Source: an optimization exercise on an open RTL-to-GDS flow (aim: small area). Production flows keep margins and buffers that such runs may drop.
The RTL was checked by simulation tests, not by an equivalence proof against the original design.
Not every run is shown, and edits may drop behaviour that the tests do not exercise.
No driver is modelled on the clock port, so clocking that relies on it looks cheaper here than on a real chip.

File: design/flow/config.mk
export PLATFORM = sky130hd
export DESIGN_NAME = ServoController
export DESIGN_NICKNAME = ServoController
export VERILOG_FILES = /design/flow/design.v
export SDC_FILE = /design/flow/constraint.sdc
export NUM_CORES = 4
export LEC_CHECK = 0
export CAP_MARGIN = 20
export CORE_MARGIN = 2
export CORE_UTILIZATION = 40
export SLEW_MARGIN = 20
File: design/flow/constraint.sdc
create_clock -name core_clock -period 10.0 [get_ports {clk_i}]
set_input_delay 2.0000 -clock core_clock [delete_from_list [all_inputs] [get_ports {clk_i}]]
set_output_delay 2.0000 -clock core_clock [all_outputs]
set_load 0.01 [all_outputs]
File: design/flow/design.v
module register (out, in, wen, rst, clk);
  parameter n = 1;
  output [n-1:0] out;
  input [n-1:0] in;
  input wen;
  input rst;
  input clk;
  reg [n-1:0] out;
  always @(posedge clk) 
    begin 
      if (rst) 
        out = 0; 
      else if (wen) 
        out = in; 
    end 
endmodule
module PWM(clock_i, rst_i, pos_i, pwm_o
	);
parameter wavelength = 900_000;
parameter offset = 50_000;
parameter sdm = 3125;  
parameter sdd = 16;	 
input clock_i;
input rst_i;
input [7:0] pos_i;
reg reset;
output pwm_o;
reg pwm_o;
reg [7:0] pos_latch;
reg [31:0] counter;
always @ (posedge clock_i)
begin
	if (rst_i) pos_latch <= 8'd0;
	else if (reset) pos_latch <= pos_i;
end
always @ (posedge clock_i)
if (rst_i)
begin
	counter <= 0;
	pwm_o <= 0;
	reset <= 0;
end
else
begin
	counter <= counter + 1;
	if (counter <= ((pos_latch*sdm)/sdd) + offset) pwm_o <= 1;
	else pwm_o <= 0;
	if (counter >= wavelength) 
		begin
			counter <= 0;
			reset <= 1;
		end
	else reset <= 0;
end
endmodule
module shift_8x16_taps(clk, rst, shift, shift_data, tap0, tap1);
input clk, rst, shift;
input [7:0] shift_data;
output [7:0] tap0, tap1;
reg [7:0] sr [15:0];
integer n;
always@(posedge clk)
begin
	if(rst)
	begin
		for(n = 0; n<16; n = n+1)
		begin
			sr[n] <= 8'd0;
		end
	end
	else
	if(shift == 1'b1)
	begin
		for(n = 15; n>0; n = n-1)
		begin
			sr[n] <= sr[n-1];
		end
		sr[0] <= shift_data;
	end
end
assign tap0 = sr[0];
assign tap1 = sr[1];
endmodule
module SPI_slave(clk, rst, SCK, MOSI, MISO, SSEL, byte_received, data);
input clk;
input rst;
input SCK, SSEL, MOSI;
output MISO;
output reg byte_received;	 
output reg [7:0] data;
reg [7:0] byte_data_received;
reg [2:0] SCKr; always @(posedge clk) if(rst) SCKr <= 3'b000; else SCKr <= {SCKr[1:0], SCK};
wire SCK_risingedge = (SCKr[2:1]==2'b01);	 
wire SCK_fallingedge = (SCKr[2:1]==2'b10);	 
reg [2:0] SSELr; always @(posedge clk) if(rst) SSELr <= 3'b000; else SSELr <= {SSELr[1:0], SSEL};
wire SSEL_active = ~SSELr[1];	 
wire SSEL_startmessage = (SSELr[2:1]==2'b10);	 
wire SSEL_endmessage = (SSELr[2:1]==2'b01);	 
reg [1:0] MOSIr; always @(posedge clk) if(rst) MOSIr <= 2'b00; else MOSIr <= {MOSIr[0], MOSI};
wire MOSI_data = MOSIr[1];
reg [2:0] bitcnt;
always @(posedge clk)
begin
	if(rst)
	begin
		bitcnt <= 3'b000;
		byte_data_received <= 8'h00;
	end
	else
	if(~SSEL_active)
		bitcnt <= 3'b000;
	else
	if(SCK_risingedge)
	begin
		bitcnt <= bitcnt + 3'b001;
		byte_data_received <= {byte_data_received[6:0], MOSI_data};
	end
end
always @(posedge clk) if(rst) byte_received <= 1'b0; else byte_received <= SSEL_active && SCK_risingedge && (bitcnt==3'b111);
always @* data = byte_data_received;
reg [7:0] byte_data_sent;
reg [7:0] cnt;
always @(posedge clk) if(rst) cnt <= 8'h00; else if(SSEL_startmessage) cnt <= cnt +8'h1;  
always @(posedge clk)
if(rst)
	byte_data_sent <= 8'h00;
else
if(SSEL_active)
begin
	if(SSEL_startmessage)
		byte_data_sent <= cnt;		 
	else
	if(SCK_fallingedge)
	begin
		if(bitcnt==3'b000)
			byte_data_sent <= 8'h00;  
		else
			byte_data_sent <= {byte_data_sent[6:0], 1'b0};
	end
end
assign MISO = byte_data_sent[7];  
endmodule
module ServoController(clk_i, rst_i, PWM, sclk, miso, mosi, c_en);
input clk_i;
input rst_i;	 
output wire [7:0] PWM;
input sclk, mosi, c_en;
output wire miso;
parameter s_shift = 1'b0;		
parameter s_latch = 1'b1;	
parameter SERVO_COUNT = 8;
wire pwm_0, pwm_1, pwm_2, pwm_3, pwm_4, pwm_5, pwm_6, pwm_7;
wire shift_in;
wire [7:0] shift_data;
wire [7:0] regaddress;
wire [7:0] regdata;
wire pwmpos[SERVO_COUNT - 1:0];
wire write_en0, write_en1, write_en2, write_en3, write_en4, write_en5, write_en6, write_en7;
reg current_state;
reg next_state;
wire en[SERVO_COUNT-1:0];
wire controlen[SERVO_COUNT-1:0];
assign PWM = {pwmpos[7], pwmpos[6], pwmpos[5], pwmpos[4], pwmpos[3], pwmpos[2], pwmpos[1], pwmpos[0]};
assign en[0] = (current_state == s_latch && regaddress == 8'h0);
assign en[1] = (current_state == s_latch && regaddress == 8'h1);
assign en[2] = (current_state == s_latch && regaddress == 8'h2);
assign en[3] = (current_state == s_latch && regaddress == 8'h3);
assign en[4] = (current_state == s_latch && regaddress == 8'h4);
assign en[5] = (current_state == s_latch && regaddress == 8'h5);
assign en[6] = (current_state == s_latch && regaddress == 8'h6);
assign en[7] = (current_state == s_latch && regaddress == 8'h7);
assign controlen[0] = (current_state == s_latch && regaddress == 8'h8);
assign controlen[1] = (current_state == s_latch && regaddress == 8'h9);
assign controlen[2] = (current_state == s_latch && regaddress == 8'hA);
assign controlen[3] = (current_state == s_latch && regaddress == 8'hB);
assign controlen[4] = (current_state == s_latch && regaddress == 8'hC);
assign controlen[5] = (current_state == s_latch && regaddress == 8'hD);
assign controlen[6] = (current_state == s_latch && regaddress == 8'hE);
assign controlen[7] = (current_state == s_latch && regaddress == 8'hF);
wire [7:0] sdata[SERVO_COUNT-1:0];
wire [7:0] cdata[SERVO_COUNT-1:0];
always @(posedge clk_i)
begin
	if(rst_i)
	begin
		next_state <= 1'b0;
		current_state <= 1'b0;
	end
	else
	begin
		if(shift_in) next_state <= next_state + 1'b1;
		current_state <= next_state;
	end
end
genvar i;
generate
for(i=0; i<SERVO_COUNT; i=i+1) begin:data
	register #(8) register(
		.clk(clk_i),
		.in(regdata),
		.out(sdata[i]),
		.rst(rst_i),
		.wen(en[i])
		);	
end
endgenerate
genvar c;
generate
for(c=0; c<SERVO_COUNT; c=c+1) begin:control
	register #(8) register(
		.clk(clk_i),
		.in(regdata),
		.out(cdata[c]),
		.rst(rst_i),
		.wen(controlen[c])
		);	
end
endgenerate
generate
for(i=0; i<SERVO_COUNT; i=i+1) begin:pwmgen
	PWM #(1_000_000, 40_000, 4375, 16) PWMModule(
		.clock_i (clk_i),
		.rst_i (rst_i),
		.pos_i (sdata[i]),
		.pwm_o (pwmpos[i])
	);
end
endgenerate
shift_8x16_taps address_datareg(
	.clk (clk_i),
	.rst (rst_i),
	.shift(shift_in),
	.shift_data(shift_data),
	.tap0(regdata),
	.tap1(regaddress)
	);
SPI_slave spi(
	.clk (clk_i), 
	.rst (rst_i), 
	.SCK (sclk), 
	.MOSI (mosi), 
	.MISO (miso), 
	.SSEL (c_en), 
	.byte_received (shift_in), 
	.data (shift_data)
	);
endmodule
File: design/flow/run.sh
#!/bin/bash
# synth_recipe.tcl (not shown) runs the flow's synth.tcl, then flattens the netlist and writes it again
# the make line also repeats each setting of config.mk as NAME=value (left out here)
make -C /OpenROAD-flow-scripts/flow DESIGN_CONFIG=/design/flow/config.mk WORK_HOME=/design/flow/orfs CLKGATE_MAP_FILE= SYNTH_SCRIPT=/design/flow/synth_recipe.tcl finish
**Run 1: cells colored by class**

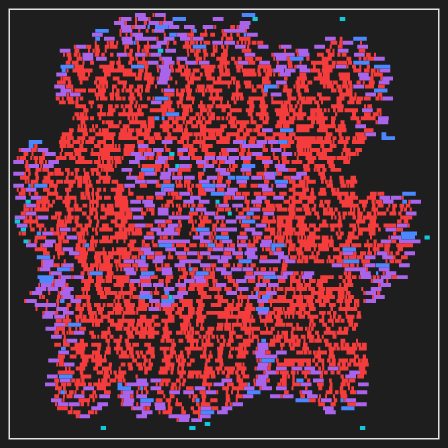
purple -> sequential cells  # cells 454
red -> combinational and other logic  # cells 3,222
blue -> clock drivers and dummy loads  # cells 100
cyan -> remaining buffers and delay cells  # cells 17
Final Util: 44.14%
area of the core: 83,160 um^2

**Run 1: metal 3**

Bar = 100 um. Cells faint in the background.
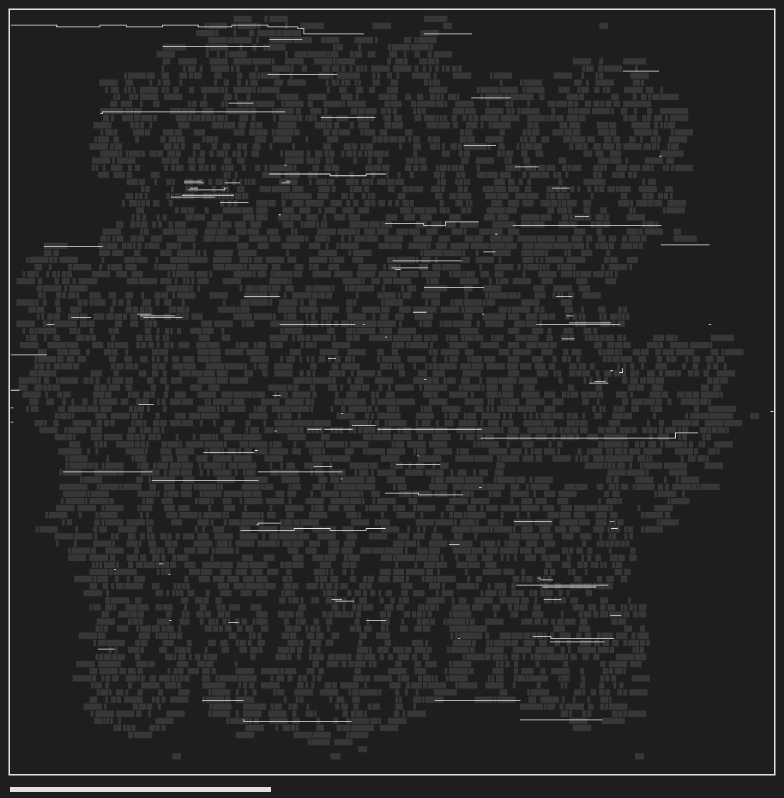
main direction = horizontal
longest straight run = 74.5 um
share of all routed wire = 2.5%
wire length on this layer = 1,640 um
total wire length: 64,460 um
Via Count: 24,683
GR met3 Demand/Resource: 1.899%

==> summary.md, run 1 <==
| Metric | Value |
|---|---|
| Synth warnings | `6` |
| Top cell type's share of synthesized area | `a little over a quarter` |
| TritonCTS clock tree | `built` |
| Xor/xnor cell area share of the yosys netlist | `7.467%` |
| Worst hold margin | `445.1 ps` |
| Bufs on Longest Clock Path | `3` |
| NonClk Buf Share | `0.4397%` |
| Setup crit start kind | `register` |
| Post-Synth Adder-Cell Area | `~28%` |
| Synth Area in Simple Gates | `16.72%` |
| Final setup viols | `0` |
| Maxcap violations | `0` |
| Sequential cell area | `9089 um^2` |
| Synth Cell Area | `33,430 um^2` |
| Arrival @ worst endpoint | `6720 ps` |
| Non-CTS inverters | `261` |
| Ant diodes | `0` |
| Number of CTS-inserted buffers | `53` |
| Placed Instances | `4,773` |
| FFs & Latches | `454` |
| Post-DP HPWL | `49,210 um` |
| Worst Skew | `23.12 ps` |
| Synthesized flop and latch total | `between 400 and 500` |
| Biggest Area Class | `multi-input gates` |
| Fin crit share | `62.07%` |
| Count of plain and timing-repair buffers | `17` |
| Syn_area_per_cell | `9.094 um^2` |
| 1st-iter DRT viols | `960` |
| Multi-input gate area | `roughly 23,000 um^2` |
| Fin crit period | `just over 6000 ps` |
| Post-synth ARST share | `0%` |
| Via count of the first global-routing pass | `around 24,000` |
| Final #Nets | `4,421` |
| Fill cells | `around 8,100` |
| First-pass iteration count of the detailed router | `5` |
| Synth area leader | `dfxtp_1` |
| Multiplexer share of the synthesized area | `4.589%` |
| Sequential share of the synthesized area | `27.19%` |
| Status | `finished clean` |
| Max_slew headroom | `32.45%` |
| Synthesis-to-layout area growth | `9.799%` |
| Hold Crit Class | `reg2reg` |
| Worst slew pin tran | `1009 ps` |
| Layout cells sized above 1 | `3.296%` |
| Max Clock Freq | `161.1 MHz` |
| H-tree depth | `2` |
| Final Max Slew Viols | `0` |
| Initial antenna violation count | `0` |
| N_taps | `1,080` |
| Post-synthesis compound-gate area fraction | `12.37%` |
| Largest register FFs | `around 260` |
| Final-report hold violation count | `0` |
| Clock root buffer | `clkbuf_16` |
| Post-synth EDFFs | `0` |
| Clock buf/inv share | `between 4 and 5%` |
| Worst-skew pair later-pin latency | `610 ps` |
| Top reg by flops | `pwmgen.PWMModule.counter` |
| Post-synthesis cell type count | `87` |
| DIE AREA | `85,900 um^2` |
| Main flop type after synthesis | `dfxtp_1` |
| Comb_multi_in | `around 3,000` |
| Cts repair resizes | `0` |
| Final ANT Viol Nets | `0` |
**Run 1: I/O nets highlighted**

Bar = 100 um.
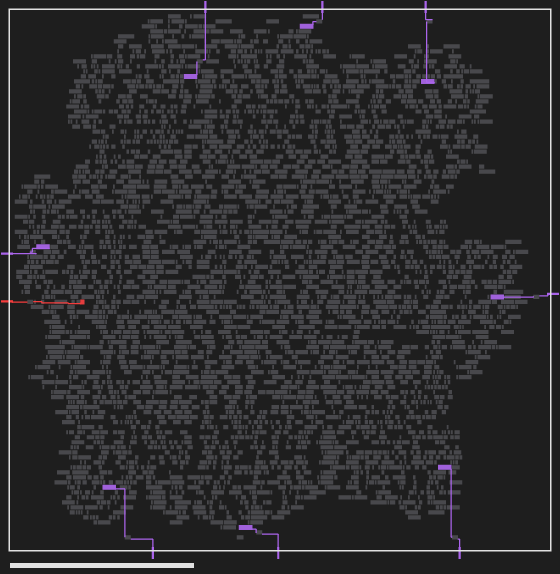
purple -> `PWM`  # bits 8, direction output, edge 3 bottom, 3 top, 1 right, 1 left, end cells 8, wire 254 um
red -> `mosi`  # bits 1, direction input, edge left, end cells 1, wire 36.6 um
I/O pin count: 14
IO Port Bufs: 13

run 1: stage by stage:
stage	instance area [um^2]	utilization, %	setup WS, ps
floorplan	33790	-	4258
global placement	34890	41.96	3897
detailed placement	34890	41.96	3743
CTS	36710	44.14	3720
global route	36710	44.14	3198
finish	36710	44.14	3793
run 1: critical path, stage by stage (launching register included):
cell and delay, ps:
dfxtp_1 520, fa_1 480, fa_1 510, fa_1 500
ha_1 300, ha_1 360, a21oi_1 270, o22ai_1 150
o21ba_2 240, or2_2 310, a221o_1 330, nor3_1 300
nand2_1 110, xnor2_1 180, ha_1 260, a21o_1 160
a21o_1 160, a2111oi_0 540, o2111ai_1 220, a211oi_1 230
run 1: layer usage:
metal	track usage, %	part of all wire, %
met1	21.20	51
met2	25.38	45
met3	1.899	2.5
met4	3.152	1.6
met5	0	0
run 1: placed cells by master (no fill, tap or decap), types with 12 or more instances in the layout:
cell,synthesis,layout
a21o_1,74,74
nor3_1,36,36
a31oi_1,14,14
nor2_1,428,428
a21oi_1,193,193
mux2i_1,151,151
o21bai_1,15,15
and4_1,17,17
and3_1,59,59
fa_1,112,112
nor2b_1,55,55
nand3b_1,24,24
a21boi_0,17,17
xnor2_1,135,135
nor4_1,38,38
clkbuf_16,0,53
o21a_1,23,23
nand2b_1,44,44
or3_1,26,26
o21ai_0,114,114
nand4b_1,13,13
o31ai_1,17,17
nand4_1,49,49
inv_1,261,261
a211oi_1,20,20
nand2_1,168,168
clkdlybuf4s50_1,0,12
nor3b_1,14,14
o211ai_1,31,31
and2_1,13,13
xor2_1,150,150
conb_1,1,96
nand3_1,115,115
ha_1,556,556
dfxtp_1,454,454
run 1: final timing paths:
check	start	end	slack, ps	cells after the start
worst min register to register	spi.MOSIr[1]$_SDFF_PP0_	spi.byte_data_received[0]$_SDFFE_PP0P_	450	2
worst min-delay path	spi.MOSIr[1]$_SDFF_PP0_	spi.byte_data_received[0]$_SDFFE_PP0P_	450	2
worst max register to register	pwmgen[4].PWMModule.pos_latch[5]$_SDFFE_PP0P_	pwmgen[4].PWMModule.pwm_o$_SDFF_PP0_	3790	19
worst max-delay path	pwmgen[4].PWMModule.pos_latch[5]$_SDFFE_PP0P_	pwmgen[4].PWMModule.pwm_o$_SDFF_PP0_	3790	19
**Run 1: clock routing**

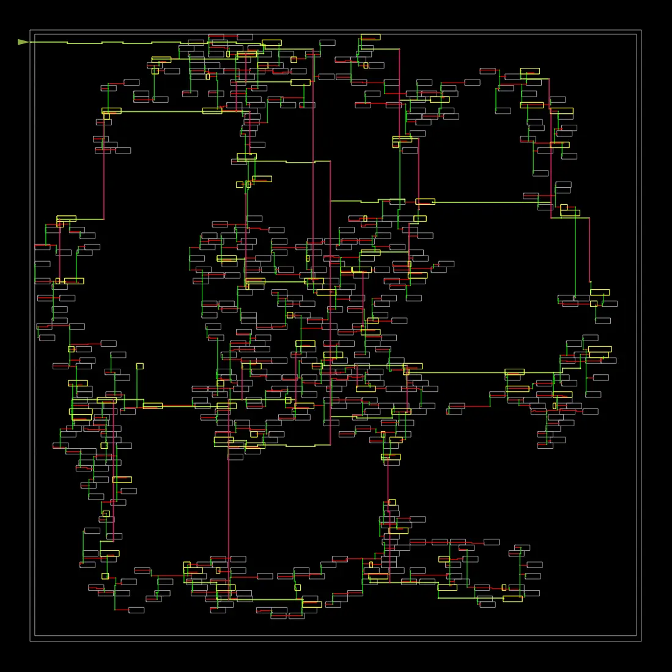

--- run 2 (diff from run 1) ---
==> design/flow/design.v (replaced) <==
module ServoController(clk_i, rst_i, PWM, sclk, miso, mosi, c_en);
input clk_i;
input rst_i;	 
output wire [7:0] PWM;
input sclk, mosi, c_en;
output wire miso;
reg [2:0] SCKr;
reg [2:0] SSELr;
reg [1:0] MOSIr;
always @(posedge clk_i)
	if (rst_i) begin
		SCKr <= 3'b000;
		SSELr <= 3'b000;
		MOSIr <= 2'b00;
	end else begin
		SCKr <= {SCKr[1:0], sclk};
		SSELr <= {SSELr[1:0], c_en};
		MOSIr <= {MOSIr[0], mosi};
	end
wire sck_rise = (SCKr[2:1] == 2'b01);
wire sck_fall = (SCKr[2:1] == 2'b10);
wire ssel_active = ~SSELr[1];
wire ssel_start = (SSELr[2:1] == 2'b10);
reg [2:0] bitcnt;
always @(posedge clk_i)
	if (rst_i) bitcnt <= 3'b000;
	else if (~ssel_active) bitcnt <= 3'b000;
	else if (sck_rise) bitcnt <= bitcnt + 3'b001;
reg [7:0] rx;
always @(posedge clk_i)
	if (ssel_active && sck_rise) rx <= {rx[6:0], MOSIr[1]};
reg br;		 
reg br_d1;	 
reg par;	 
always @(posedge clk_i) begin
	br <= ~rst_i & ssel_active & sck_rise & (bitcnt == 3'b111);
	br_d1 <= br;
	par <= ~rst_i & (par ^ br);
end
wire wr_ev = par & (br | br_d1);
reg pinv;		 
reg [2:0] paddr;	 
always @(posedge clk_i)
	if (rst_i) begin
		pinv <= 1'b0;
		paddr <= 3'b000;
	end else if (wr_ev) begin
		pinv <= |rx[7:3];
		paddr <= rx[2:0];
	end
wire [7:0] wdata = rx & {8{~rst_i}};
reg [7:0] sd [0:7];	 
reg [7:0] pos [0:7];	 
reg z;
reg nfirst;	 
reg [3:0] p;
reg [7:0] s;
reg [8:0] k;
wire term = (k == 9'h000);
wire wrap = term & (s == 8'hff);
wire load = ~z & (p == 4'h0) & (s == 8'd183) & (k == 9'h07a);	 
wire longstep = (s[3:0] == 4'd15) | (s[3:0] == 4'd2) | (s[3:0] == 4'd4) |
		(s[3:0] == 4'd6) | (s[3:0] == 4'd9) | (s[3:0] == 4'd11) |
		(s[3:0] == 4'd13);
always @(posedge clk_i) begin
	z <= rst_i | load;
	nfirst <= ~rst_i & (nfirst | load);
	if (rst_i) p <= 4'h0;
	else if (z | wrap) p <= {p[2:0], ~(p[3] ^ p[2])};
	if (z) begin
		s <= 8'd110;
		k <= 9'h0b6;
	end else if (term) begin
		s <= s + 8'd1;
		k <= longstep ? 9'h036 : 9'h06c;
	end else
		k <= {k[7:0], ~(k[8] ^ k[4])};
end
wire phase_b = (p == 4'h3);
wire pwm_all = (p == 4'h1) | (phase_b & (s == 8'd0));
wire pwm_cmp = phase_b & nfirst;
function ge8(input [7:0] a, input [7:0] b);
	integer j;
	reg c;
	begin
		c = 1'b1;
		for (j = 0; j < 8; j = j + 1)
			c = (a[j] & ~b[j]) | ((a[j] | ~b[j]) & c);
		ge8 = c;
	end
endfunction
genvar i;
generate
for (i = 0; i < 8; i = i + 1) begin : ch
	always @(posedge clk_i) begin
		if (rst_i | (wr_ev & ~pinv & (paddr == i))) sd[i] <= wdata;
		if (load) pos[i] <= sd[i];
	end
	assign PWM[i] = pwm_all | (pwm_cmp & ge8(pos[i], s));
end
endgenerate
reg [7:0] q;
always @(posedge clk_i)
	if (rst_i) q <= 8'hff;
	else if (ssel_start) q <= q + 8'h1;
reg sv;
always @(posedge clk_i)
	if (rst_i) sv <= 1'b0;
	else if (ssel_start) sv <= 1'b1;
	else if (ssel_active & sck_fall & (bitcnt == 3'b000)) sv <= 1'b0;
reg rs;
always @(posedge clk_i) rs <= ~rst_i & (sck_rise | (rs & ~ssel_start));
wire [2:0] idx = ~bitcnt + {2'b00, SCKr[2] & rs};
wire miso_now = sv & q[idx];
reg miso_prev;
always @(posedge clk_i) miso_prev <= miso;
assign miso = SSELr[2] ? miso_prev : miso_now;
endmodule
--- a/design/flow/config.mk
+++ b/design/flow/config.mk
@@ -8,4 +8,5 @@
 export CAP_MARGIN = 20
 export CORE_MARGIN = 2
-export CORE_UTILIZATION = 40
+export CORE_UTILIZATION = 65
+export CTS_BUF_LIST = sky130_fd_sc_hd__clkbuf_4 sky130_fd_sc_hd__clkbuf_8
 export SLEW_MARGIN = 20
**Run 2: clock routing**

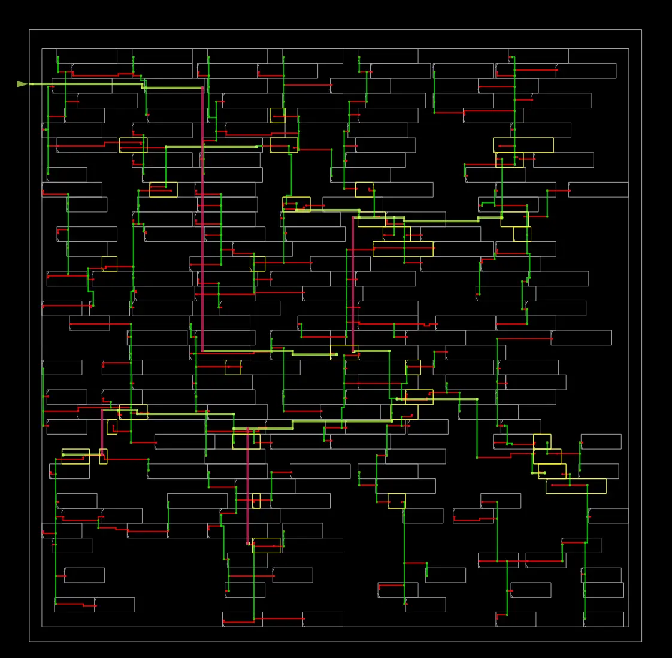
number of CTS-inserted buffers: 17
worst-skew pair later-pin latency: 440 ps
Sink Count: 188

**Run 2: metal 3**

Bar = 20 um. Cells faint in the background.
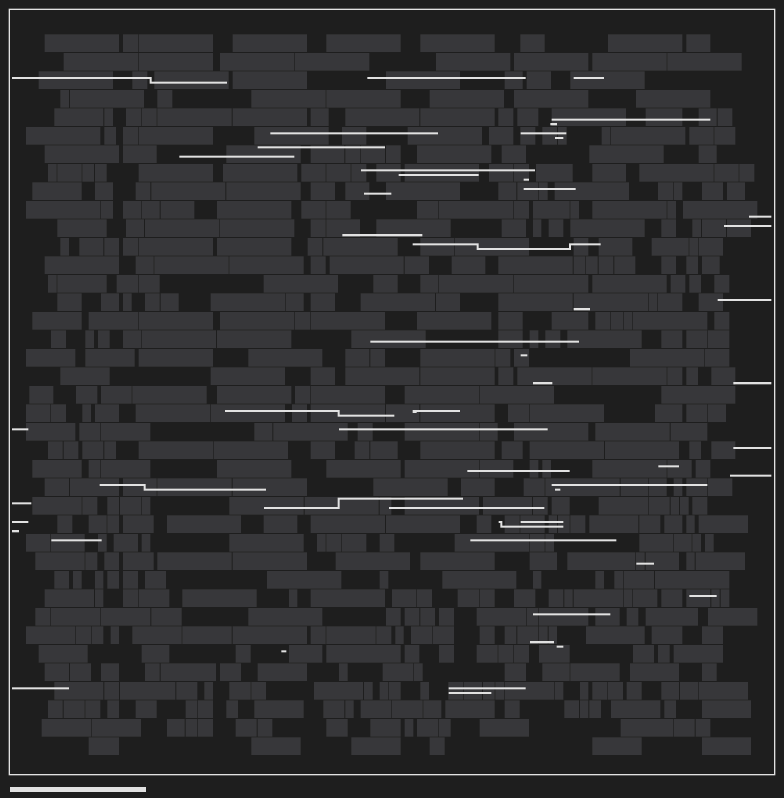
nets with wire on the layer = 37
main direction = horizontal
wire length on this layer = 585 um
longest straight run = 30.4 um
total wire length: 13,220 um
GR met3 Demand/Resource: 5.616%
Via Count: 4,171

==> run 2 against run 1 <==
Against the previous run:
- still clean
- fmax rose by 22%
- setup slack improved by 1100 ps
- cell area fell by 78%
==> summary.md, run 2 <==
| Metric | Value |
|---|---|
| Synth warnings | `3 (-3)` |
| Placer Congestion | `0.7878` |
| Fin crit period | `5088 ps (-1119 ps)` |
| Setup crit start kind | `register` |
| Sequential share of the synthesized area | `67.19% (+40 points)` |
| Worst Skew | `14.00 ps (-9.118 ps)` |
| First-pass iteration count of the detailed router | `4 (-1)` |
| Clock root buffer | `clkbuf_8` |
| Post-synthesis cell type count | `72 (-17%)` |
| Via count of the first global-routing pass | `4,236 (-82%)` |
| Starting density of the core | `66.80%` |
| Die H | `between 100 and 150 um` |
| Post CTS Setup Buffer Count | `0` |
| Cell Area, Placed | `7844 um^2 (-78%)` |
| Synth Cell Area | `7627 um^2 (-77%)` |
| Final #Nets | `565 (-87%)` |
| Leading cell type in the layout, fill and taps excluded | `edfxtp_1` |
| Multi-input gate area | `2335 um^2 (-90%)` |
| Rows | `39` |
| RSZ-0062 raised after global routing | `no` |
| Arrival @ worst endpoint | `3090 ps (-3630 ps)` |
| GRT Residual Overflow | `0` |
| Hold Crit Class | `reg2reg` |
| 1st-iter DRT viols | `327 (-66%)` |
| Status | `finished clean` |
| Post-DP HPWL | `8941 um (-82%)` |
| DR WL/cell | `18.75 um` |
| Ant diodes | `0 (unchanged)` |
| Synthesis-to-layout area growth | `8.202%` |
| Main flop type after synthesis | `edfxtp_1` |
| Final setup viols | `0 (unchanged)` |
| Fill cells | `747 (-91%)` |
| Ranking of synthesized cells by area | `edfxtp_1, dfxtp_1, nor2b_1` |
| Vias/cell | `5.916` |
| R2R Setup Slk | `7290 ps (+3500 ps)` |
| Max_slew headroom | `34.92% (+2.5 points)` |
| Layout cells sized above 1 | `11.39% (+8.1 points)` |
| Maxcap violations | `0 (unchanged)` |
| Initial antenna violation count | `0 (unchanged)` |
| Most common cell in the netlist | `edfxtp_1` |
| Critical path endpoint category | `primary output` |
| Cts repair resizes | `0 (unchanged)` |
| IO Port Bufs | `13 (unchanged)` |
| Post-synth ARST share | `0% (unchanged)` |
| Final ANT Viol Nets | `0 (unchanged)` |
| H-tree depth | `4 (+2)` |
| Commonest non-fill, non-tap cells in the layout | `edfxtp_1, dfxtp_1, nor2b_1, nand2b_1, nor2_1` |
| Syn Inst Count | `536` |
| Kind of critical path | `reg2out` |
| Worst hold margin | `379.7 ps (-65.39 ps)` |
| I/O pin count | `14 (unchanged)` |
| # hold bufs at CTS | `0` |
| Final Max Slew Viols | `0 (unchanged)` |
| Fin crit share | `50.88% (-11 points)` |
| Final-report hold violation count | `0 (unchanged)` |
| Total track usage | `22.32%` |
| Largest net degree at the start of global routing | `between 60 and 70` |
| Worst-path fanout max | `12` |
| Die width | `112.3 um` |
| Pre-CTS WS | `5401 ps (+1657 ps)` |
| TritonCTS clock tree | `built` |
| Post-route cell area | `8253 um^2 (-78%)` |
| # DRC | `0` |
| Sequential cell area | `5125 um^2 (-44%)` |
| Bufs on Longest Clock Path | `2 (-1)` |
| Synthesized flop and latch total | `188 (-59%)` |
| Synth area leader | `edfxtp_1` |
| Final setup TNS | `0 ps` |
| Worst setup margin | `4912 ps (+1119 ps)` |
| Worst Path Required | `roughly 8000 ps` |
| Worst slew pin tran | `974.1 ps (-35.34 ps)` |
| Area of the core | `11,420 um^2 (-86%)` |
| Post-synth EDFFs | `136 (+136)` |
| Max Clock Freq | `196.6 MHz (+22%)` |
| Top cell type's share of synthesized area | `53.54% (+26 points)` |
| First-pass GRT wire length | `around 22,000 um` |
| Syn_area_per_cell | `14.23 um^2 (+56%)` |
| DIE AREA | `12,620 um^2 (-85%)` |
**Run 2: a small window of the routed layout**

Bar = 10 um. Window x 72 to 97, y 72 to 97 um. Cells in gray, sequential cells in the stronger gray; small squares are vias.
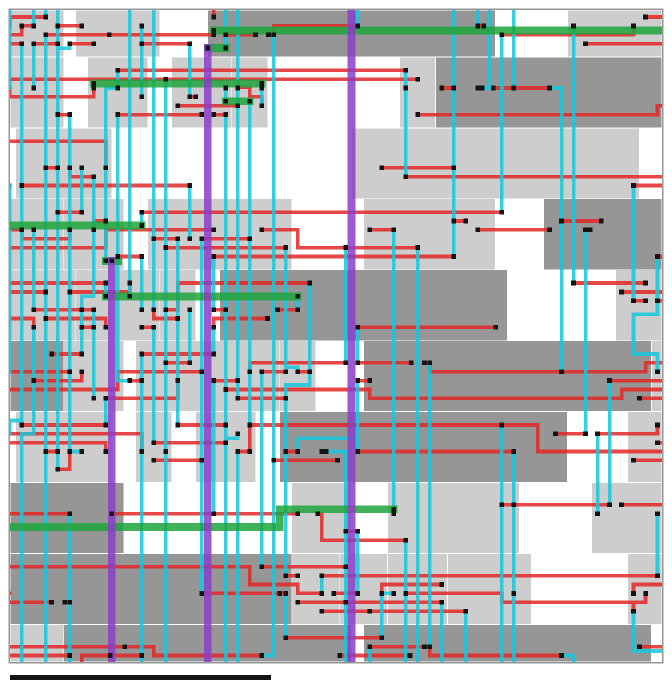
cyan -> metal 2
purple -> metal 4
red -> metal 1
green -> metal 3
cells with their middle in the window = 40
most frequent = edfxtp_1 (8), nand2b_1 (5)
netlist names of flops here include = `pos` (4), `sd` (4)
sequential cells in the window = 8

-- run 2: cell types whose count changed in the layout (fill, tap and decap cells not counted), sizes merged, moves of 146 or more --
cell   change
xor2     -146
dfxtp    -402
inv      -248
ha       -545
nor2     -392
nand2    -157
a21oi    -176
-- run 2: cell type report --
type                            instances  area share, %
Inverter                               16         0.7277
Clock buffer                           21          3.199
Sequential cell                       188          62.10
Clock inverter                         11          1.759
Multi-Input combinational cell        311          28.29
Timing Repair Buffer                   15          1.759
Tap cell                              143          2.168
-- run 2: cells by family after synthesis --
logic type	Yosys count	share of synthesized area [%]
flops	188	67.19
simple gates	174	13.62
compound gates	78	8.662
buf+inv	37	2.313
fa+ha+maj	33	4.708
xor+xnor	15	1.722
mux	11	1.788
-- run 2: through the flow --
step / std cells / util [%]
after detailed placement: 673 / 68.69
after global routing: 705 / 72.28
after CTS: 705 / 72.28
final: 705 / 72.28
after floorplan: 536 / -
after global placement: 673 / 68.69
-- run 2: critical path, stage by stage, from the launching register on --
cell,delay (ps)
dfxtp_1,330
inv_1,60
ha_1,170
nand2_1,250
nor2_1,710
or3b_2,490
nand3b_1,90
clkdlybuf4s50_1,540
-- run 2: worst paths after layout --
kind / start / depth (start not counted) / to
worst max register to register: s[0]$_SDFFE_PP0N_ / 5 / pos[0][6]$_DFFE_PP_
worst max-delay path: p[2]$_SDFFE_PP0P_ / 7 / PWM[5]
worst min-delay path: br$_DFF_P_ / 0 / br_d1$_DFF_P_
worst min register to register: br$_DFF_P_ / 0 / br_d1$_DFF_P_
-- run 2: routing by layer --
layer | track usage [%] | vias to the layer above | routed length [um]
met3 | 5.616 | 16 | 585
met1 | 28.66 | 2047 | 5703
met4 | 8.211 | 0 | 223
li1 | - | 2017 | -
met2 | 37.23 | 91 | 6705
met5 | 0 | - | 0
**Run 2: I/O nets highlighted**

Bar = 20 um.
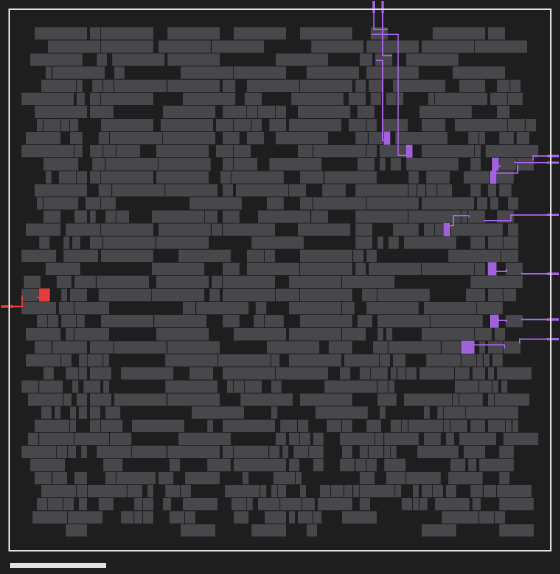

--- run 3 (diff from run 2) ---
==> design/flow/flow/run.sh (new file) <==
#!/bin/bash
# Standard ORFS flow with smaller port buffers and a clock tree without dummy loads.
bash standard.sh \
  'BUFFER_PORTS_ARGS=-buffer_cell sky130_fd_sc_hd__buf_1' \
  'CTS_ARGS=-sink_clustering_enable -repair_clock_nets -dont_use_dummy_load -buf_list {sky130_fd_sc_hd__clkbuf_4 sky130_fd_sc_hd__clkbuf_8}' \
  finish > flow.log 2>&1
==> design/flow/standard.sh (new file) <==
#!/bin/bash
# synth_recipe.tcl (not shown) runs the flow's synth.tcl, then flattens the netlist and writes it again
# the make line also repeats each setting of config.mk as NAME=value (left out here)
make -C /OpenROAD-flow-scripts/flow DESIGN_CONFIG=/design/flow/config.mk WORK_HOME=/design/flow/orfs CLKGATE_MAP_FILE= SYNTH_SCRIPT=/design/flow/synth_recipe.tcl "${@:-finish}"
--- a/design/flow/config.mk
+++ b/design/flow/config.mk
@@ -9,4 +9,3 @@
 export CORE_MARGIN = 2
 export CORE_UTILIZATION = 65
-export CTS_BUF_LIST = sky130_fd_sc_hd__clkbuf_4 sky130_fd_sc_hd__clkbuf_8
 export SLEW_MARGIN = 20
removed: design/flow/run.sh
**Run 3: I/O nets highlighted**

Bar = 20 um.
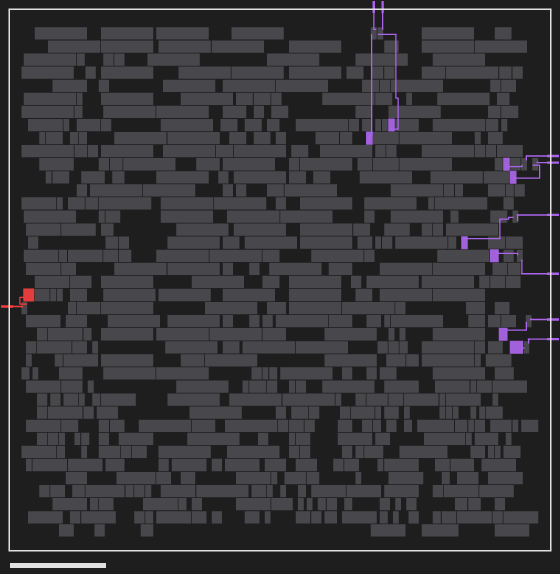
red -> `mosi`  # bits 1, direction input, edge left, end cells 1, wire 5.90 um
purple -> `PWM`  # bits 8, direction output, edge 6 right, 2 top, end cells 8, wire 127 um

**Run 3: cells colored by class**

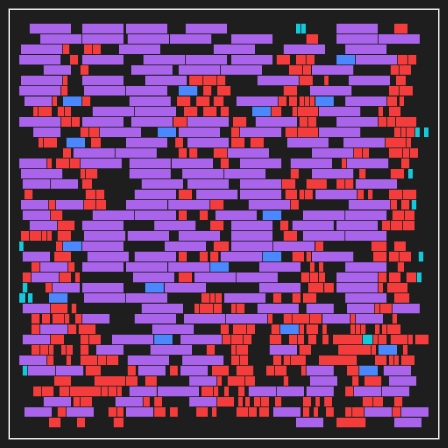
cyan -> remaining buffers and delay cells  # cells 14
purple -> sequential cells  # cells 188
red -> combinational and other logic  # cells 327
blue -> clock drivers  # cells 17
Rows: 39
post-route cell area: 7990 um^2
Final Util: 69.98%
sequential cell area share: 64.14%
area of the core: 11,420 um^2

**Run 3: clock routing**

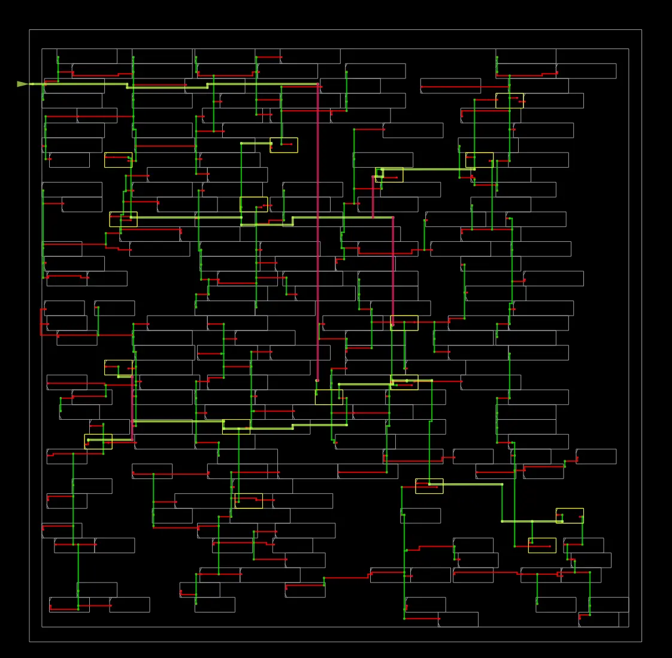
# clk buffers: 17
FFs & Latches: 188

==> run 3 against run 2 <==
Against the previous run:
- via count is 0.65% lower
- clock-buffer cell count decreased by 4
- register-to-register slack gained 40 ps
- non-clock buffer count is 1 lower
- still clean on timing, DRC and antenna
- highest routed layer unchanged
==> summary.md, run 3 <==
| Metric | Value |
|---|---|
| Number of CTS-inserted buffers | `17 (unchanged)` |
| Ranking of synthesized cells by area | `edfxtp_1, dfxtp_1, nor2b_1` |
| Sequential cell area | `5125 um^2 (unchanged)` |
| Hold Crit Class | `reg2reg` |
| Worst slew pin tran | `984.6 ps (+10.47 ps)` |
| Worst Path Required | `8000 ps (about the same)` |
| TritonCTS clock tree | `built` |
| Syn_area_per_cell | `14.23 um^2 (unchanged)` |
| Max_slew headroom | `34.36% (-0.56 points)` |
| Final-report hold violation count | `0 (unchanged)` |
| Synthesized flop and latch total | `188 (unchanged)` |
| Placer Congestion | `0.7874 (about the same)` |
| Post-synth ARST share | `0% (unchanged)` |
| First-pass GRT wire length | `21,730 um (+1.1%)` |
| DR WL/cell | `19.31 um (+3.0%)` |
| Initial antenna violation count | `0 (unchanged)` |
| Total wire length | `13,300 um (+0.64%)` |
| DR top layer | `met4` |
| DIE AREA | `12,620 um^2 (unchanged)` |
| H-tree depth | `4 (unchanged)` |
| Top cell type's share of synthesized area | `53.54% (unchanged)` |
| Worst-skew pair later-pin latency | `460 ps (+20 ps)` |
| Sink Count | `188 (unchanged)` |
| GRT Residual Overflow | `0 (unchanged)` |
| Final Max Slew Viols | `0 (unchanged)` |
| Total track usage | `22.78% (+0.46 points)` |
| Worst Skew | `35.85 ps (+21.85 ps)` |
| Finished Layout Cells | `689 (-2.3%)` |
| Sequential share of the synthesized area | `67.19% (unchanged)` |
| Ant diodes | `0 (unchanged)` |
| Post-Route M1 WL | `6029 um (+5.7%)` |
| Critical path endpoint category | `primary output` |
| Largest net degree at the start of global routing | `67 (unchanged)` |
| Commonest non-fill, non-tap cells in the layout | `edfxtp_1, dfxtp_1, nor2b_1, nand2b_1, nor2_1` |
| Clock root buffer | `clkbuf_8` |
| Worst-path fanout max | `12 (unchanged)` |
| First-pass iteration count of the detailed router | `5 (+1)` |
| Placed Instances | `672 (-0.15%)` |
| Synthesis-to-layout area growth | `4.757%` |
| Final #Nets | `564 (-0.18%)` |
| # DRC | `0 (unchanged)` |
| Via Count | `4,144 (-0.65%)` |
| Wire length on met3 | `594 um (+1.5%)` |
| Post-DP HPWL | `9147 um (+2.3%)` |
| Via count of the first global-routing pass | `4,190 (-1.1%)` |
| IO Port Bufs | `13 (unchanged)` |
| Critical Path Start | `p[2]$_SDFFE_PP0P_` |
| Fin crit share | `46.29% (-4.6 points)` |
| Synth warnings | `3 (unchanged)` |
| Final ANT Viol Nets | `0 (unchanged)` |
| RSZ-0062 raised after global routing | `no` |
| Synth area leader | `edfxtp_1` |
| # hold bufs at CTS | `0 (unchanged)` |
| Synth Cell Area | `7627 um^2 (unchanged)` |
| Starting density of the core | `66.80% (unchanged)` |
| Main flop type after synthesis | `edfxtp_1` |
| Status | `finished clean` |
| R2R Path Start | `s[0]$_SDFFE_PP0N_` |
| Arrival @ worst endpoint | `2630 ps (-460 ps)` |
run 3: cell types whose count changed in the layout (fill, tap and decap cells not counted), moves of 2 or more:
cell | before | now
buf_1 | 0 | 12
clkbuf_4 | 4 | 0
inv_6 | 3 | 0
clkdlybuf4s50_1 | 13 | 0
clkinv_1 | 2 | 0
bufinv_16 | 3 | 0
run 3: layout make-up:
class | count | share of cell area (%)
Timing Repair Buffer | 14 | 0.7203
Multi-Input combinational cell | 311 | 29.22
Sequential cell | 188 | 64.14
Clock buffer | 17 | 2.928
Tap cell | 143 | 2.239
Inverter | 16 | 0.7516
run 3: path summary, 6_finish.rpt:
check	endpoint	slack, ps	depth (start not counted)
max	PWM[7]	5370	8
min	br_d1$_DFF_P_	390	0
max reg2reg	pos[5][2]$_DFFE_PP_	7330	5
min reg2reg	br_d1$_DFF_P_	390	0
run 3: stage by stage:
stage	hold slack, ps	setup slack [ps]	instance area [um^2]
3_3_place_gp	372.1	5906	7756
3_5_place_dp	375.6	5797	7756
2_1_floorplan	363.4	4870	7627
6_report	385.4	5371	7990
5_1_grt	398.7	5117	7990
4_1_cts	386.8	5329	7990
run 3: metal layers:
metal / track usage, % / up-vias
met1: 31.01 / 2037
met4: 8.374 / 0
met3: 5.076 / 19
li1: - / 1995
met2: 36.59 / 93
met5: 0 / -
run 3: kinds of logic after synthesis:
group                    after synthesis  synth area share [%]
AND/OR/NAND/NOR                      174                 13.62
XOR/XNOR                              15                 1.722
multiplexers                          11                 1.788
AO/OA/AOI/OAI                         78                 8.662
buffers and inverters                 37                 2.313
flip-flops                           188                 67.19
adder cells (fa/ha/maj)               33                 4.708
run 3: worst max-delay path: stages, from the launching register on:
cell       delay [ps]
dfxtp_1           320
inv_1              60
ha_1              160
nand2_1           230
nor2_1            690
o221a_2           370
o2111ai_1         120
nand3_1           100
buf_1             150
**Run 3: a small window of the routed layout**

Bar = 10 um. Window x 72 to 97, y 72 to 97 um. Cells in gray, sequential cells in the stronger gray; small squares are vias.
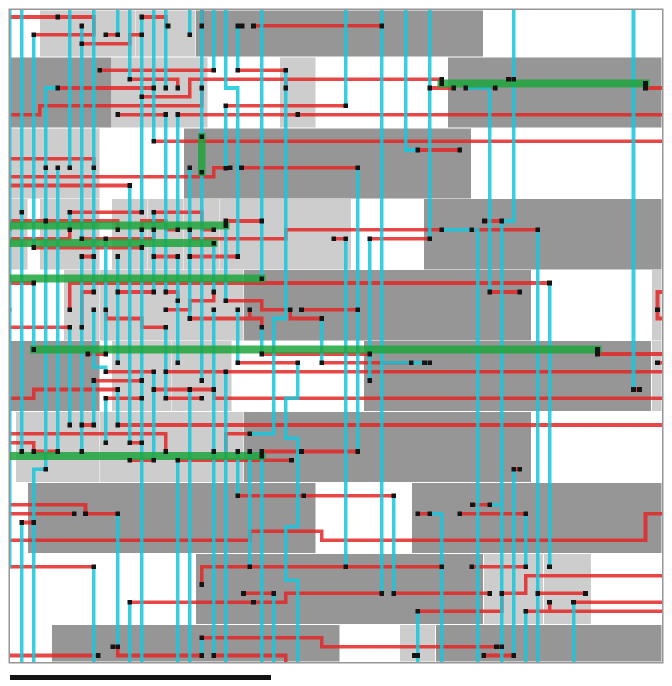

--- run 4 (diff from run 3) ---
==> design/flow/flow/run.sh (replaced) <==
#!/bin/bash
bash standard.sh \
  'BUFFER_PORTS_ARGS=-buffer_cell sky130_fd_sc_hd__buf_1' \
  'CTS_ARGS=-sink_clustering_enable -repair_clock_nets -dont_use_dummy_load -sink_clustering_size 20 -buf_list {sky130_fd_sc_hd__clkbuf_16 sky130_fd_sc_hd__clkbuf_4}' \
  finish > flow.log 2>&1
--- a/design/flow/config.mk
+++ b/design/flow/config.mk
@@ -8,4 +8,4 @@
 export CAP_MARGIN = 20
 export CORE_MARGIN = 2
-export CORE_UTILIZATION = 65
+export CORE_UTILIZATION = 70
 export SLEW_MARGIN = 20
**Run 4: a small window of the routed layout**

Bar = 10 um. Window x 69 to 94, y 69 to 94 um. Cells in gray, sequential cells in the stronger gray; small squares are vias.
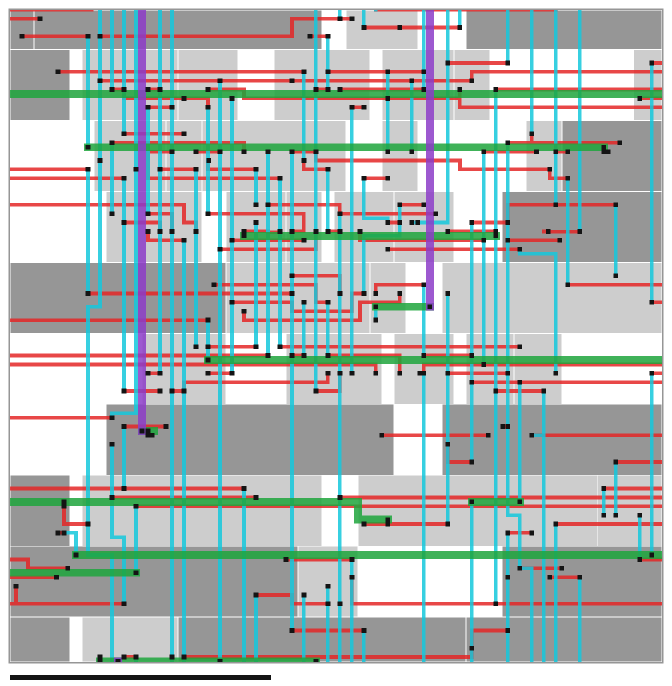
purple -> metal 4
cyan -> metal 2
red -> metal 1
green -> metal 3
netlist names of flops here include = `pos` (8), `sd` (2)
cells with their middle in the window = 38
sequential cells in the window = 10
most frequent = edfxtp_1 (10), nor2_1 (4)

**Run 4: I/O nets highlighted**

Bar = 20 um.
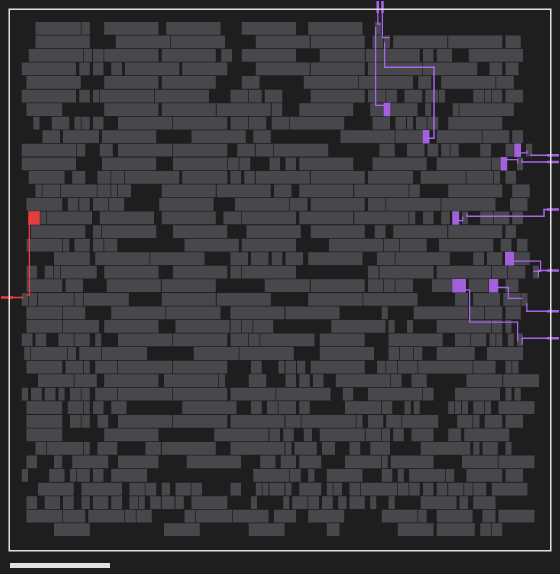
red -> `mosi`  # bits 1, direction input, edge left, end cells 1, wire 18.3 um
purple -> `PWM`  # bits 8, direction output, edge 6 right, 2 top, end cells 8, wire 150 um

**Run 4: clock routing**

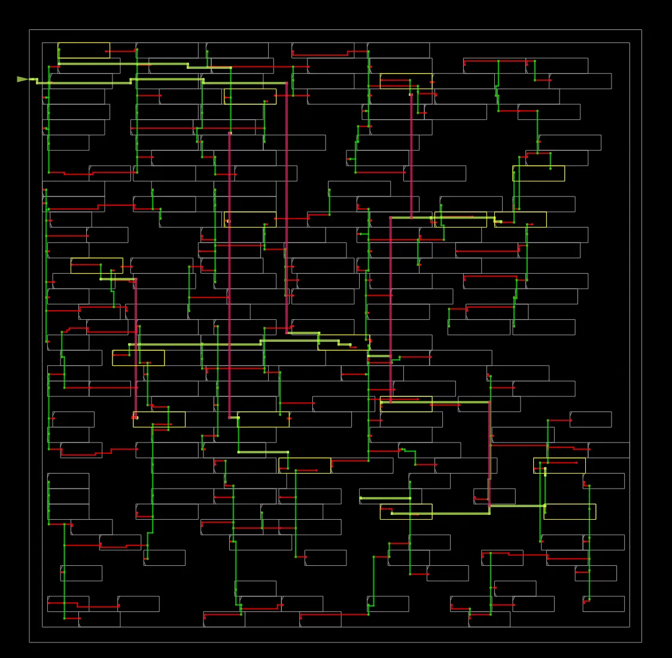
worst-skew pair later-pin latency: 430 ps

==> run 4 against run 3 <==
Against the previous run:
- synthesized cell count unchanged
- critical endpoint is now PWM[5]
- setup slack worse by 120 ps
- still clean on timing, DRC and antenna
- first-iteration DRC count increased by 7.8%
- sequential share of layout area is 1.5 points lower
- cell area up 2.3%
==> summary.md, run 4 <==
| Metric | Value |
|---|---|
| Final Max Slew Viols | `0 (unchanged)` |
| GR met3 Demand/Resource | `6.269% (+1.2 points)` |
| Initial antenna violation count | `0 (unchanged)` |
| Synthesis-to-layout area growth | `7.218%` |
| Worst Path Required | `8000 ps (about the same)` |
| IO Port Bufs | `13 (unchanged)` |
| Reg2Reg Depth | `5 (unchanged)` |
| Post-synthesis compound-gate area fraction | `8.661% (unchanged)` |
| Synth Area in Simple Gates | `13.62% (unchanged)` |
| Via count of the first global-routing pass | `4,330 (+3.3%)` |
| Sequential share of the synthesized area | `67.19% (unchanged)` |
| Total track usage | `26.10% (+3.3 points)` |
| Ranking of synthesized cells by area | `edfxtp_1, dfxtp_1, nor2b_1` |
| Total wire length | `13,820 um (+3.9%)` |
| Post-DP HPWL | `9145 um (about the same)` |
| RSZ-0062 raised after global routing | `no` |
| Number of CTS-inserted buffers | `17 (unchanged)` |
| Hold Crit Class | `reg2reg` |
| Crit path largest cell delay | `720 ps (+30 ps)` |
| Worst Skew | `16.85 ps (-19.00 ps)` |
| Top cell type's share of synthesized area | `53.54% (unchanged)` |
| TritonCTS clock tree | `built` |
| Syn_area_per_cell | `14.23 um^2 (unchanged)` |
| Met2 Use GR | `43.49% (+6.9 points)` |
| # hold bufs at CTS | `0 (unchanged)` |
| Main flop type after synthesis | `edfxtp_1` |
| Starting density of the core | `70.98% (+4.2 points)` |
| Status | `finished clean` |
| Xor/xnor cell area share of the yosys netlist | `1.722% (unchanged)` |
| Worst slew pin tran | `994.0 ps (+9.428 ps)` |
| GRT Residual Overflow | `0 (unchanged)` |
| Synth area leader | `edfxtp_1` |
| DR WL/cell | `20.15 um (+4.4%)` |
| Worst-path fanout max | `12 (unchanged)` |
| Final ANT Viol Nets | `0 (unchanged)` |
| Placer Congestion | `0.7812 (-0.79%)` |
| Synth Cell Area | `7627 um^2 (unchanged)` |
| Multiplexer share of the synthesized area | `1.788% (unchanged)` |
| DIE AREA | `11,750 um^2 (-6.9%)` |
| Critical path endpoint category | `primary output` |
| Final #Nets | `564 (unchanged)` |
| Hold Path Stages | `0 (unchanged)` |
| First-pass iteration count of the detailed router | `4 (-1)` |
| Synthesized flop and latch total | `188 (unchanged)` |
| Finished Layout Cells | `686 (-0.44%)` |
| Post-synth ARST share | `0% (unchanged)` |
| Max_slew headroom | `33.73% (-0.63 points)` |
| Global route hottest layer | `met2` |
| Synth warnings | `3 (unchanged)` |
| Post-Synth Adder-Cell Area | `4.708% (unchanged)` |
| Arrival @ worst endpoint | `2750 ps (+120 ps)` |
| Rows | `38 (-2.6%)` |
| Grt met1 use | `32.64% (+1.6 points)` |
| Ant diodes | `0 (unchanged)` |
| Placed Instances | `669 (-0.45%)` |
| H-tree depth | `4 (unchanged)` |
| Commonest non-fill, non-tap cells in the layout | `edfxtp_1, dfxtp_1, nor2b_1, nand2b_1, nor2_1` |
| Final-report hold violation count | `0 (unchanged)` |
| Fin crit share | `47.51% (+1.2 points)` |
| Slowest CP cell | `nor2_1` |
| Area of the core | `10,750 um^2 (-5.9%)` |
| First-pass GRT wire length | `22,180 um (+2.1%)` |
run 4: layer usage:
layer	vias up	share of wire, %
li1	1993	-
met3	28	5.0
met5	-	0
met4	0	2.4
met1	2069	42
met2	119	50
run 4: path summary, 6_finish.rpt:
| kind | startpoint | endpoint | slack, ps |
|---|---|---|---|
| min reg2reg | br$_DFF_P_ | br_d1$_DFF_P_ | 390 |
| min | br$_DFF_P_ | br_d1$_DFF_P_ | 390 |
| max reg2reg | s[0]$_SDFFE_PP0N_ | pos[5][1]$_DFFE_PP_ | 7240 |
| max | p[2]$_SDFFE_PP0P_ | PWM[5] | 5250 |
run 4: through the flow:
stage	area [um^2]	hold WS (ps)	setup WS, ps
final	8178	391.6	5249
after detailed placement	7752	386.0	5703
after global placement	7752	371.0	5866
after CTS	8178	391.4	5241
after floorplan	7627	363.4	4870
after global routing	8178	410.0	5057
run 4: cells by family after synthesis:
family                   count (synthesis)
AO/OA/AOI/OAI                           78
multiplexers                            11
XOR/XNOR                                15
flip-flops                             188
adder cells (fa/ha/maj)                 33
buffers and inverters                   37
AND/OR/NAND/NOR                        174
run 4: cell type report:
type	count	area [um^2]	area share, %
Clock buffer	17	425.4	5.202
Multi-Input combinational cell	311	2335	28.55
Inverter	16	60.06	0.7344
Sequential cell	188	5125	62.67
Tap cell	140	175.2	2.142
Timing Repair Buffer	14	57.56	0.7038
**Run 4: cells colored by class**

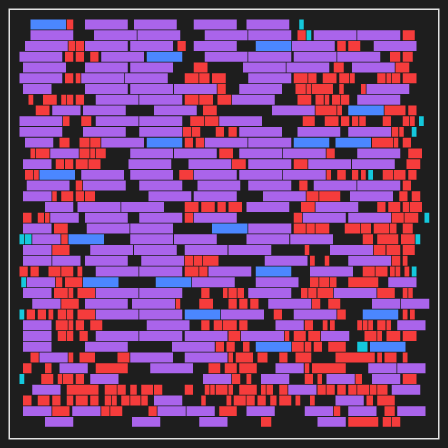

--- run 5 (diff from run 4) ---
--- a/design/flow/design.v
+++ b/design/flow/design.v
@@ -100,19 +100,22 @@
 end
 endgenerate
-reg [7:0] q;
+reg [7:0] cnt;
 always @(posedge clk_i)
-	if (rst_i) q <= 8'hff;
-	else if (ssel_start) q <= q + 8'h1;
-reg sv;
+	if (rst_i) cnt <= 8'h00;
+	else if (ssel_start) cnt <= cnt + 8'h1;
+reg [7:0] byte_data_sent;
 always @(posedge clk_i)
-	if (rst_i) sv <= 1'b0;
-	else if (ssel_start) sv <= 1'b1;
-	else if (ssel_active & sck_fall & (bitcnt == 3'b000)) sv <= 1'b0;
-reg rs;
-always @(posedge clk_i) rs <= ~rst_i & (sck_rise | (rs & ~ssel_start));
-wire [2:0] idx = ~bitcnt + {2'b00, SCKr[2] & rs};
-wire miso_now = sv & q[idx];
-reg miso_prev;
-always @(posedge clk_i) miso_prev <= miso;
-assign miso = SSELr[2] ? miso_prev : miso_now;
+	if (rst_i)
+		byte_data_sent <= 8'h00;
+	else if (ssel_active) begin
+		if (ssel_start)
+			byte_data_sent <= cnt;
+		else if (sck_fall) begin
+			if (bitcnt == 3'b000)
+				byte_data_sent <= 8'h00;
+			else
+				byte_data_sent <= {byte_data_sent[6:0], 1'b0};
+		end
+	end
+assign miso = byte_data_sent[7];
 endmodule
==> design/flow/run.sh (new file) <==
#!/bin/bash
# synth_recipe.tcl (not shown) runs the flow's synth.tcl, then flattens the netlist and writes it again
# the make line also repeats each setting of config.mk as NAME=value (left out here)
make -C /OpenROAD-flow-scripts/flow DESIGN_CONFIG=/design/flow/config.mk WORK_HOME=/design/flow/orfs CLKGATE_MAP_FILE= SYNTH_SCRIPT=/design/flow/synth_recipe.tcl finish
--- a/design/flow/config.mk
+++ b/design/flow/config.mk
@@ -8,4 +8,4 @@
 export CAP_MARGIN = 20
 export CORE_MARGIN = 2
-export CORE_UTILIZATION = 70
+export CORE_UTILIZATION = 40
 export SLEW_MARGIN = 20
removed: design/flow/flow/run.sh
removed: design/flow/standard.sh
**Run 5: cells colored by class**

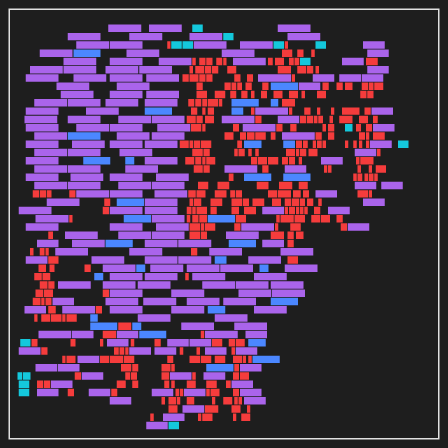
cyan -> remaining buffers and delay cells  # cells 15
blue -> clock drivers and dummy loads  # cells 31
purple -> sequential cells  # cells 193
red -> combinational and other logic  # cells 326
post-route cell area: 8403 um^2
Rows: 49

**Run 5: a small window of the routed layout**

Bar = 10 um. Window x 93 to 118, y 93 to 118 um. Cells in gray, sequential cells in the stronger gray; small squares are vias.
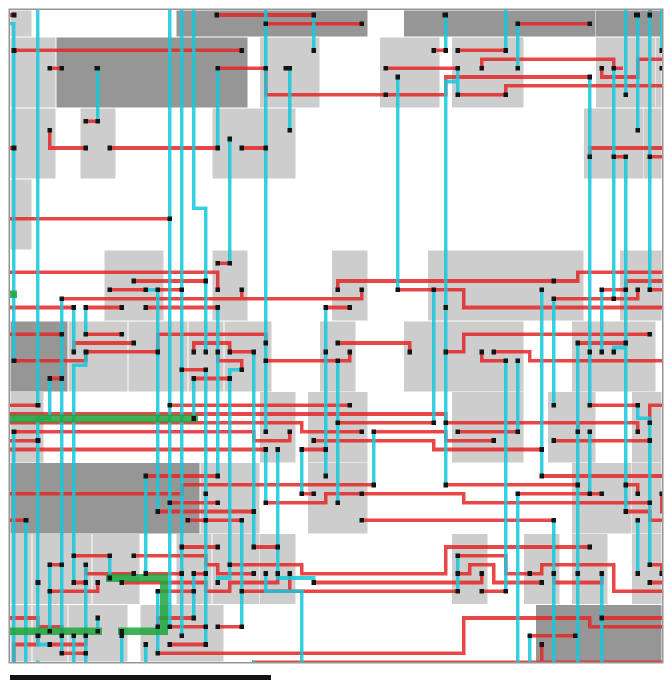
cyan -> metal 2
red -> metal 1
green -> metal 3
cells with their middle in the window = 45
most frequent = nor2_1 (10), nand2_1 (4), nand2b_1 (4)
sequential cells in the window = 3

==> run 5 against run 4 <==
Against the previous run:
- fmax down 5.8%
- critical path depth unchanged
- cell count up 16%
- core utilization down 30 points
- setup slack worse by 290 ps
- cell area up 2.8%
- via count up 0.86%
- wire length up 3.8%
- critical path type unchanged
- critical endpoint is now PWM[6]
==> summary.md, run 5 <==
| Metric | Value |
|---|---|
| Hold Crit Class | `reg2reg` |
| Synthesized flop and latch total | `193 (+2.7%)` |
| Worst-path clk slew | `70 ps` |
| Arrival @ worst endpoint | `3050 ps (+300 ps)` |
| Cts repair resizes | `0` |
| R2R Path Start | `s[0]$_SDFFE_PP0N_` |
| Crit path largest cell delay | `720 ps (about the same)` |
| Kind of critical path | `reg2out` |
| Leading cell type in the layout, fill and taps excluded | `edfxtp_1` |
| Syn_area_per_cell | `13.74 um^2 (-3.5%)` |
| First-pass iteration count of the detailed router | `5 (+1)` |
| Pre-CTS WS | `5466 ps (-236.6 ps)` |
| Final Max Slew Viols | `0 (unchanged)` |
| Post-synth ARST share | `0% (unchanged)` |
| Ranking of synthesized cells by area | `edfxtp_1, dfxtp_1, nor2b_1` |
| Crit-path cells | `inv_2 > ha_1 > nand3_1 > a21oi_1 > a2111oi_0 > nor2_1 > clkdlybuf4s50_1` |
| CP Depth | `7` |
| Synth Cell Area | `7472 um^2 (-2.0%)` |
| Cell Area, Placed | `7806 um^2 (+0.69%)` |
| Final #Nets | `567 (+0.53%)` |
| Max Clock Freq | `198.2 MHz` |
| GRT Residual Overflow | `0 (unchanged)` |
| Post-synth EDFFs | `136` |
| Worst-skew pair later-pin latency | `430 ps (about the same)` |
| Critical path endpoint category | `primary output` |
| Via Count | `4,245` |
| Crit-path leading delay family | `compound AO/OA/AOI/OAI gates` |
| Worst setup margin | `4955 ps (-294.8 ps)` |
| IO Port Bufs | `13 (unchanged)` |
| Sequential share of the synthesized area | `69.93% (+2.7 points)` |
| Synth area leader | `edfxtp_1` |
| Layout cells sized above 1 | `9.204%` |
| Initial antenna violation count | `0 (unchanged)` |
| Number of CTS-inserted buffers | `17 (unchanged)` |
| # hold bufs at CTS | `0 (unchanged)` |
| Critical Path Start | `s[1]$_SDFFE_PP1N_` |
| Slowest CP cell | `a21oi_1` |
| Status | `finished clean` |
| Worst-path fanout max | `11 (-1)` |
| Main flop type after synthesis | `edfxtp_1` |
| DR WL/cell | `18.08 um (-10%)` |
| Placer Congestion | `0.8394 (+7.5%)` |
| Total wire length | `14,360 um (+3.8%)` |
| Worst Skew | `15.09 ps (-1.765 ps)` |
| R2R Setup Slk | `7200 ps (-40 ps)` |
| Final-report hold violation count | `0 (unchanged)` |
| Fin crit share | `50.45% (+2.9 points)` |
| Starting density of the core | `41.17% (-30 points)` |
| Post-synthesis cell type count | `60` |
| Synth warnings | `3 (unchanged)` |
| H-tree depth | `4 (unchanged)` |
| TritonCTS clock tree | `built` |
| DIE AREA | `19,790 um^2 (+68%)` |
| Reg2Reg Depth | `6 (+1)` |
| Setup crit start kind | `register` |
| Commonest non-fill, non-tap cells in the layout | `edfxtp_1, dfxtp_1, nor2_1, nor2b_1, nand2b_1` |
| Top cell type's share of synthesized area | `54.66% (+1.1 points)` |
| CP endpoint | `PWM[6]` |
| RSZ-0062 raised after global routing | `no` |
| Worst hold margin | `392.9 ps (+1.238 ps)` |
| Max_slew headroom | `32.99% (-0.74 points)` |
| Worst Path Required | `8000 ps (about the same)` |
| Total track usage | `15.30% (-11 points)` |
| Ant diodes | `0 (unchanged)` |
| Fin crit period | `5045 ps` |
| # DRC | `0` |
| Maxcap violations | `0` |
| Final ANT Viol Nets | `0 (unchanged)` |
| Post-DP HPWL | `9444 um (+3.3%)` |
| Area of the core | `18,150 um^2 (+69%)` |
| Final Util | `46.30%` |
| Synthesis-to-layout area growth | `12.46%` |
| Via count of the first global-routing pass | `4,209 (-2.8%)` |
| Reg-to-reg endpoint | `pos[2][1]$_DFFE_PP_` |
| Worst slew pin tran | `1003 ps (+9.039 ps)` |
| Commonest cells post-synth | `edfxtp_1, dfxtp_1, nor2_1, nor2b_1, nand2b_1` |
| First-pass GRT wire length | `22,740 um (+2.5%)` |
**Run 5: clock routing**

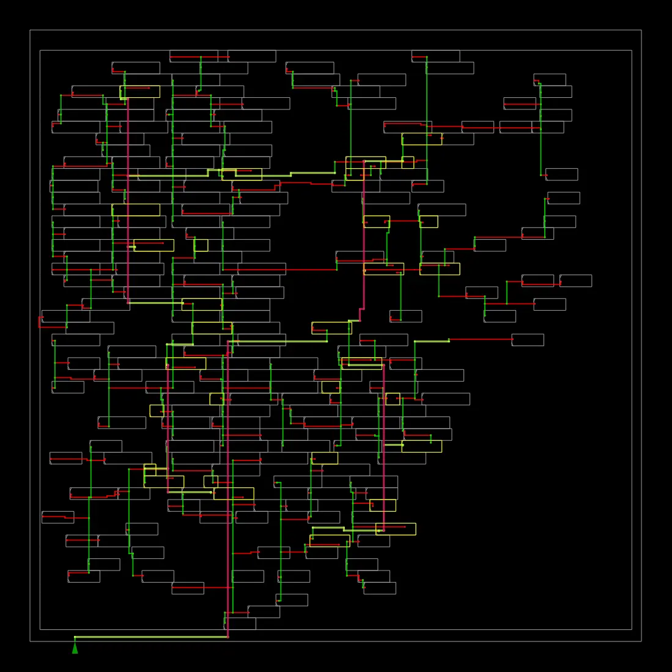
FFs & Latches: 193

==> run 5: changes by cell type in the layout (fill, tap and decap cells not counted), sizes merged, moves of 7 or more <==
cell,before,now
and2b,7,0
clkdlybuf4s50,0,12
nand2,11,18
nand2b,37,23
a31oi,2,13
nor2,36,53
buf,13,3
==> run 5: cell families after synthesis <==
logic type      count (synthesis)  share of synthesized area [%]
compound gates                 85                          8.373
simple gates                  172                          12.44
mux                             8                          1.072
fa+ha+maj                      27                          4.019
xor+xnor                       17                          1.993
flops                         193                          69.93
buf+inv                        42                          2.176
==> run 5: stage by stage <==
stage | instances
2_1_floorplan | 544
3_3_place_gp | 763
3_5_place_dp | 763
4_1_cts | 794
5_1_grt | 794
6_report | 794
==> run 5: area by class of cell <==
type                       count  area (um^2)
inverter                      17        63.81
fill                        1593         9744
clock inverter                14        171.4
tap                          229        286.5
sequential                   193         5225
multi-input combinational    309         2091
clock buffer                  17        425.4
timing repair buffer          15        140.1
==> run 5: how the worst min path moves through the flow <==
stage	cells past startpoint	slack (ps)	from	endpoint
2_1_floorplan	0	360	br$_DFF_P_	br_d1$_DFF_P_
3_3_place_gp	0	370	br$_DFF_P_	br_d1$_DFF_P_
3_5_place_dp	0	380	br$_DFF_P_	br_d1$_DFF_P_
4_1_cts	0	390	br$_DFF_P_	br_d1$_DFF_P_
5_1_grt	0	410	br$_DFF_P_	br_d1$_DFF_P_
6_report	0	390	br$_DFF_P_	br_d1$_DFF_P_
==> run 5: layer usage <==
metal	share of wire, %	up-vias	global-route usage [%]
met5	0	-	0
met4	2.0	0	6.526
met3	3.8	21	3.159
met2	48	104	23.75
met1	47	2094	21.02
li1	-	2026	-
**Run 5: I/O nets highlighted**

Bar = 50 um.
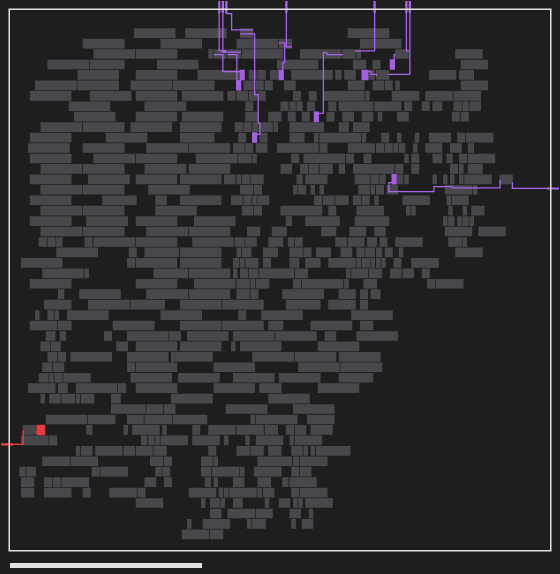

## Run 6: files that changed since run 5, shown whole
removed: design/flow/run.sh
==> design/flow/design.v <==
module ServoController(clk_i, rst_i, PWM, sclk, miso, mosi, c_en);
input clk_i;
input rst_i;	 
output wire [7:0] PWM;
input sclk, mosi, c_en;
output wire miso;
reg [2:0] SCKr;
reg [2:0] SSELr;
reg [1:0] MOSIr;
always @(posedge clk_i)
	if (rst_i) begin
		SCKr <= 3'b000;
		SSELr <= 3'b000;
		MOSIr <= 2'b00;
	end else begin
		SCKr <= {SCKr[1:0], sclk};
		SSELr <= {SSELr[1:0], c_en};
		MOSIr <= {MOSIr[0], mosi};
	end
wire sck_rise = (SCKr[2:1] == 2'b01);
wire sck_fall = (SCKr[2:1] == 2'b10);
wire ssel_active = ~SSELr[1];
wire ssel_start = (SSELr[2:1] == 2'b10);
reg [2:0] bitcnt;
always @(posedge clk_i)
	if (rst_i) bitcnt <= 3'b000;
	else if (~ssel_active) bitcnt <= 3'b000;
	else if (sck_rise) bitcnt <= bitcnt + 3'b001;
reg [7:0] rx;
always @(posedge clk_i)
	if (ssel_active && sck_rise) rx <= {rx[6:0], MOSIr[1]};
reg br;		 
reg br_d1;	 
reg par;	 
always @(posedge clk_i) begin
	br <= ~rst_i & ssel_active & sck_rise & (bitcnt == 3'b111);
	br_d1 <= br;
	par <= ~rst_i & (par ^ br);
end
wire wr_ev = par & (br | br_d1);
reg pinv;		 
reg [2:0] paddr;	 
always @(posedge clk_i)
	if (rst_i) begin
		pinv <= 1'b0;
		paddr <= 3'b000;
	end else if (wr_ev) begin
		pinv <= |rx[7:3];
		paddr <= rx[2:0];
	end
wire [7:0] wdata = rx & {8{~rst_i}};
reg [7:0] sd [0:7];	 
reg [7:0] pos [0:7];	 
reg z;
reg nfirst;	 
reg [3:0] p;
reg [7:0] s;
reg [8:0] k;
wire term = (k == 9'h000);
wire wrap = term & (s == 8'hff);
wire load = ~z & (p == 4'h0) & (s == 8'd183) & (k == 9'h07a);	 
wire longstep = (s[3:0] == 4'd15) | (s[3:0] == 4'd2) | (s[3:0] == 4'd4) |
		(s[3:0] == 4'd6) | (s[3:0] == 4'd9) | (s[3:0] == 4'd11) |
		(s[3:0] == 4'd13);
always @(posedge clk_i) begin
	z <= rst_i | load;
	nfirst <= ~rst_i & (nfirst | load);
	if (rst_i) p <= 4'h0;
	else if (z | wrap) p <= {p[2:0], ~(p[3] ^ p[2])};
	if (z) begin
		s <= 8'd110;
		k <= 9'h0b6;
	end else if (term) begin
		s <= s + 8'd1;
		k <= longstep ? 9'h036 : 9'h06c;
	end else
		k <= {k[7:0], ~(k[8] ^ k[4])};
end
wire phase_b = (p == 4'h3);
wire pwm_all = (p == 4'h1) | (phase_b & (s == 8'd0));
wire pwm_cmp = phase_b & nfirst;
function ge8(input [7:0] a, input [7:0] b);
	integer j;
	reg c;
	begin
		c = 1'b1;
		for (j = 0; j < 8; j = j + 1)
			c = (a[j] & ~b[j]) | ((a[j] | ~b[j]) & c);
		ge8 = c;
	end
endfunction
genvar i;
generate
for (i = 0; i < 8; i = i + 1) begin : ch
	always @(posedge clk_i) begin
		if (rst_i | (wr_ev & ~pinv & (paddr == i))) sd[i] <= wdata;
		if (load) pos[i] <= sd[i];
	end
	assign PWM[i] = pwm_all | (pwm_cmp & ge8(pos[i], s));
end
endgenerate
reg [7:0] q;
always @(posedge clk_i)
	if (rst_i) q <= 8'hff;
	else if (ssel_start) q <= q + 8'h1;
reg sv;
always @(posedge clk_i)
	if (rst_i) sv <= 1'b0;
	else if (ssel_start) sv <= 1'b1;
	else if (ssel_active & sck_fall & (bitcnt == 3'b000)) sv <= 1'b0;
reg rs;
always @(posedge clk_i) rs <= ~rst_i & (sck_rise | (rs & ~ssel_start));
wire [2:0] idx = ~bitcnt + {2'b00, SCKr[2] & rs};
wire miso_now = sv & q[idx];
reg miso_prev;
always @(posedge clk_i) miso_prev <= miso;
assign miso = SSELr[2] ? miso_prev : miso_now;
endmodule
==> design/flow/flow/run.sh <==
#!/bin/bash
# Layout flow: the standard synthesis, then an area-oriented re-mapping of
# its combinational logic (registers untouched), then the standard ORFS flow
# with small port buffers and a clock tree without dummy loads.
set -u
HERE=$(pwd)
R=$HERE/orfs/results/$FLOW_PLATFORM/ServoController/base
LIB=$FLOW_HOME/platforms/$FLOW_PLATFORM/lib/sky130_fd_sc_hd__tt_025C_1v80.lib

bash standard.sh synth > synth.log 2>&1 || { echo "standard synthesis failed"; exit 1; }
cp $R/1_2_yosys.v standard_1_2_yosys.v

python3 flow/mkmap.py $LIB combmap.v > mkmap.log 2>&1
export LIB MAP=$HERE/combmap.v TOP=$FLOW_TOP IN_V=$HERE/standard_1_2_yosys.v OUT_V=$HERE/resyn.v ABC_SCRIPT=$HERE/flow/resyn.abc
export DONT_USE="$(sed -n '/DONT_USE_CELLS/,/^#/p' $FLOW_HOME/platforms/$FLOW_PLATFORM/config.mk | grep -o 'sky130_fd_sc_hd__[a-z0-9_]*' | tr '\n' ' ')"
if yosys -c flow/resyn.tcl > resyn.log 2>&1 && [ -s resyn.v ]; then
  cp resyn.v $R/1_2_yosys.v
  rm -f $R/1_synth.odb
else
  echo "re-mapping failed; keeping the standard netlist"
fi

bash standard.sh \
  'BUFFER_PORTS_ARGS=-buffer_cell sky130_fd_sc_hd__buf_1' \
  'CTS_ARGS=-sink_clustering_enable -repair_clock_nets -dont_use_dummy_load -buf_list {sky130_fd_sc_hd__clkbuf_8}' \
  finish > flow.log 2>&1
==> design/flow/flow/mkmap.py <==
# Writes a yosys techmap file that gives every combinational sky130hd cell
# its logic function (from the liberty 'function' attributes).
import re, sys
lib = sys.argv[1]
txt = open(lib).read()
out = []
# split into cell blocks
for m in re.finditer(r'\n\s*cell\s*\(\s*"?(\w+)"?\s*\)\s*\{', txt):
    name = m.group(1)
    start = m.end()
    depth = 1; i = start
    while depth:
        c = txt[i]
        if c == '{': depth += 1
        elif c == '}': depth -= 1
        i += 1
    body = txt[start:i]
    if re.search(r'\b(ff|latch|statetable)\s*\(', body): continue
    pins = []
    for pm in re.finditer(r'\n\s*pin\s*\(\s*"?(\w+)"?\s*\)\s*\{', body):
        ps = pm.end(); d = 1; j = ps
        while d:
            c = body[j]
            if c == '{': d += 1
            elif c == '}': d -= 1
            j += 1
        pb = body[ps:j]
        dirm = re.search(r'direction\s*:\s*"?(\w+)"?', pb)
        fm = re.search(r'\bfunction\s*:\s*"([^"]*)"', pb)
        pins.append((pm.group(1), dirm.group(1) if dirm else None, fm.group(1) if fm else None))
    ins = [p for p in pins if p[1] == 'input']
    outs = [p for p in pins if p[1] == 'output']
    if not outs or any(o[2] is None for o in outs): continue
    if any(p[1] not in ('input', 'output') for p in pins): continue
    def conv(f):
        f = f.replace('!', '~').replace('+', '|').replace('*', '&')
        f = re.sub(r'\)\s*\(', ') & (', f)
        # implicit AND by space between operands
        f = re.sub(r'(\w|\))\s+(?=[\w(~])', r'\1 & ', f)
        return f
    ports = [p[0] for p in ins] + [p[0] for p in outs]
    s = "module %s(%s);\n" % (name, ", ".join(ports))
    for p in ins: s += "  input %s;\n" % p[0]
    for p in outs: s += "  output %s;\n  assign %s = %s;\n" % (p[0], p[0], conv(p[2]))
    s += "endmodule\n"
    out.append(s)
open(sys.argv[2], 'w').write("(* techmap_celltype = \"\" *)\n" if False else "")
open(sys.argv[2], 'a').write("".join(out))
print(len(out), "cells")
==> design/flow/flow/resyn.abc <==
strash
dch -f
amap
topo
==> design/flow/flow/resyn.tcl <==
# Re-map the combinational logic of the standard synthesis netlist for area.
# Flip-flops are kept as they are (same instances, names and cell types).
# env: IN_V OUT_V LIB MAP TOP ABC_SCRIPT DONT_USE
yosys read_liberty -lib -ignore_miss_dir $::env(LIB)
yosys read_verilog -defer $::env(IN_V)
yosys hierarchy -top $::env(TOP)
yosys tee -o $::env(OUT_V).before.stat stat -liberty $::env(LIB)
yosys read_verilog -lib $::env(MAP)
yosys techmap -map $::env(MAP)
yosys techmap
yosys opt -purge
set du {}
foreach c $::env(DONT_USE) { lappend du -dont_use $c }
yosys abc -liberty $::env(LIB) {*}$du -script $::env(ABC_SCRIPT)
yosys opt_clean -purge
yosys splitnets
yosys opt_clean -purge
yosys hilomap -singleton -hicell sky130_fd_sc_hd__conb_1 HI -locell sky130_fd_sc_hd__conb_1 LO
yosys insbuf -buf sky130_fd_sc_hd__buf_4 A X
yosys check -assert
yosys tee -o $::env(OUT_V).stat stat -liberty $::env(LIB)
yosys write_verilog -noattr -nohex -nodec $::env(OUT_V)
==> design/flow/standard.sh <==
#!/bin/bash
# synth_recipe.tcl (not shown) runs the flow's synth.tcl, then flattens the netlist and writes it again
# the make line also repeats each setting of config.mk as NAME=value (left out here)
make -C /OpenROAD-flow-scripts/flow DESIGN_CONFIG=/design/flow/config.mk WORK_HOME=/design/flow/orfs CLKGATE_MAP_FILE= SYNTH_SCRIPT=/design/flow/synth_recipe.tcl "${@:-finish}"
==> design/flow/config.mk <==
export PLATFORM = sky130hd
export DESIGN_NAME = ServoController
export DESIGN_NICKNAME = ServoController
export VERILOG_FILES = /design/flow/design.v
export SDC_FILE = /design/flow/constraint.sdc
export NUM_CORES = 4
export LEC_CHECK = 0
export CAP_MARGIN = 20
export CORE_MARGIN = 2
export CORE_UTILIZATION = 70
export SLEW_MARGIN = 20
**Run 6: I/O nets highlighted**

Bar = 20 um.
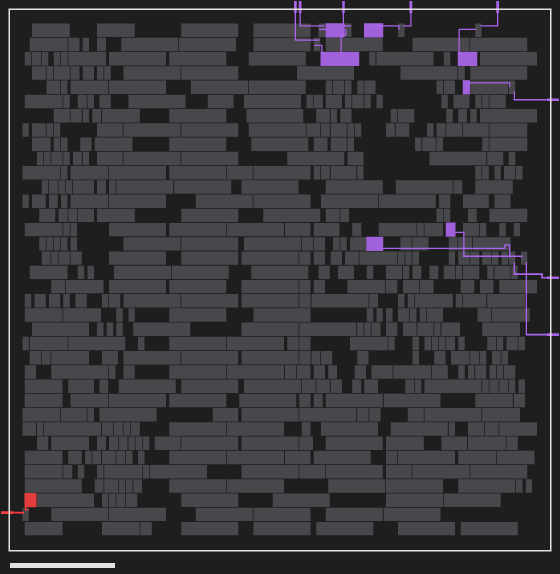
purple -> `PWM`  # bits 8, direction output, edge 5 top, 3 right, end cells 8, wire 147 um
red -> `mosi`  # bits 1, direction input, edge left, end cells 1, wire 4.10 um

**Run 6: cells colored by class**

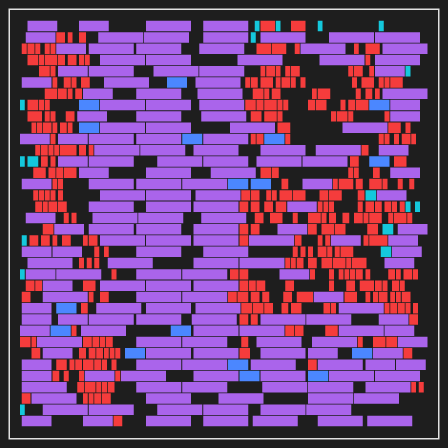
purple -> sequential cells  # cells 188
red -> combinational and other logic  # cells 327
blue -> clock drivers  # cells 17
cyan -> remaining buffers and delay cells  # cells 17
post-route cell area: 7368 um^2
Final Util: 76.44%
area of the core: 9639 um^2

==> run 6 against run 5 <==
Against the previous run:
- still clean on timing, DRC and antenna
- setup slack gained 180 ps
- global-route usage is 11 points higher
- register-to-register slack worse by 560 ps
- wire length decreased by 10%
- flip-flop and latch count down 5
- hold slack about the same
- die area shrank 46%
- clock-buffer cell count unchanged
- area after synthesis fell by 7.9%
- sequential share of layout area rose by 7.4 points
- critical path type unchanged
==> summary.md, run 6 <==
| Metric | Value |
|---|---|
| Layout cells sized above 1 | `4.007% (-5.2 points)` |
| First-pass GRT wire length | `20,150 um (-11%)` |
| Final ANT Viol Nets | `0 (unchanged)` |
| Worst-path fanout max | `16 (+5)` |
| Maxcap violations | `0 (unchanged)` |
| Worst slew pin tran | `951.0 ps (-52.02 ps)` |
| Critical path endpoint category | `primary output` |
| Status | `finished clean` |
| First-pass iteration count of the detailed router | `5 (unchanged)` |
| R2R Setup Slk | `6640 ps (-560 ps)` |
| DIE AREA | `10,640 um^2 (-46%)` |
| Number of CTS-inserted buffers | `17 (unchanged)` |
| RSZ-0062 raised after global routing | `no` |
| Synthesis-to-layout area growth | `7.053%` |
| Final #Nets | `556 (-1.9%)` |
| DR WL/cell | `18.84 um (+4.2%)` |
| Placer Congestion | `0.8600 (+2.5%)` |
| Largest net degree at the start of global routing | `34` |
| Die H | `103.2 um` |
| Syn_area_per_cell | `13.36 um^2 (-2.7%)` |
| Synth Cell Area | `6883 um^2 (-7.9%)` |
| TritonCTS clock tree | `built` |
| Worst-skew pair later-pin latency | `440 ps (about the same)` |
| Arrival @ worst endpoint | `2860 ps (-190 ps)` |
| 1st-iter DRT viols | `254` |
| Max Clock Freq | `205.6 MHz (+3.7%)` |
| Kind of critical path | `reg2out` |
| Via count of the first global-routing pass | `3,975 (-5.6%)` |
| Setup crit start kind | `register` |
| Post-DP HPWL | `8801 um (-6.8%)` |
| R2R Path Start | `k[2]$_SDFF_PP1_` |
| Starting density of the core | `71.40% (+30 points)` |
| Via Count | `4,218 (-0.64%)` |
| Ant diodes | `0 (unchanged)` |
| Total track usage | `26.35% (+11 points)` |
| # hold bufs at CTS | `0 (unchanged)` |
| IO Port Bufs | `13 (unchanged)` |
| Final Max Slew Viols | `0 (unchanged)` |
| Final setup TNS | `0 ps` |
| Rows | `36 (-27%)` |
| Worst hold margin | `392.6 ps (-0.2690 ps)` |
| Critical Path Start | `s[3]$_SDFFE_PP1N_` |
| Total wire length | `12,850 um (-10%)` |
| H-tree depth | `4 (unchanged)` |
| Final-report hold violation count | `0 (unchanged)` |
| Worst Skew | `27.49 ps (+12.40 ps)` |
| Clock root buffer | `clkbuf_8` |
| Leading cell type in the layout, fill and taps excluded | `edfxtp_1` |
| Cts repair resizes | `0 (unchanged)` |
| I/O pin count | `14` |
| Hold Crit Class | `reg2reg` |
| Synth warnings | `3 (unchanged)` |
| Fin crit share | `48.65% (-1.8 points)` |
| Final setup viols | `0` |
| Fin crit period | `4865 ps (-180.5 ps)` |
| Bufs on Longest Clock Path | `2` |
| Max_slew headroom | `35.93% (+2.9 points)` |
| Post CTS Setup Buffer Count | `0` |
| Vias/cell | `6.185` |
| Worst Path Required | `8000 ps (about the same)` |
| Pre-CTS WS | `5628 ps (+161.2 ps)` |
| GRT Residual Overflow | `0 (unchanged)` |
| Hold Crit Start | `br$_DFF_P_` |
| Sink Count | `188` |
| Syn Inst Count | `about 500` |
| Worst-path clk slew | `90 ps (+20 ps)` |
| Worst setup margin | `5135 ps (+180.5 ps)` |
| Initial antenna violation count | `0 (unchanged)` |
| Die width | `slightly above 100 um` |
| Commonest non-fill, non-tap cells in the layout | `edfxtp_1, nor2_1, dfxtp_1, clkinv_1, nand2_1` |
| # DRC | `0 (unchanged)` |
**Run 6: a small window of the routed layout**

Bar = 10 um. Window x 65 to 90, y 65 to 90 um. Cells in gray, sequential cells in the stronger gray; small squares are vias.
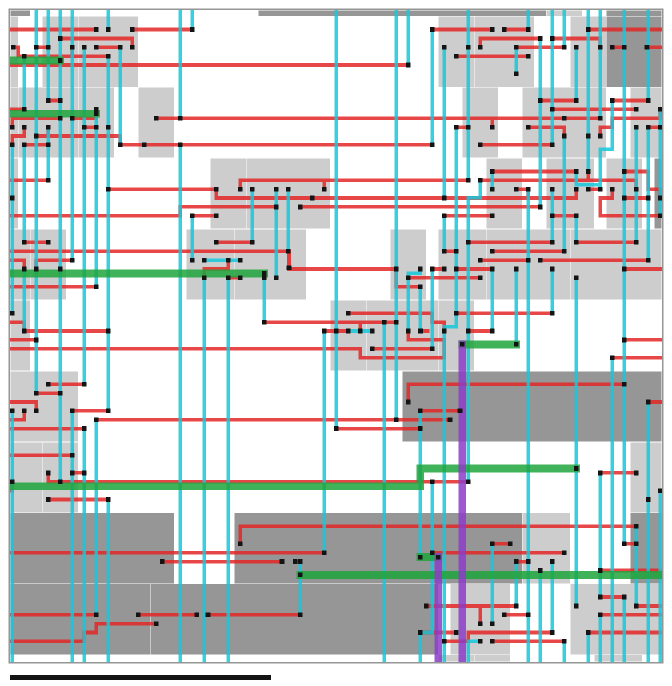
cyan -> metal 2
purple -> metal 4
green -> metal 3
red -> metal 1
sequential cells in the window = 4
cells with their middle in the window = 38
netlist names of flops here include = `pos` (2), `sd` (2)
most frequent = nor2_1 (12), nand2_1 (4), edfxtp_1 (4)

==> run 6: cell count changes in the layout (fill, tap and decap cells not counted), moves of 12 or more <==
cell and change:
clkinv_1 +43, nand2_1 +25, nand2b_1 -23, clkbuf_16 -17
clkbuf_8 +17, o21ai_0 +17, nor2b_1 -16, inv_1 -15
o22ai_1 +14, a31oi_1 -13, buf_1 +13, clkdlybuf4s50_1 -12
maj3_1 -12
==> run 6: final cells by class <==
| class | instances | area, um^2 |
|---|---|---|
| repair buffers | 17 | 78.83 |
| flip-flops and latches | 188 | 5125 |
| fillers | 608 | 2271 |
| well taps | 133 | 166.4 |
| clock buffers | 17 | 234.0 |
| multi-input cells | 283 | 1599 |
| inverters | 44 | 165.2 |
==> run 6: per-stage QoR <==
step                      std cells  area (um^2)
after floorplan                 515         6883
after global placement          665         7134
after detailed placement        665         7134
after CTS                       682         7368
after global routing            682         7368
final                           682         7368
==> run 6: worst paths after layout <==
check	cells past startpoint	endpoint
min	0	br_d1$_DFF_P_
max reg2reg	6	p[2]$_SDFFE_PP0P_
max	10	PWM[2]
min reg2reg	0	br_d1$_DFF_P_
==> run 6: critical path, cell delays in order, from the launching register on <==
cell and delay [ps]:
dfxtp_1 490, clkinv_1 450, nand2_1 220, nor4_1 70
o21ai_0 140, buf_4 180, clkinv_1 190, nor2_1 210
clkinv_1 190, o311a_1 170, buf_1 130
==> run 6: per-layer routing <==
| layer | global-route usage (%) | up-vias | wire length (um) | part of all wire, % |
|---|---|---|---|---|
| li1 | - | 2022 | - | - |
| met1 | 34.87 | 2022 | 5347 | 42 |
| met2 | 42.76 | 149 | 6438 | 50 |
| met3 | 6.373 | 25 | 738 | 5.7 |
| met4 | 10.32 | 0 | 328 | 2.6 |
| met5 | 0 | - | 0 | 0 |
**Run 6: clock routing**

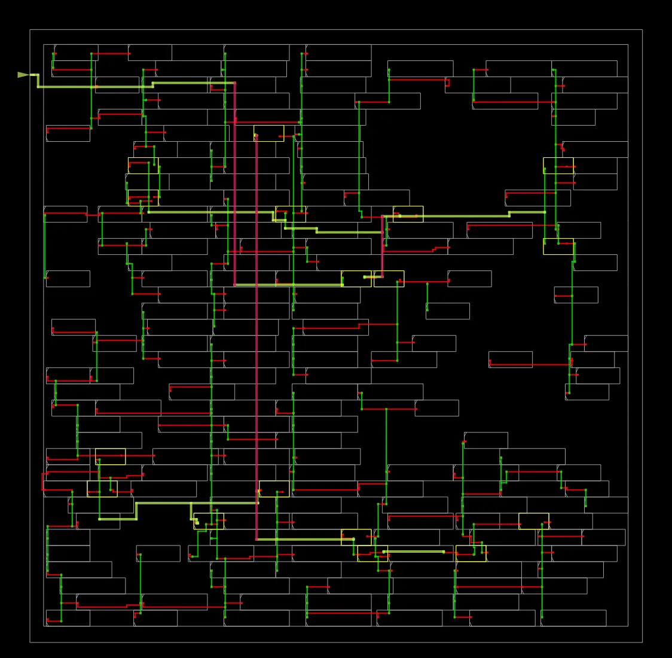

--- run 7 (diff from run 6) ---
--- a/design/flow/design.v
+++ b/design/flow/design.v
@@ -12,10 +12,9 @@
 		SCKr <= 3'b000;
 		SSELr <= 3'b000;
-		MOSIr <= 2'b00;
 	end else begin
 		SCKr <= {SCKr[1:0], sclk};
 		SSELr <= {SSELr[1:0], c_en};
-		MOSIr <= {MOSIr[0], mosi};
 	end
+always @(posedge clk_i) MOSIr <= {MOSIr[0], mosi};
 wire sck_rise = (SCKr[2:1] == 2'b01);
 wire sck_fall = (SCKr[2:1] == 2'b10);
==> design/flow/flow/run.sh (replaced) <==
#!/bin/bash
# Layout flow: the standard synthesis, then an area-oriented re-mapping of
# its combinational logic (registers untouched), then the standard ORFS flow
# with small port buffers and a clock tree without dummy loads, whose
# buffers are downsized after CTS where the clock-pin slew allows.
set -u
HERE=$(pwd)
R=$HERE/orfs/results/$FLOW_PLATFORM/ServoController/base
P=$FLOW_HOME/platforms/$FLOW_PLATFORM
LIB=$P/lib/sky130_fd_sc_hd__tt_025C_1v80.lib
ARGS=('BUFFER_PORTS_ARGS=-buffer_cell sky130_fd_sc_hd__buf_1'
      'CTS_ARGS=-sink_clustering_enable -repair_clock_nets -dont_use_dummy_load -buf_list {sky130_fd_sc_hd__clkbuf_8}')

bash standard.sh synth > synth.log 2>&1 || { echo "standard synthesis failed"; exit 1; }
cp $R/1_2_yosys.v standard_1_2_yosys.v

python3 flow/mkmap.py $LIB combmap.v > mkmap.log 2>&1
export LIB MAP=$HERE/combmap.v TOP=$FLOW_TOP IN_V=$HERE/standard_1_2_yosys.v OUT_V=$HERE/resyn.v ABC_SCRIPT=$HERE/flow/resyn.abc
export DONT_USE="$(sed -n '/DONT_USE_CELLS/,/^#/p' $P/config.mk | grep -o 'sky130_fd_sc_hd__[a-z0-9_]*' | tr '\n' ' ')"
if yosys -c flow/resyn.tcl > resyn.log 2>&1 && [ -s resyn.v ]; then
  cp resyn.v $R/1_2_yosys.v
  rm -f $R/1_synth.odb
else
  echo "re-mapping failed; keeping the standard netlist"
fi

bash standard.sh "${ARGS[@]}" cts > flow_to_cts.log 2>&1 || { echo "flow up to CTS failed"; exit 1; }

cp $R/4_cts.odb 4_cts_before_downsize.odb
if ODB=$R/4_cts.odb SDC=$R/4_cts.sdc TLEF=$P/lef/sky130_fd_sc_hd.tlef LEF=$P/lef/sky130_fd_sc_hd_merged.lef \
   RC=$P/setRC.tcl SMALL="sky130_fd_sc_hd__clkbuf_4" LIMIT_NS=0.118 \
   openroad -no_init -exit flow/downsize_clk.tcl > downsize_clk.log 2>&1; then
  touch $R/4_cts.odb
else
  echo "clock buffer downsizing failed; keeping the CTS result"
  cp 4_cts_before_downsize.odb $R/4_cts.odb
fi
rm -f 4_cts_before_downsize.odb

bash standard.sh "${ARGS[@]}" finish > flow.log 2>&1
==> design/flow/flow/downsize_clk.tcl (new file) <==
# Replace clock-tree buffers by a smaller size where the flip-flop clock-pin
# slew stays below a limit (placement parasitics), then write the database back.
# env: ODB SDC LIB TLEF LEF RC SMALL LIMIT_NS
read_lef $::env(TLEF)
read_lef $::env(LEF)
read_liberty $::env(LIB)
read_db $::env(ODB)
read_sdc $::env(SDC)
source $::env(RC)
set_propagated_clock [all_clocks]
estimate_parasitics -placement
proc worst_clk_slew {} {
  set w 0
  foreach pin [get_pins -hierarchical */CLK] {
    set s [get_property $pin slew_max]
    if {$s > $w} {set w $s}
  }
  return $w
}
set limit $::env(LIMIT_NS)
puts "start worst clock-pin slew [worst_clk_slew]"
set bufs {}
foreach inst [get_cells *] {
  set m [get_property $inst ref_name]
  if {[string match sky130_fd_sc_hd__clkbuf_* $m]} { lappend bufs [list [get_property $inst full_name] $m] }
}
set n 0
foreach b $bufs {
  lassign $b name master
  foreach small $::env(SMALL) {
    if {$small eq $master} break
    replace_cell [get_cells $name] $small
    estimate_parasitics -placement
    if {[worst_clk_slew] > $limit} {
      replace_cell [get_cells $name] $master
      estimate_parasitics -placement
    } else { incr n; break }
  }
}
puts "downsized $n of [llength $bufs] clock buffers; worst clock-pin slew [worst_clk_slew]"
report_worst_slack -min
report_worst_slack -max
write_db $::env(ODB)
--- a/design/flow/config.mk
+++ b/design/flow/config.mk
@@ -8,4 +8,4 @@
 export CAP_MARGIN = 20
 export CORE_MARGIN = 2
-export CORE_UTILIZATION = 70
+export CORE_UTILIZATION = 85
 export SLEW_MARGIN = 20
**Run 7: clock routing**

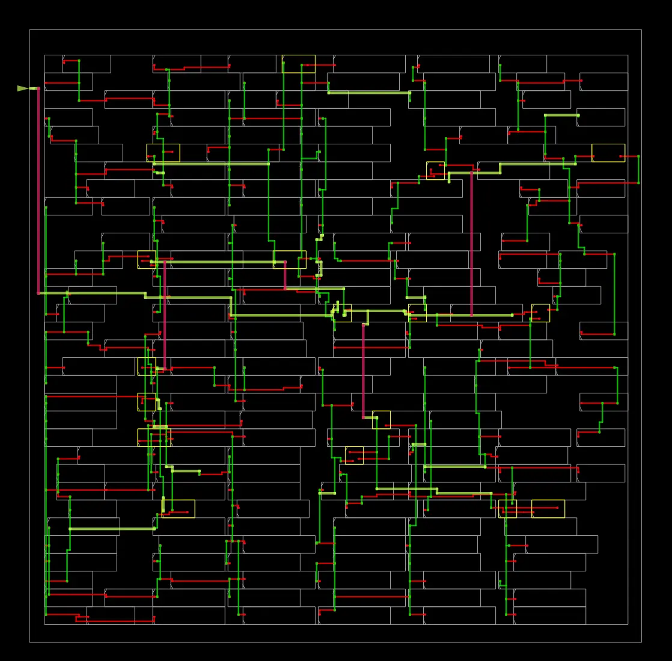
worst-skew pair later-pin latency: 570 ps

**Run 7: metal 3**

Bar = 20 um. Cells faint in the background.
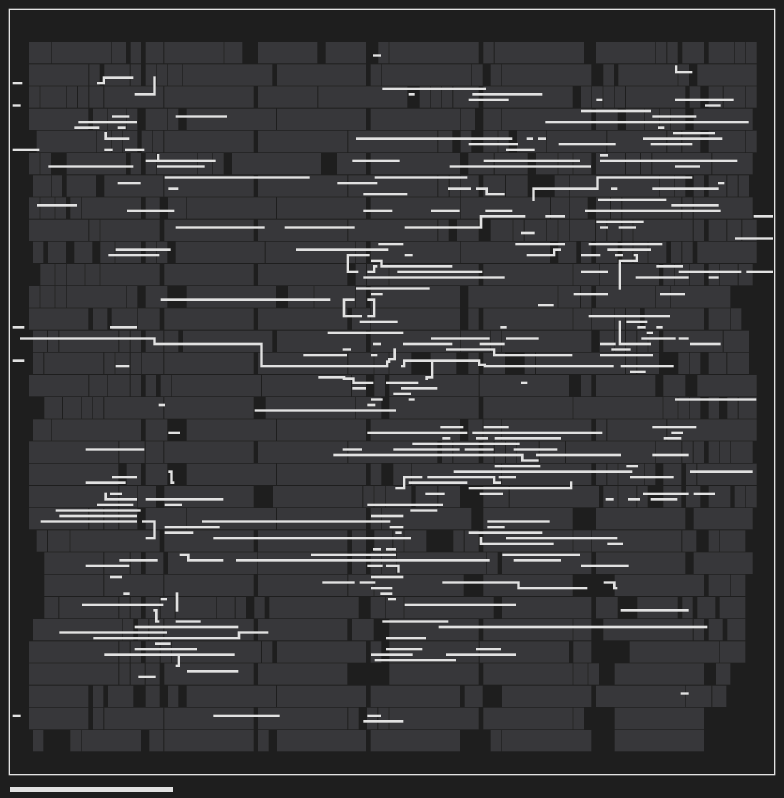
main direction = horizontal
wire length on this layer = 1,570 um
share of all routed wire = 9.6%
longest straight run = 32.7 um
GR met3 Demand/Resource: 10.72%
Via Count: 4,705
total wire length: 16,270 um

**Run 7: cells colored by class**

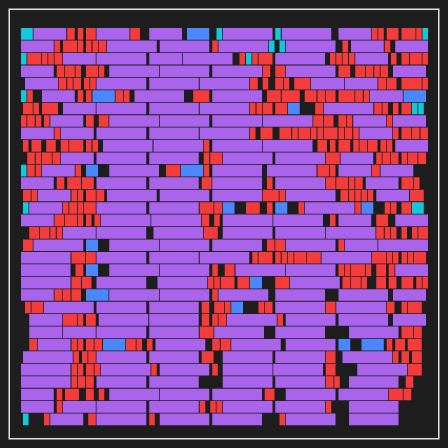
cyan -> remaining buffers and delay cells  # cells 15
red -> combinational and other logic  # cells 326
purple -> sequential cells  # cells 188
blue -> clock drivers  # cells 17
Rows: 32
sequential cell area share: 71.20%
Final Util: 92.67%
post-route cell area: 7198 um^2

==> run 7 against run 6 <==
Against the previous run:
- critical path depth is 1 lower
- clock skew is 14 ps higher
- via count is 12% higher
- clock-buffer cell count stayed put
- fmax is 12% lower
==> summary.md, run 7 <==
| Metric | Value |
|---|---|
| Die width | `93.64 um (-9.2%)` |
| Setup crit start kind | `register` |
| Worst Path Required | `8000 ps (about the same)` |
| Worst Skew | `41.37 ps (+13.88 ps)` |
| Critical path endpoint category | `primary output` |
| Ant diodes | `0 (unchanged)` |
| Finished Layout Cells | `648 (-5.0%)` |
| Status | `finished clean` |
| Worst-path clk slew | `120 ps (+30 ps)` |
| Worst slew pin tran | `802.8 ps (-148.3 ps)` |
| # hold bufs at CTS | `0 (unchanged)` |
| Commonest non-fill, non-tap cells in the layout | `edfxtp_1, nor2_1, dfxtp_1, clkinv_1, nand2_1` |
| Syn Inst Count | `514 (-0.19%)` |
| Final setup viols | `0 (unchanged)` |
| Worst setup margin | `4465 ps (-670.4 ps)` |
| Synth warnings | `3 (unchanged)` |
| IO Port Bufs | `13 (unchanged)` |
| Cts repair resizes | `0 (unchanged)` |
| Fill cells | `234 (-62%)` |
| Clock root buffer | `clkbuf_8` |
| Worst hold margin | `390.5 ps (-2.098 ps)` |
| Hold Crit Class | `reg2reg` |
| Placer Congestion | `0.8686 (+1.0%)` |
| Final-report hold violation count | `0 (unchanged)` |
| Total track usage | `40.64% (+14 points)` |
| Largest net degree at the start of global routing | `67 (+97%)` |
| I/O pin count | `14 (unchanged)` |
| Final #Nets | `553 (-0.54%)` |
| Final ANT Viol Nets | `0 (unchanged)` |
| Post-DP HPWL | `9461 um (+7.5%)` |
| DIE AREA | `8768 um^2 (-18%)` |
| Max Clock Freq | `180.7 MHz (-12%)` |
| GRT Residual Overflow | `0 (unchanged)` |
| Via count of the first global-routing pass | `4,607 (+16%)` |
| Arrival @ worst endpoint | `3540 ps (+680 ps)` |
| First-pass iteration count of the detailed router | `7 (+2)` |
| Fin crit share | `55.35% (+6.7 points)` |
| Post CTS Setup Buffer Count | `0 (unchanged)` |
| Bufs on Longest Clock Path | `2 (unchanged)` |
| Worst-path fanout max | `16 (unchanged)` |
| RSZ-0062 raised after global routing | `no` |
| Syn_area_per_cell | `13.29 um^2 (-0.59%)` |
| Fin crit period | `5535 ps (+670.4 ps)` |
| Global route hottest layer | `met2` |
| Layout cells sized above 1 | `3.663% (-0.34 points)` |
| Grt met1 use | `48.23% (+13 points)` |
| Leading cell type in the layout, fill and taps excluded | `edfxtp_1` |
| Initial antenna violation count | `0 (unchanged)` |
| Pre-CTS WS | `5413 ps (-214.1 ps)` |
| H-tree depth | `4 (unchanged)` |
| # DRC | `0 (unchanged)` |
| Starting density of the core | `87.92% (+17 points)` |
| Area of the core | `7767 um^2 (-19%)` |
| Synthesis-to-layout area growth | `5.405%` |
| DR WL/cell | `25.10 um (+33%)` |
| Die H | `93.64 um (-9.2%)` |
| Number of CTS-inserted buffers | `17 (unchanged)` |
| Placed Instances | `631 (-5.1%)` |
| Final setup TNS | `0 ps (unchanged)` |
| Final Max Slew Viols | `0 (unchanged)` |
| First-pass GRT wire length | `25,170 um (+25%)` |
| Kind of critical path | `reg2out` |
| TritonCTS clock tree | `built` |
| Met2 Use GR | `68.53% (+26 points)` |
| Max_slew headroom | `46.48% (+11 points)` |
| 1st-iter DRT viols | `720 (+180%)` |
| Synth Cell Area | `6829 um^2 (-0.78%)` |
| Sink Count | `188 (unchanged)` |
| Maxcap violations | `0 (unchanged)` |
| Vias/cell | `7.261 (+17%)` |
run 7: final cells by class:
cell class	count	area, um^2	area share (%)
timing repair buffer	15	63.81	0.8865
tap	102	127.6	1.773
sequential	188	5125	71.20
multi-input combinational	277	1526	21.21
clock buffer	17	171.4	2.381
inverter	49	183.9	2.555
run 7: path summary, 6_finish.rpt:
kind                           from                end  slack (ps)  cells past startpoint
hold / removal     MOSIr[0]$_DFF_P_   MOSIr[1]$_DFF_P_         390                      0
hold reg to reg    MOSIr[0]$_DFF_P_   MOSIr[1]$_DFF_P_         390                      0
setup reg to reg    k[0]$_SDFF_PP0_  p[0]$_SDFFE_PP0P_        5890                     13
setup / recovery  s[3]$_SDFFE_PP1N_             PWM[6]        4460                      9
run 7: critical path, stage by stage, from the launching register on:
cell      delay, ps
dfxtp_1         380
clkinv_1        310
nand2_1         150
or4_1           510
o22ai_1         470
clkinv_1        270
nand2_1         170
clkinv_1        170
nor3_1          350
buf_1           190
run 7: metrics by stage:
step	utilization (%)	area, um^2
after floorplan	-	6829
after global placement	90.46	7027
after detailed placement	90.46	7027
after CTS	93.48	7261
after global routing	92.67	7198
final	92.67	7198
run 7: routing by layer:
metal | share of wire, % | vias up | wire length (um)
li1 | - | 1988 | -
met1 | 34 | 2169 | 5557
met2 | 51 | 441 | 8266
met3 | 9.6 | 107 | 1567
met4 | 5.4 | 0 | 875
met5 | 0 | - | 0
**Run 7: a small window of the routed layout**

Bar = 10 um. Window x 58 to 83, y 58 to 83 um. Cells in gray, sequential cells in the stronger gray; small squares are vias.
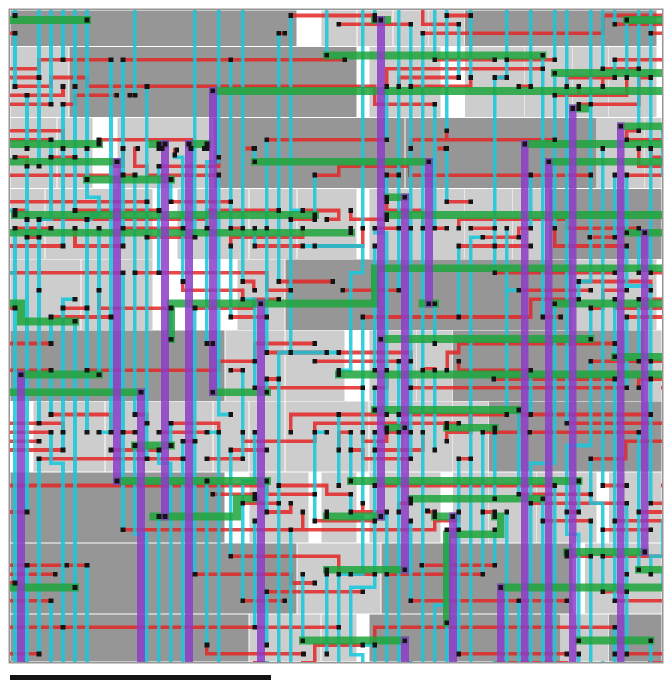

--- run 8 (diff from run 7) ---
--- a/design/flow/flow/run.sh
+++ b/design/flow/flow/run.sh
@@ -29,5 +29,5 @@
 cp $R/4_cts.odb 4_cts_before_downsize.odb
 if ODB=$R/4_cts.odb SDC=$R/4_cts.sdc TLEF=$P/lef/sky130_fd_sc_hd.tlef LEF=$P/lef/sky130_fd_sc_hd_merged.lef \
-   RC=$P/setRC.tcl SMALL="sky130_fd_sc_hd__clkbuf_4" LIMIT_NS=0.118 \
+   RC=$P/setRC.tcl SMALL="sky130_fd_sc_hd__clkbuf_4" LIMIT_NS=0.110 \
    openroad -no_init -exit flow/downsize_clk.tcl > downsize_clk.log 2>&1; then
   touch $R/4_cts.odb
--- a/design/flow/config.mk
+++ b/design/flow/config.mk
@@ -8,4 +8,4 @@
 export CAP_MARGIN = 20
 export CORE_MARGIN = 2
-export CORE_UTILIZATION = 85
+export CORE_UTILIZATION = 70
 export SLEW_MARGIN = 20
**Run 8: a small window of the routed layout**

Bar = 10 um. Window x 65 to 90, y 65 to 90 um. Cells in gray, sequential cells in the stronger gray; small squares are vias.
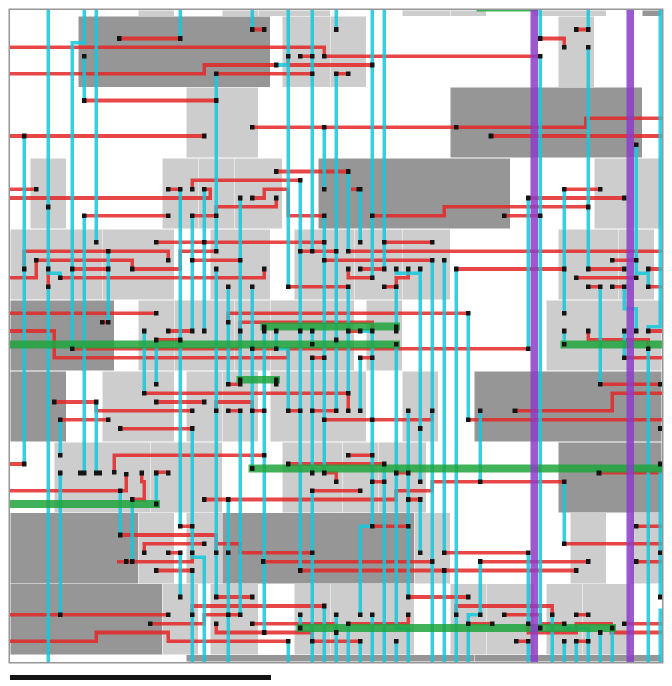
cyan -> metal 2
red -> metal 1
purple -> metal 4
green -> metal 3
most frequent = nor2_1 (9), clkinv_1 (7)
cells with their middle in the window = 53
sequential cells in the window = 7
netlist names of flops here include = `k` (3), `s` (2)

**Run 8: clock routing**

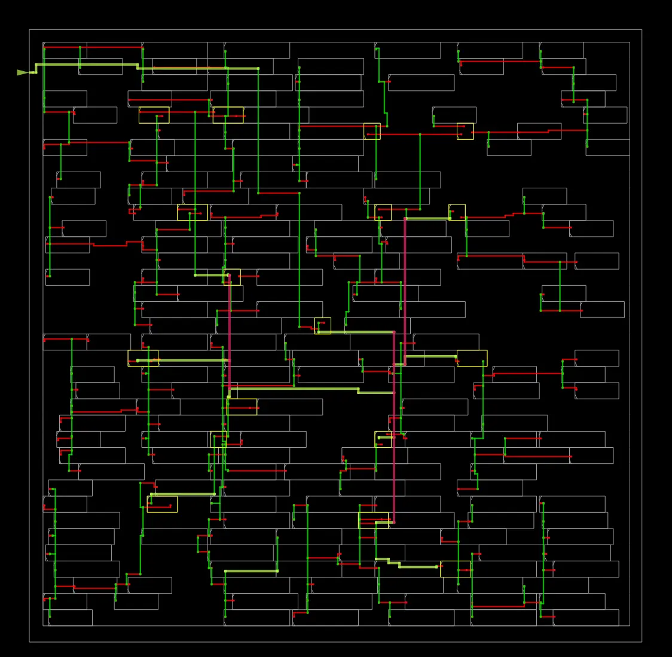
worst-skew pair later-pin latency: 560 ps
Worst Skew: 38.87 ps

**Run 8: cells colored by class**

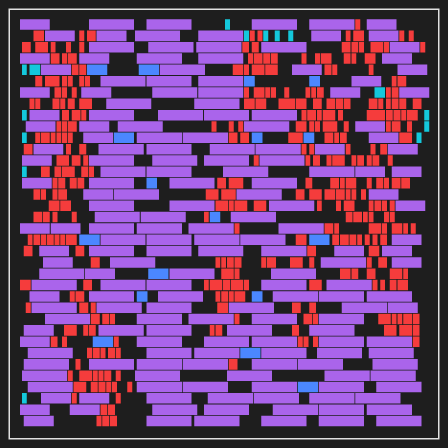
cyan -> remaining buffers and delay cells  # cells 15
purple -> sequential cells  # cells 188
blue -> clock drivers  # cells 17
red -> combinational and other logic  # cells 326
sequential cell area share: 70.69%
Rows: 36
Final Util: 75.21%
post-route cell area: 7249 um^2

==> run 8 against run 7 <==
Against the previous run:
- clock-buffer cell count unchanged
- sequential share of layout area is 0.50 points lower
- first-iteration DRC count decreased by 65%
- highest routed layer unchanged
- core utilization fell by 17 points
==> summary.md, run 8 <==
| Metric | Value |
|---|---|
| DIE AREA | `10,560 um^2 (+20%)` |
| Pre-CTS WS | `5509 ps (+95.91 ps)` |
| Final Max Slew Viols | `0 (unchanged)` |
| Multi-input gate area | `1526 um^2 (unchanged)` |
| Total track usage | `25.25% (-15 points)` |
| Area of the core | `9639 um^2 (+24%)` |
| Die width | `102.8 um (+9.8%)` |
| Placer Congestion | `0.8435 (-2.9%)` |
| Arrival @ worst endpoint | `3060 ps (-480 ps)` |
| GRT Residual Overflow | `0 (unchanged)` |
| Synth warnings | `3 (unchanged)` |
| Worst slew pin tran | `805.7 ps (+2.953 ps)` |
| Hold Crit Class | `reg2reg` |
| # hold bufs at CTS | `0 (unchanged)` |
| Hold Crit Start | `MOSIr[0]$_DFF_P_` |
| Final setup viols | `0 (unchanged)` |
| Max Clock Freq | `197.4 MHz (+9.3%)` |
| Post-DP HPWL | `8625 um (-8.8%)` |
| Layout cells sized above 1 | `3.663% (unchanged)` |
| Final setup TNS | `0 ps (unchanged)` |
| Final #Nets | `553 (unchanged)` |
| Crit path largest cell delay | `520 ps (about the same)` |
| Worst-path fanout max | `16 (unchanged)` |
| Bufs on Longest Clock Path | `2 (unchanged)` |
| R2R Setup Slk | `6230 ps (+340 ps)` |
| Fin crit period | `5065 ps (-470.5 ps)` |
| Initial antenna violation count | `0 (unchanged)` |
| R2R Path Start | `k[2]$_SDFF_PP1_` |
| Largest net degree at the start of global routing | `67 (unchanged)` |
| Number of CTS-inserted buffers | `17 (unchanged)` |
| Synthesis-to-layout area growth | `6.156%` |
| Final ANT Viol Nets | `0 (unchanged)` |
| Total wire length | `12,400 um (-24%)` |
| Maxcap violations | `0 (unchanged)` |
| Worst setup margin | `4935 ps (+470.5 ps)` |
| Reg-to-reg endpoint | `p[0]$_SDFFE_PP0P_` |
| 1st-iter DRT viols | `252 (-65%)` |
| I/O pin count | `14 (unchanged)` |
| CP Buf/Inv Count | `4 (unchanged)` |
| Final-report hold violation count | `0 (unchanged)` |
| Critical path endpoint category | `primary output` |
| Crit-path cells | `clkinv_1 > nand2_1 > or4_1 > o22ai_1 > clkinv_1 > nand2_1 > clkinv_1 > a31oi_1 > buf_1` |
| CP most frequent cell | `clkinv_1` |
| Kind of critical path | `reg2out` |
| Hold Path Stages | `0 (unchanged)` |
| Die H | `102.8 um (+9.8%)` |
| TritonCTS clock tree | `built` |
| Sequential cell area | `5125 um^2 (unchanged)` |
| Setup crit start kind | `register` |
| Sink Count | `188 (unchanged)` |
| Syn_area_per_cell | `13.29 um^2 (unchanged)` |
| Worst Path Required | `8000 ps (about the same)` |
| Hold Path End | `MOSIr[1]$_DFF_P_` |
| Ant diodes | `0 (unchanged)` |
| Slowest CP cell | `or4_1` |
| Commonest non-fill, non-tap cells in the layout | `edfxtp_1, nor2_1, dfxtp_1, clkinv_1, nand2_1` |
| First-pass iteration count of the detailed router | `6 (-1)` |
| First-pass GRT wire length | `19,160 um (-24%)` |
| Fin crit share | `50.65% (-4.7 points)` |
| Cts repair resizes | `0 (unchanged)` |
| Worst-path clk slew | `80 ps (-40 ps)` |
| Status | `finished clean` |
| Syn Inst Count | `514 (unchanged)` |
| H-tree depth | `4 (unchanged)` |
| Crit-path leading delay family | `buffers and inverters` |
| Via Count | `4,150 (-12%)` |
| Vias/cell | `6.112 (-16%)` |
| Post CTS Setup Buffer Count | `0 (unchanged)` |
| RSZ-0062 raised after global routing | `no` |
| Via count of the first global-routing pass | `3,945 (-14%)` |
| Reg2Reg Depth | `13 (unchanged)` |
| Max_slew headroom | `46.28% (-0.20 points)` |
| DR WL/cell | `18.27 um (-27%)` |
| # DRC | `0 (unchanged)` |
| Starting density of the core | `70.85% (-17 points)` |
| IO Port Bufs | `13 (unchanged)` |
| Synth Cell Area | `6829 um^2 (unchanged)` |
| Fill cells | `646 (+180%)` |
| Leading cell type in the layout, fill and taps excluded | `edfxtp_1` |
| Clock root buffer | `clkbuf_8` |
-- run 8: cell count changes in the layout (fill, tap and decap cells not counted) --
cell / change
clkbuf_4: -2
clkbuf_8: +2
-- run 8: worst max-delay path by stage --
stage	start	to	depth (start not counted)
floorplan	s[2]$_SDFFE_PP1N_	pos[0][0]$_DFFE_PP_	4
global placement	s[3]$_SDFFE_PP1N_	PWM[1]	9
detailed placement	s[3]$_SDFFE_PP1N_	PWM[1]	9
CTS	s[3]$_SDFFE_PP1N_	PWM[1]	9
global route	s[3]$_SDFFE_PP1N_	PWM[1]	9
finish	s[3]$_SDFFE_PP1N_	PWM[1]	9
-- run 8: metrics by stage --
| stage | hold WS, ps | util [%] | cells | instance area (um^2) |
|---|---|---|---|---|
| floorplan | 309.6 | - | 514 | 6829 |
| global placement | 319.0 | 73.30 | 662 | 7066 |
| detailed placement | 314.7 | 73.30 | 662 | 7066 |
| CTS | 339.2 | 75.73 | 679 | 7300 |
| global route | 348.2 | 75.21 | 679 | 7249 |
| finish | 334.5 | 75.21 | 679 | 7249 |
-- run 8: routing by layer --
| metal | share of wire, % | up-vias | GRT usage (%) |
|---|---|---|---|
| li1 | - | 1989 | - |
| met1 | 41 | 2004 | 29.92 |
| met2 | 53 | 135 | 44.70 |
| met3 | 4.6 | 22 | 5.492 |
| met4 | 2.3 | 0 | 11.03 |
| met5 | 0 | - | 0 |
-- run 8: cell type report --
cell class              count  share of cell area [%]
well taps                 133                   2.295
flip-flops and latches    188                   70.69
clock buffers              17                   2.537
repair buffers             15                  0.8802
inverters                  49                   2.537
multi-input cells         277                   21.06

==> layout pictures side by side <==
Metal 3.
shot_01.png
Bar = 20 um. Cells faint in the background.
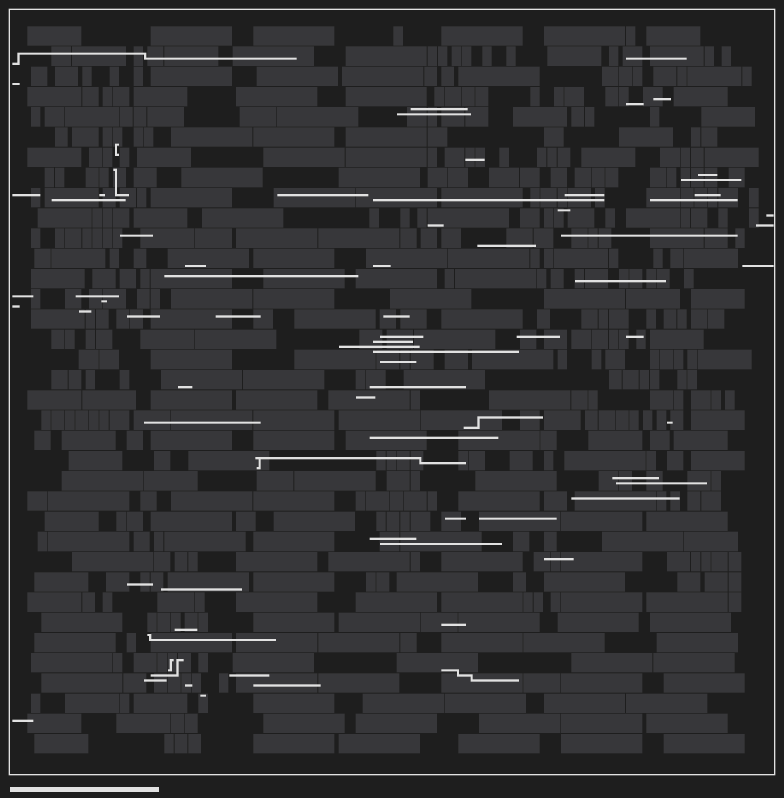
shot_02.png
Bar = 50 um. Cells faint in the background.
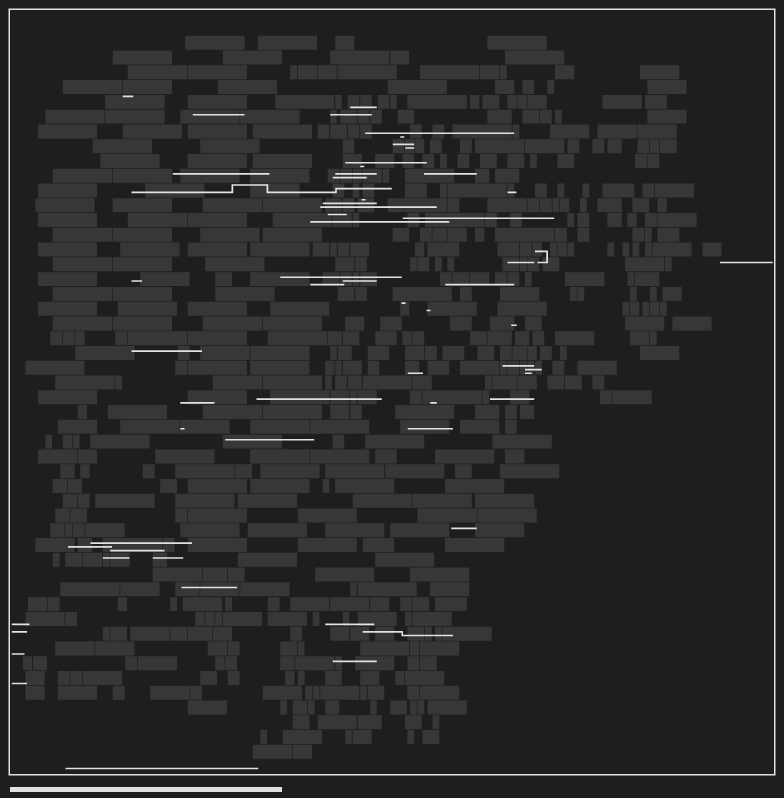
shot_03.png
Bar = 20 um. Cells faint in the background.
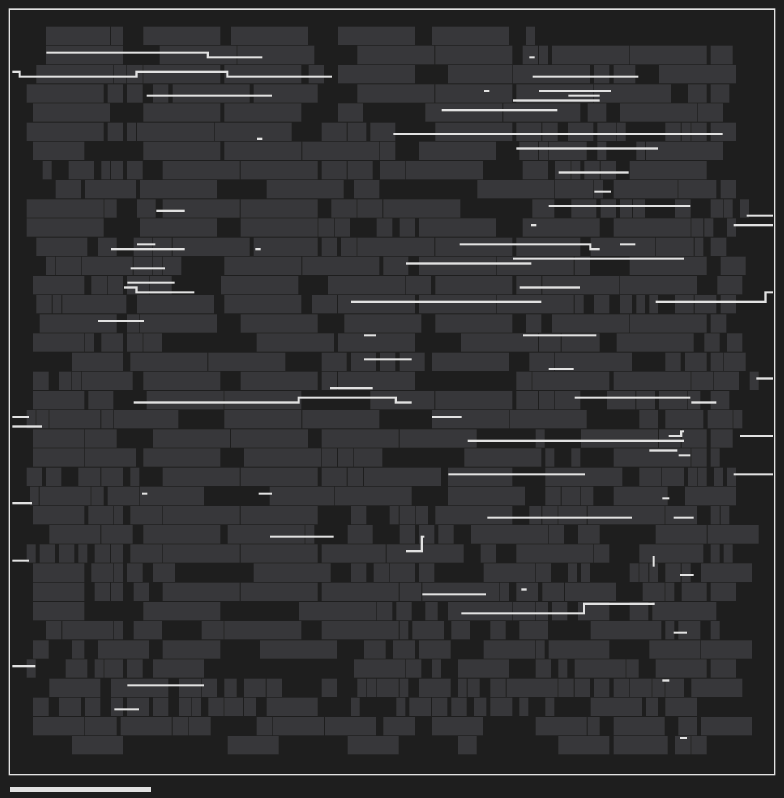
shot_04.png
Bar = 20 um. Cells faint in the background.
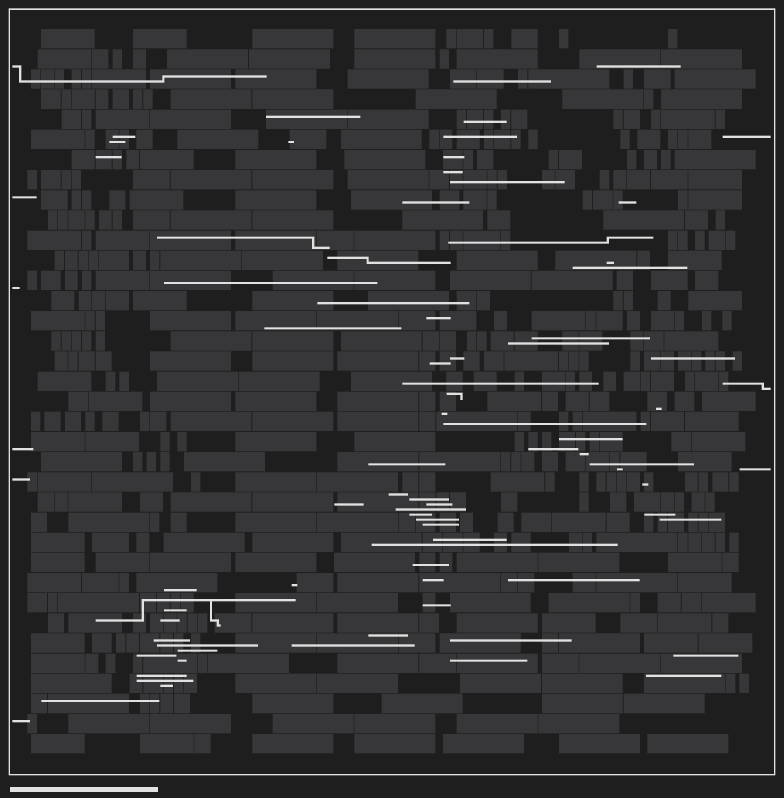
shot_05.png
Bar = 20 um. Cells faint in the background.
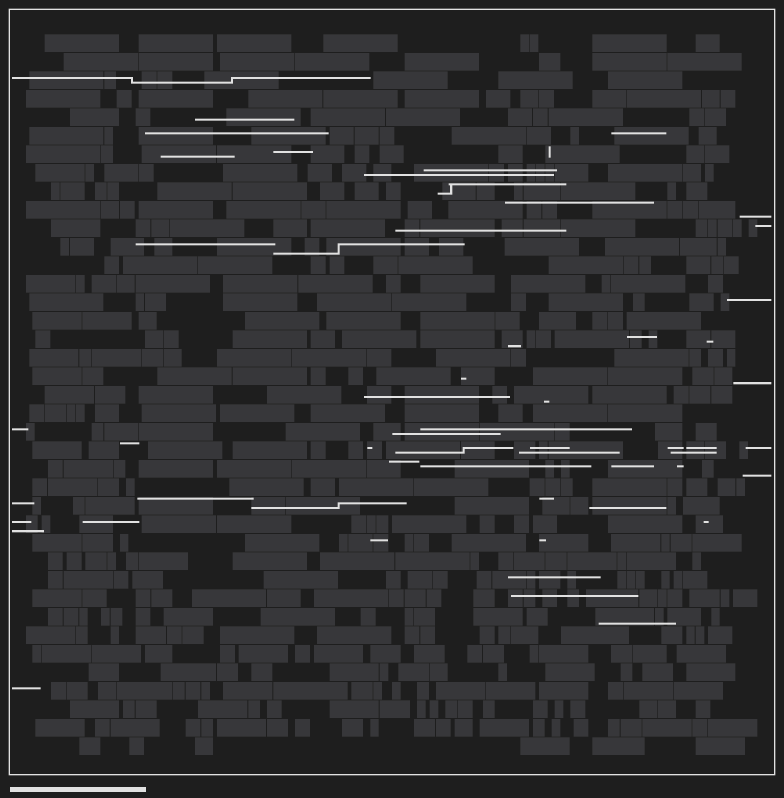
shot_02.png -> run 5
shot_04.png -> run 6
shot_05.png -> run 3
shot_01.png -> run 8
shot_03.png -> run 4
- largest die: shot_02.png

Key to shot_05.png:
wire length on this layer = 595 um
main direction = horizontal
share of all routed wire = 4.5%

==> port drivers added, routing unchanged <==
The results above use ideal ports. As a check the final layouts listed here were re-extracted and re-timed, cells and wires unchanged.
Step 1 assumes that a clkbuf_16 drives the clock port and a buf_2 every other input.
Step 2 also shifts input and output timing later by t, the mid clock arrival at the registers, as if the neighbouring blocks saw the same clock.
Slacks: ideal ports / drivers / drivers and shift; pairs: ideal ports / drivers.
run | t (ns) | setup slack, ns | worst register clock-pin slew, ns
run 1 | 0.659 | 3.793 / 3.793 / 3.793 | 0.07 / 0.07
run 2 | 0.471 | 4.912 / 4.876 / 5.347 | 0.09 / 0.09
run 3 | 0.480 | 5.371 / 5.332 / 5.812 | 0.10 / 0.10
run 4 | 0.459 | 5.249 / 5.208 / 5.666 | 0.06 / 0.06
run 5 | 0.470 | 4.955 / 4.912 / 5.382 | 0.08 / 0.08
run 6 | 0.455 | 5.135 / 5.102 / 5.557 | 0.09 / 0.09
run 7 | 0.580 | 4.465 / 4.433 / 5.013 | 0.12 / 0.12
run 8 | 0.571 | 4.935 / 4.906 / 5.477 | 0.11 / 0.11
After both steps every run listed still meets setup and hold.
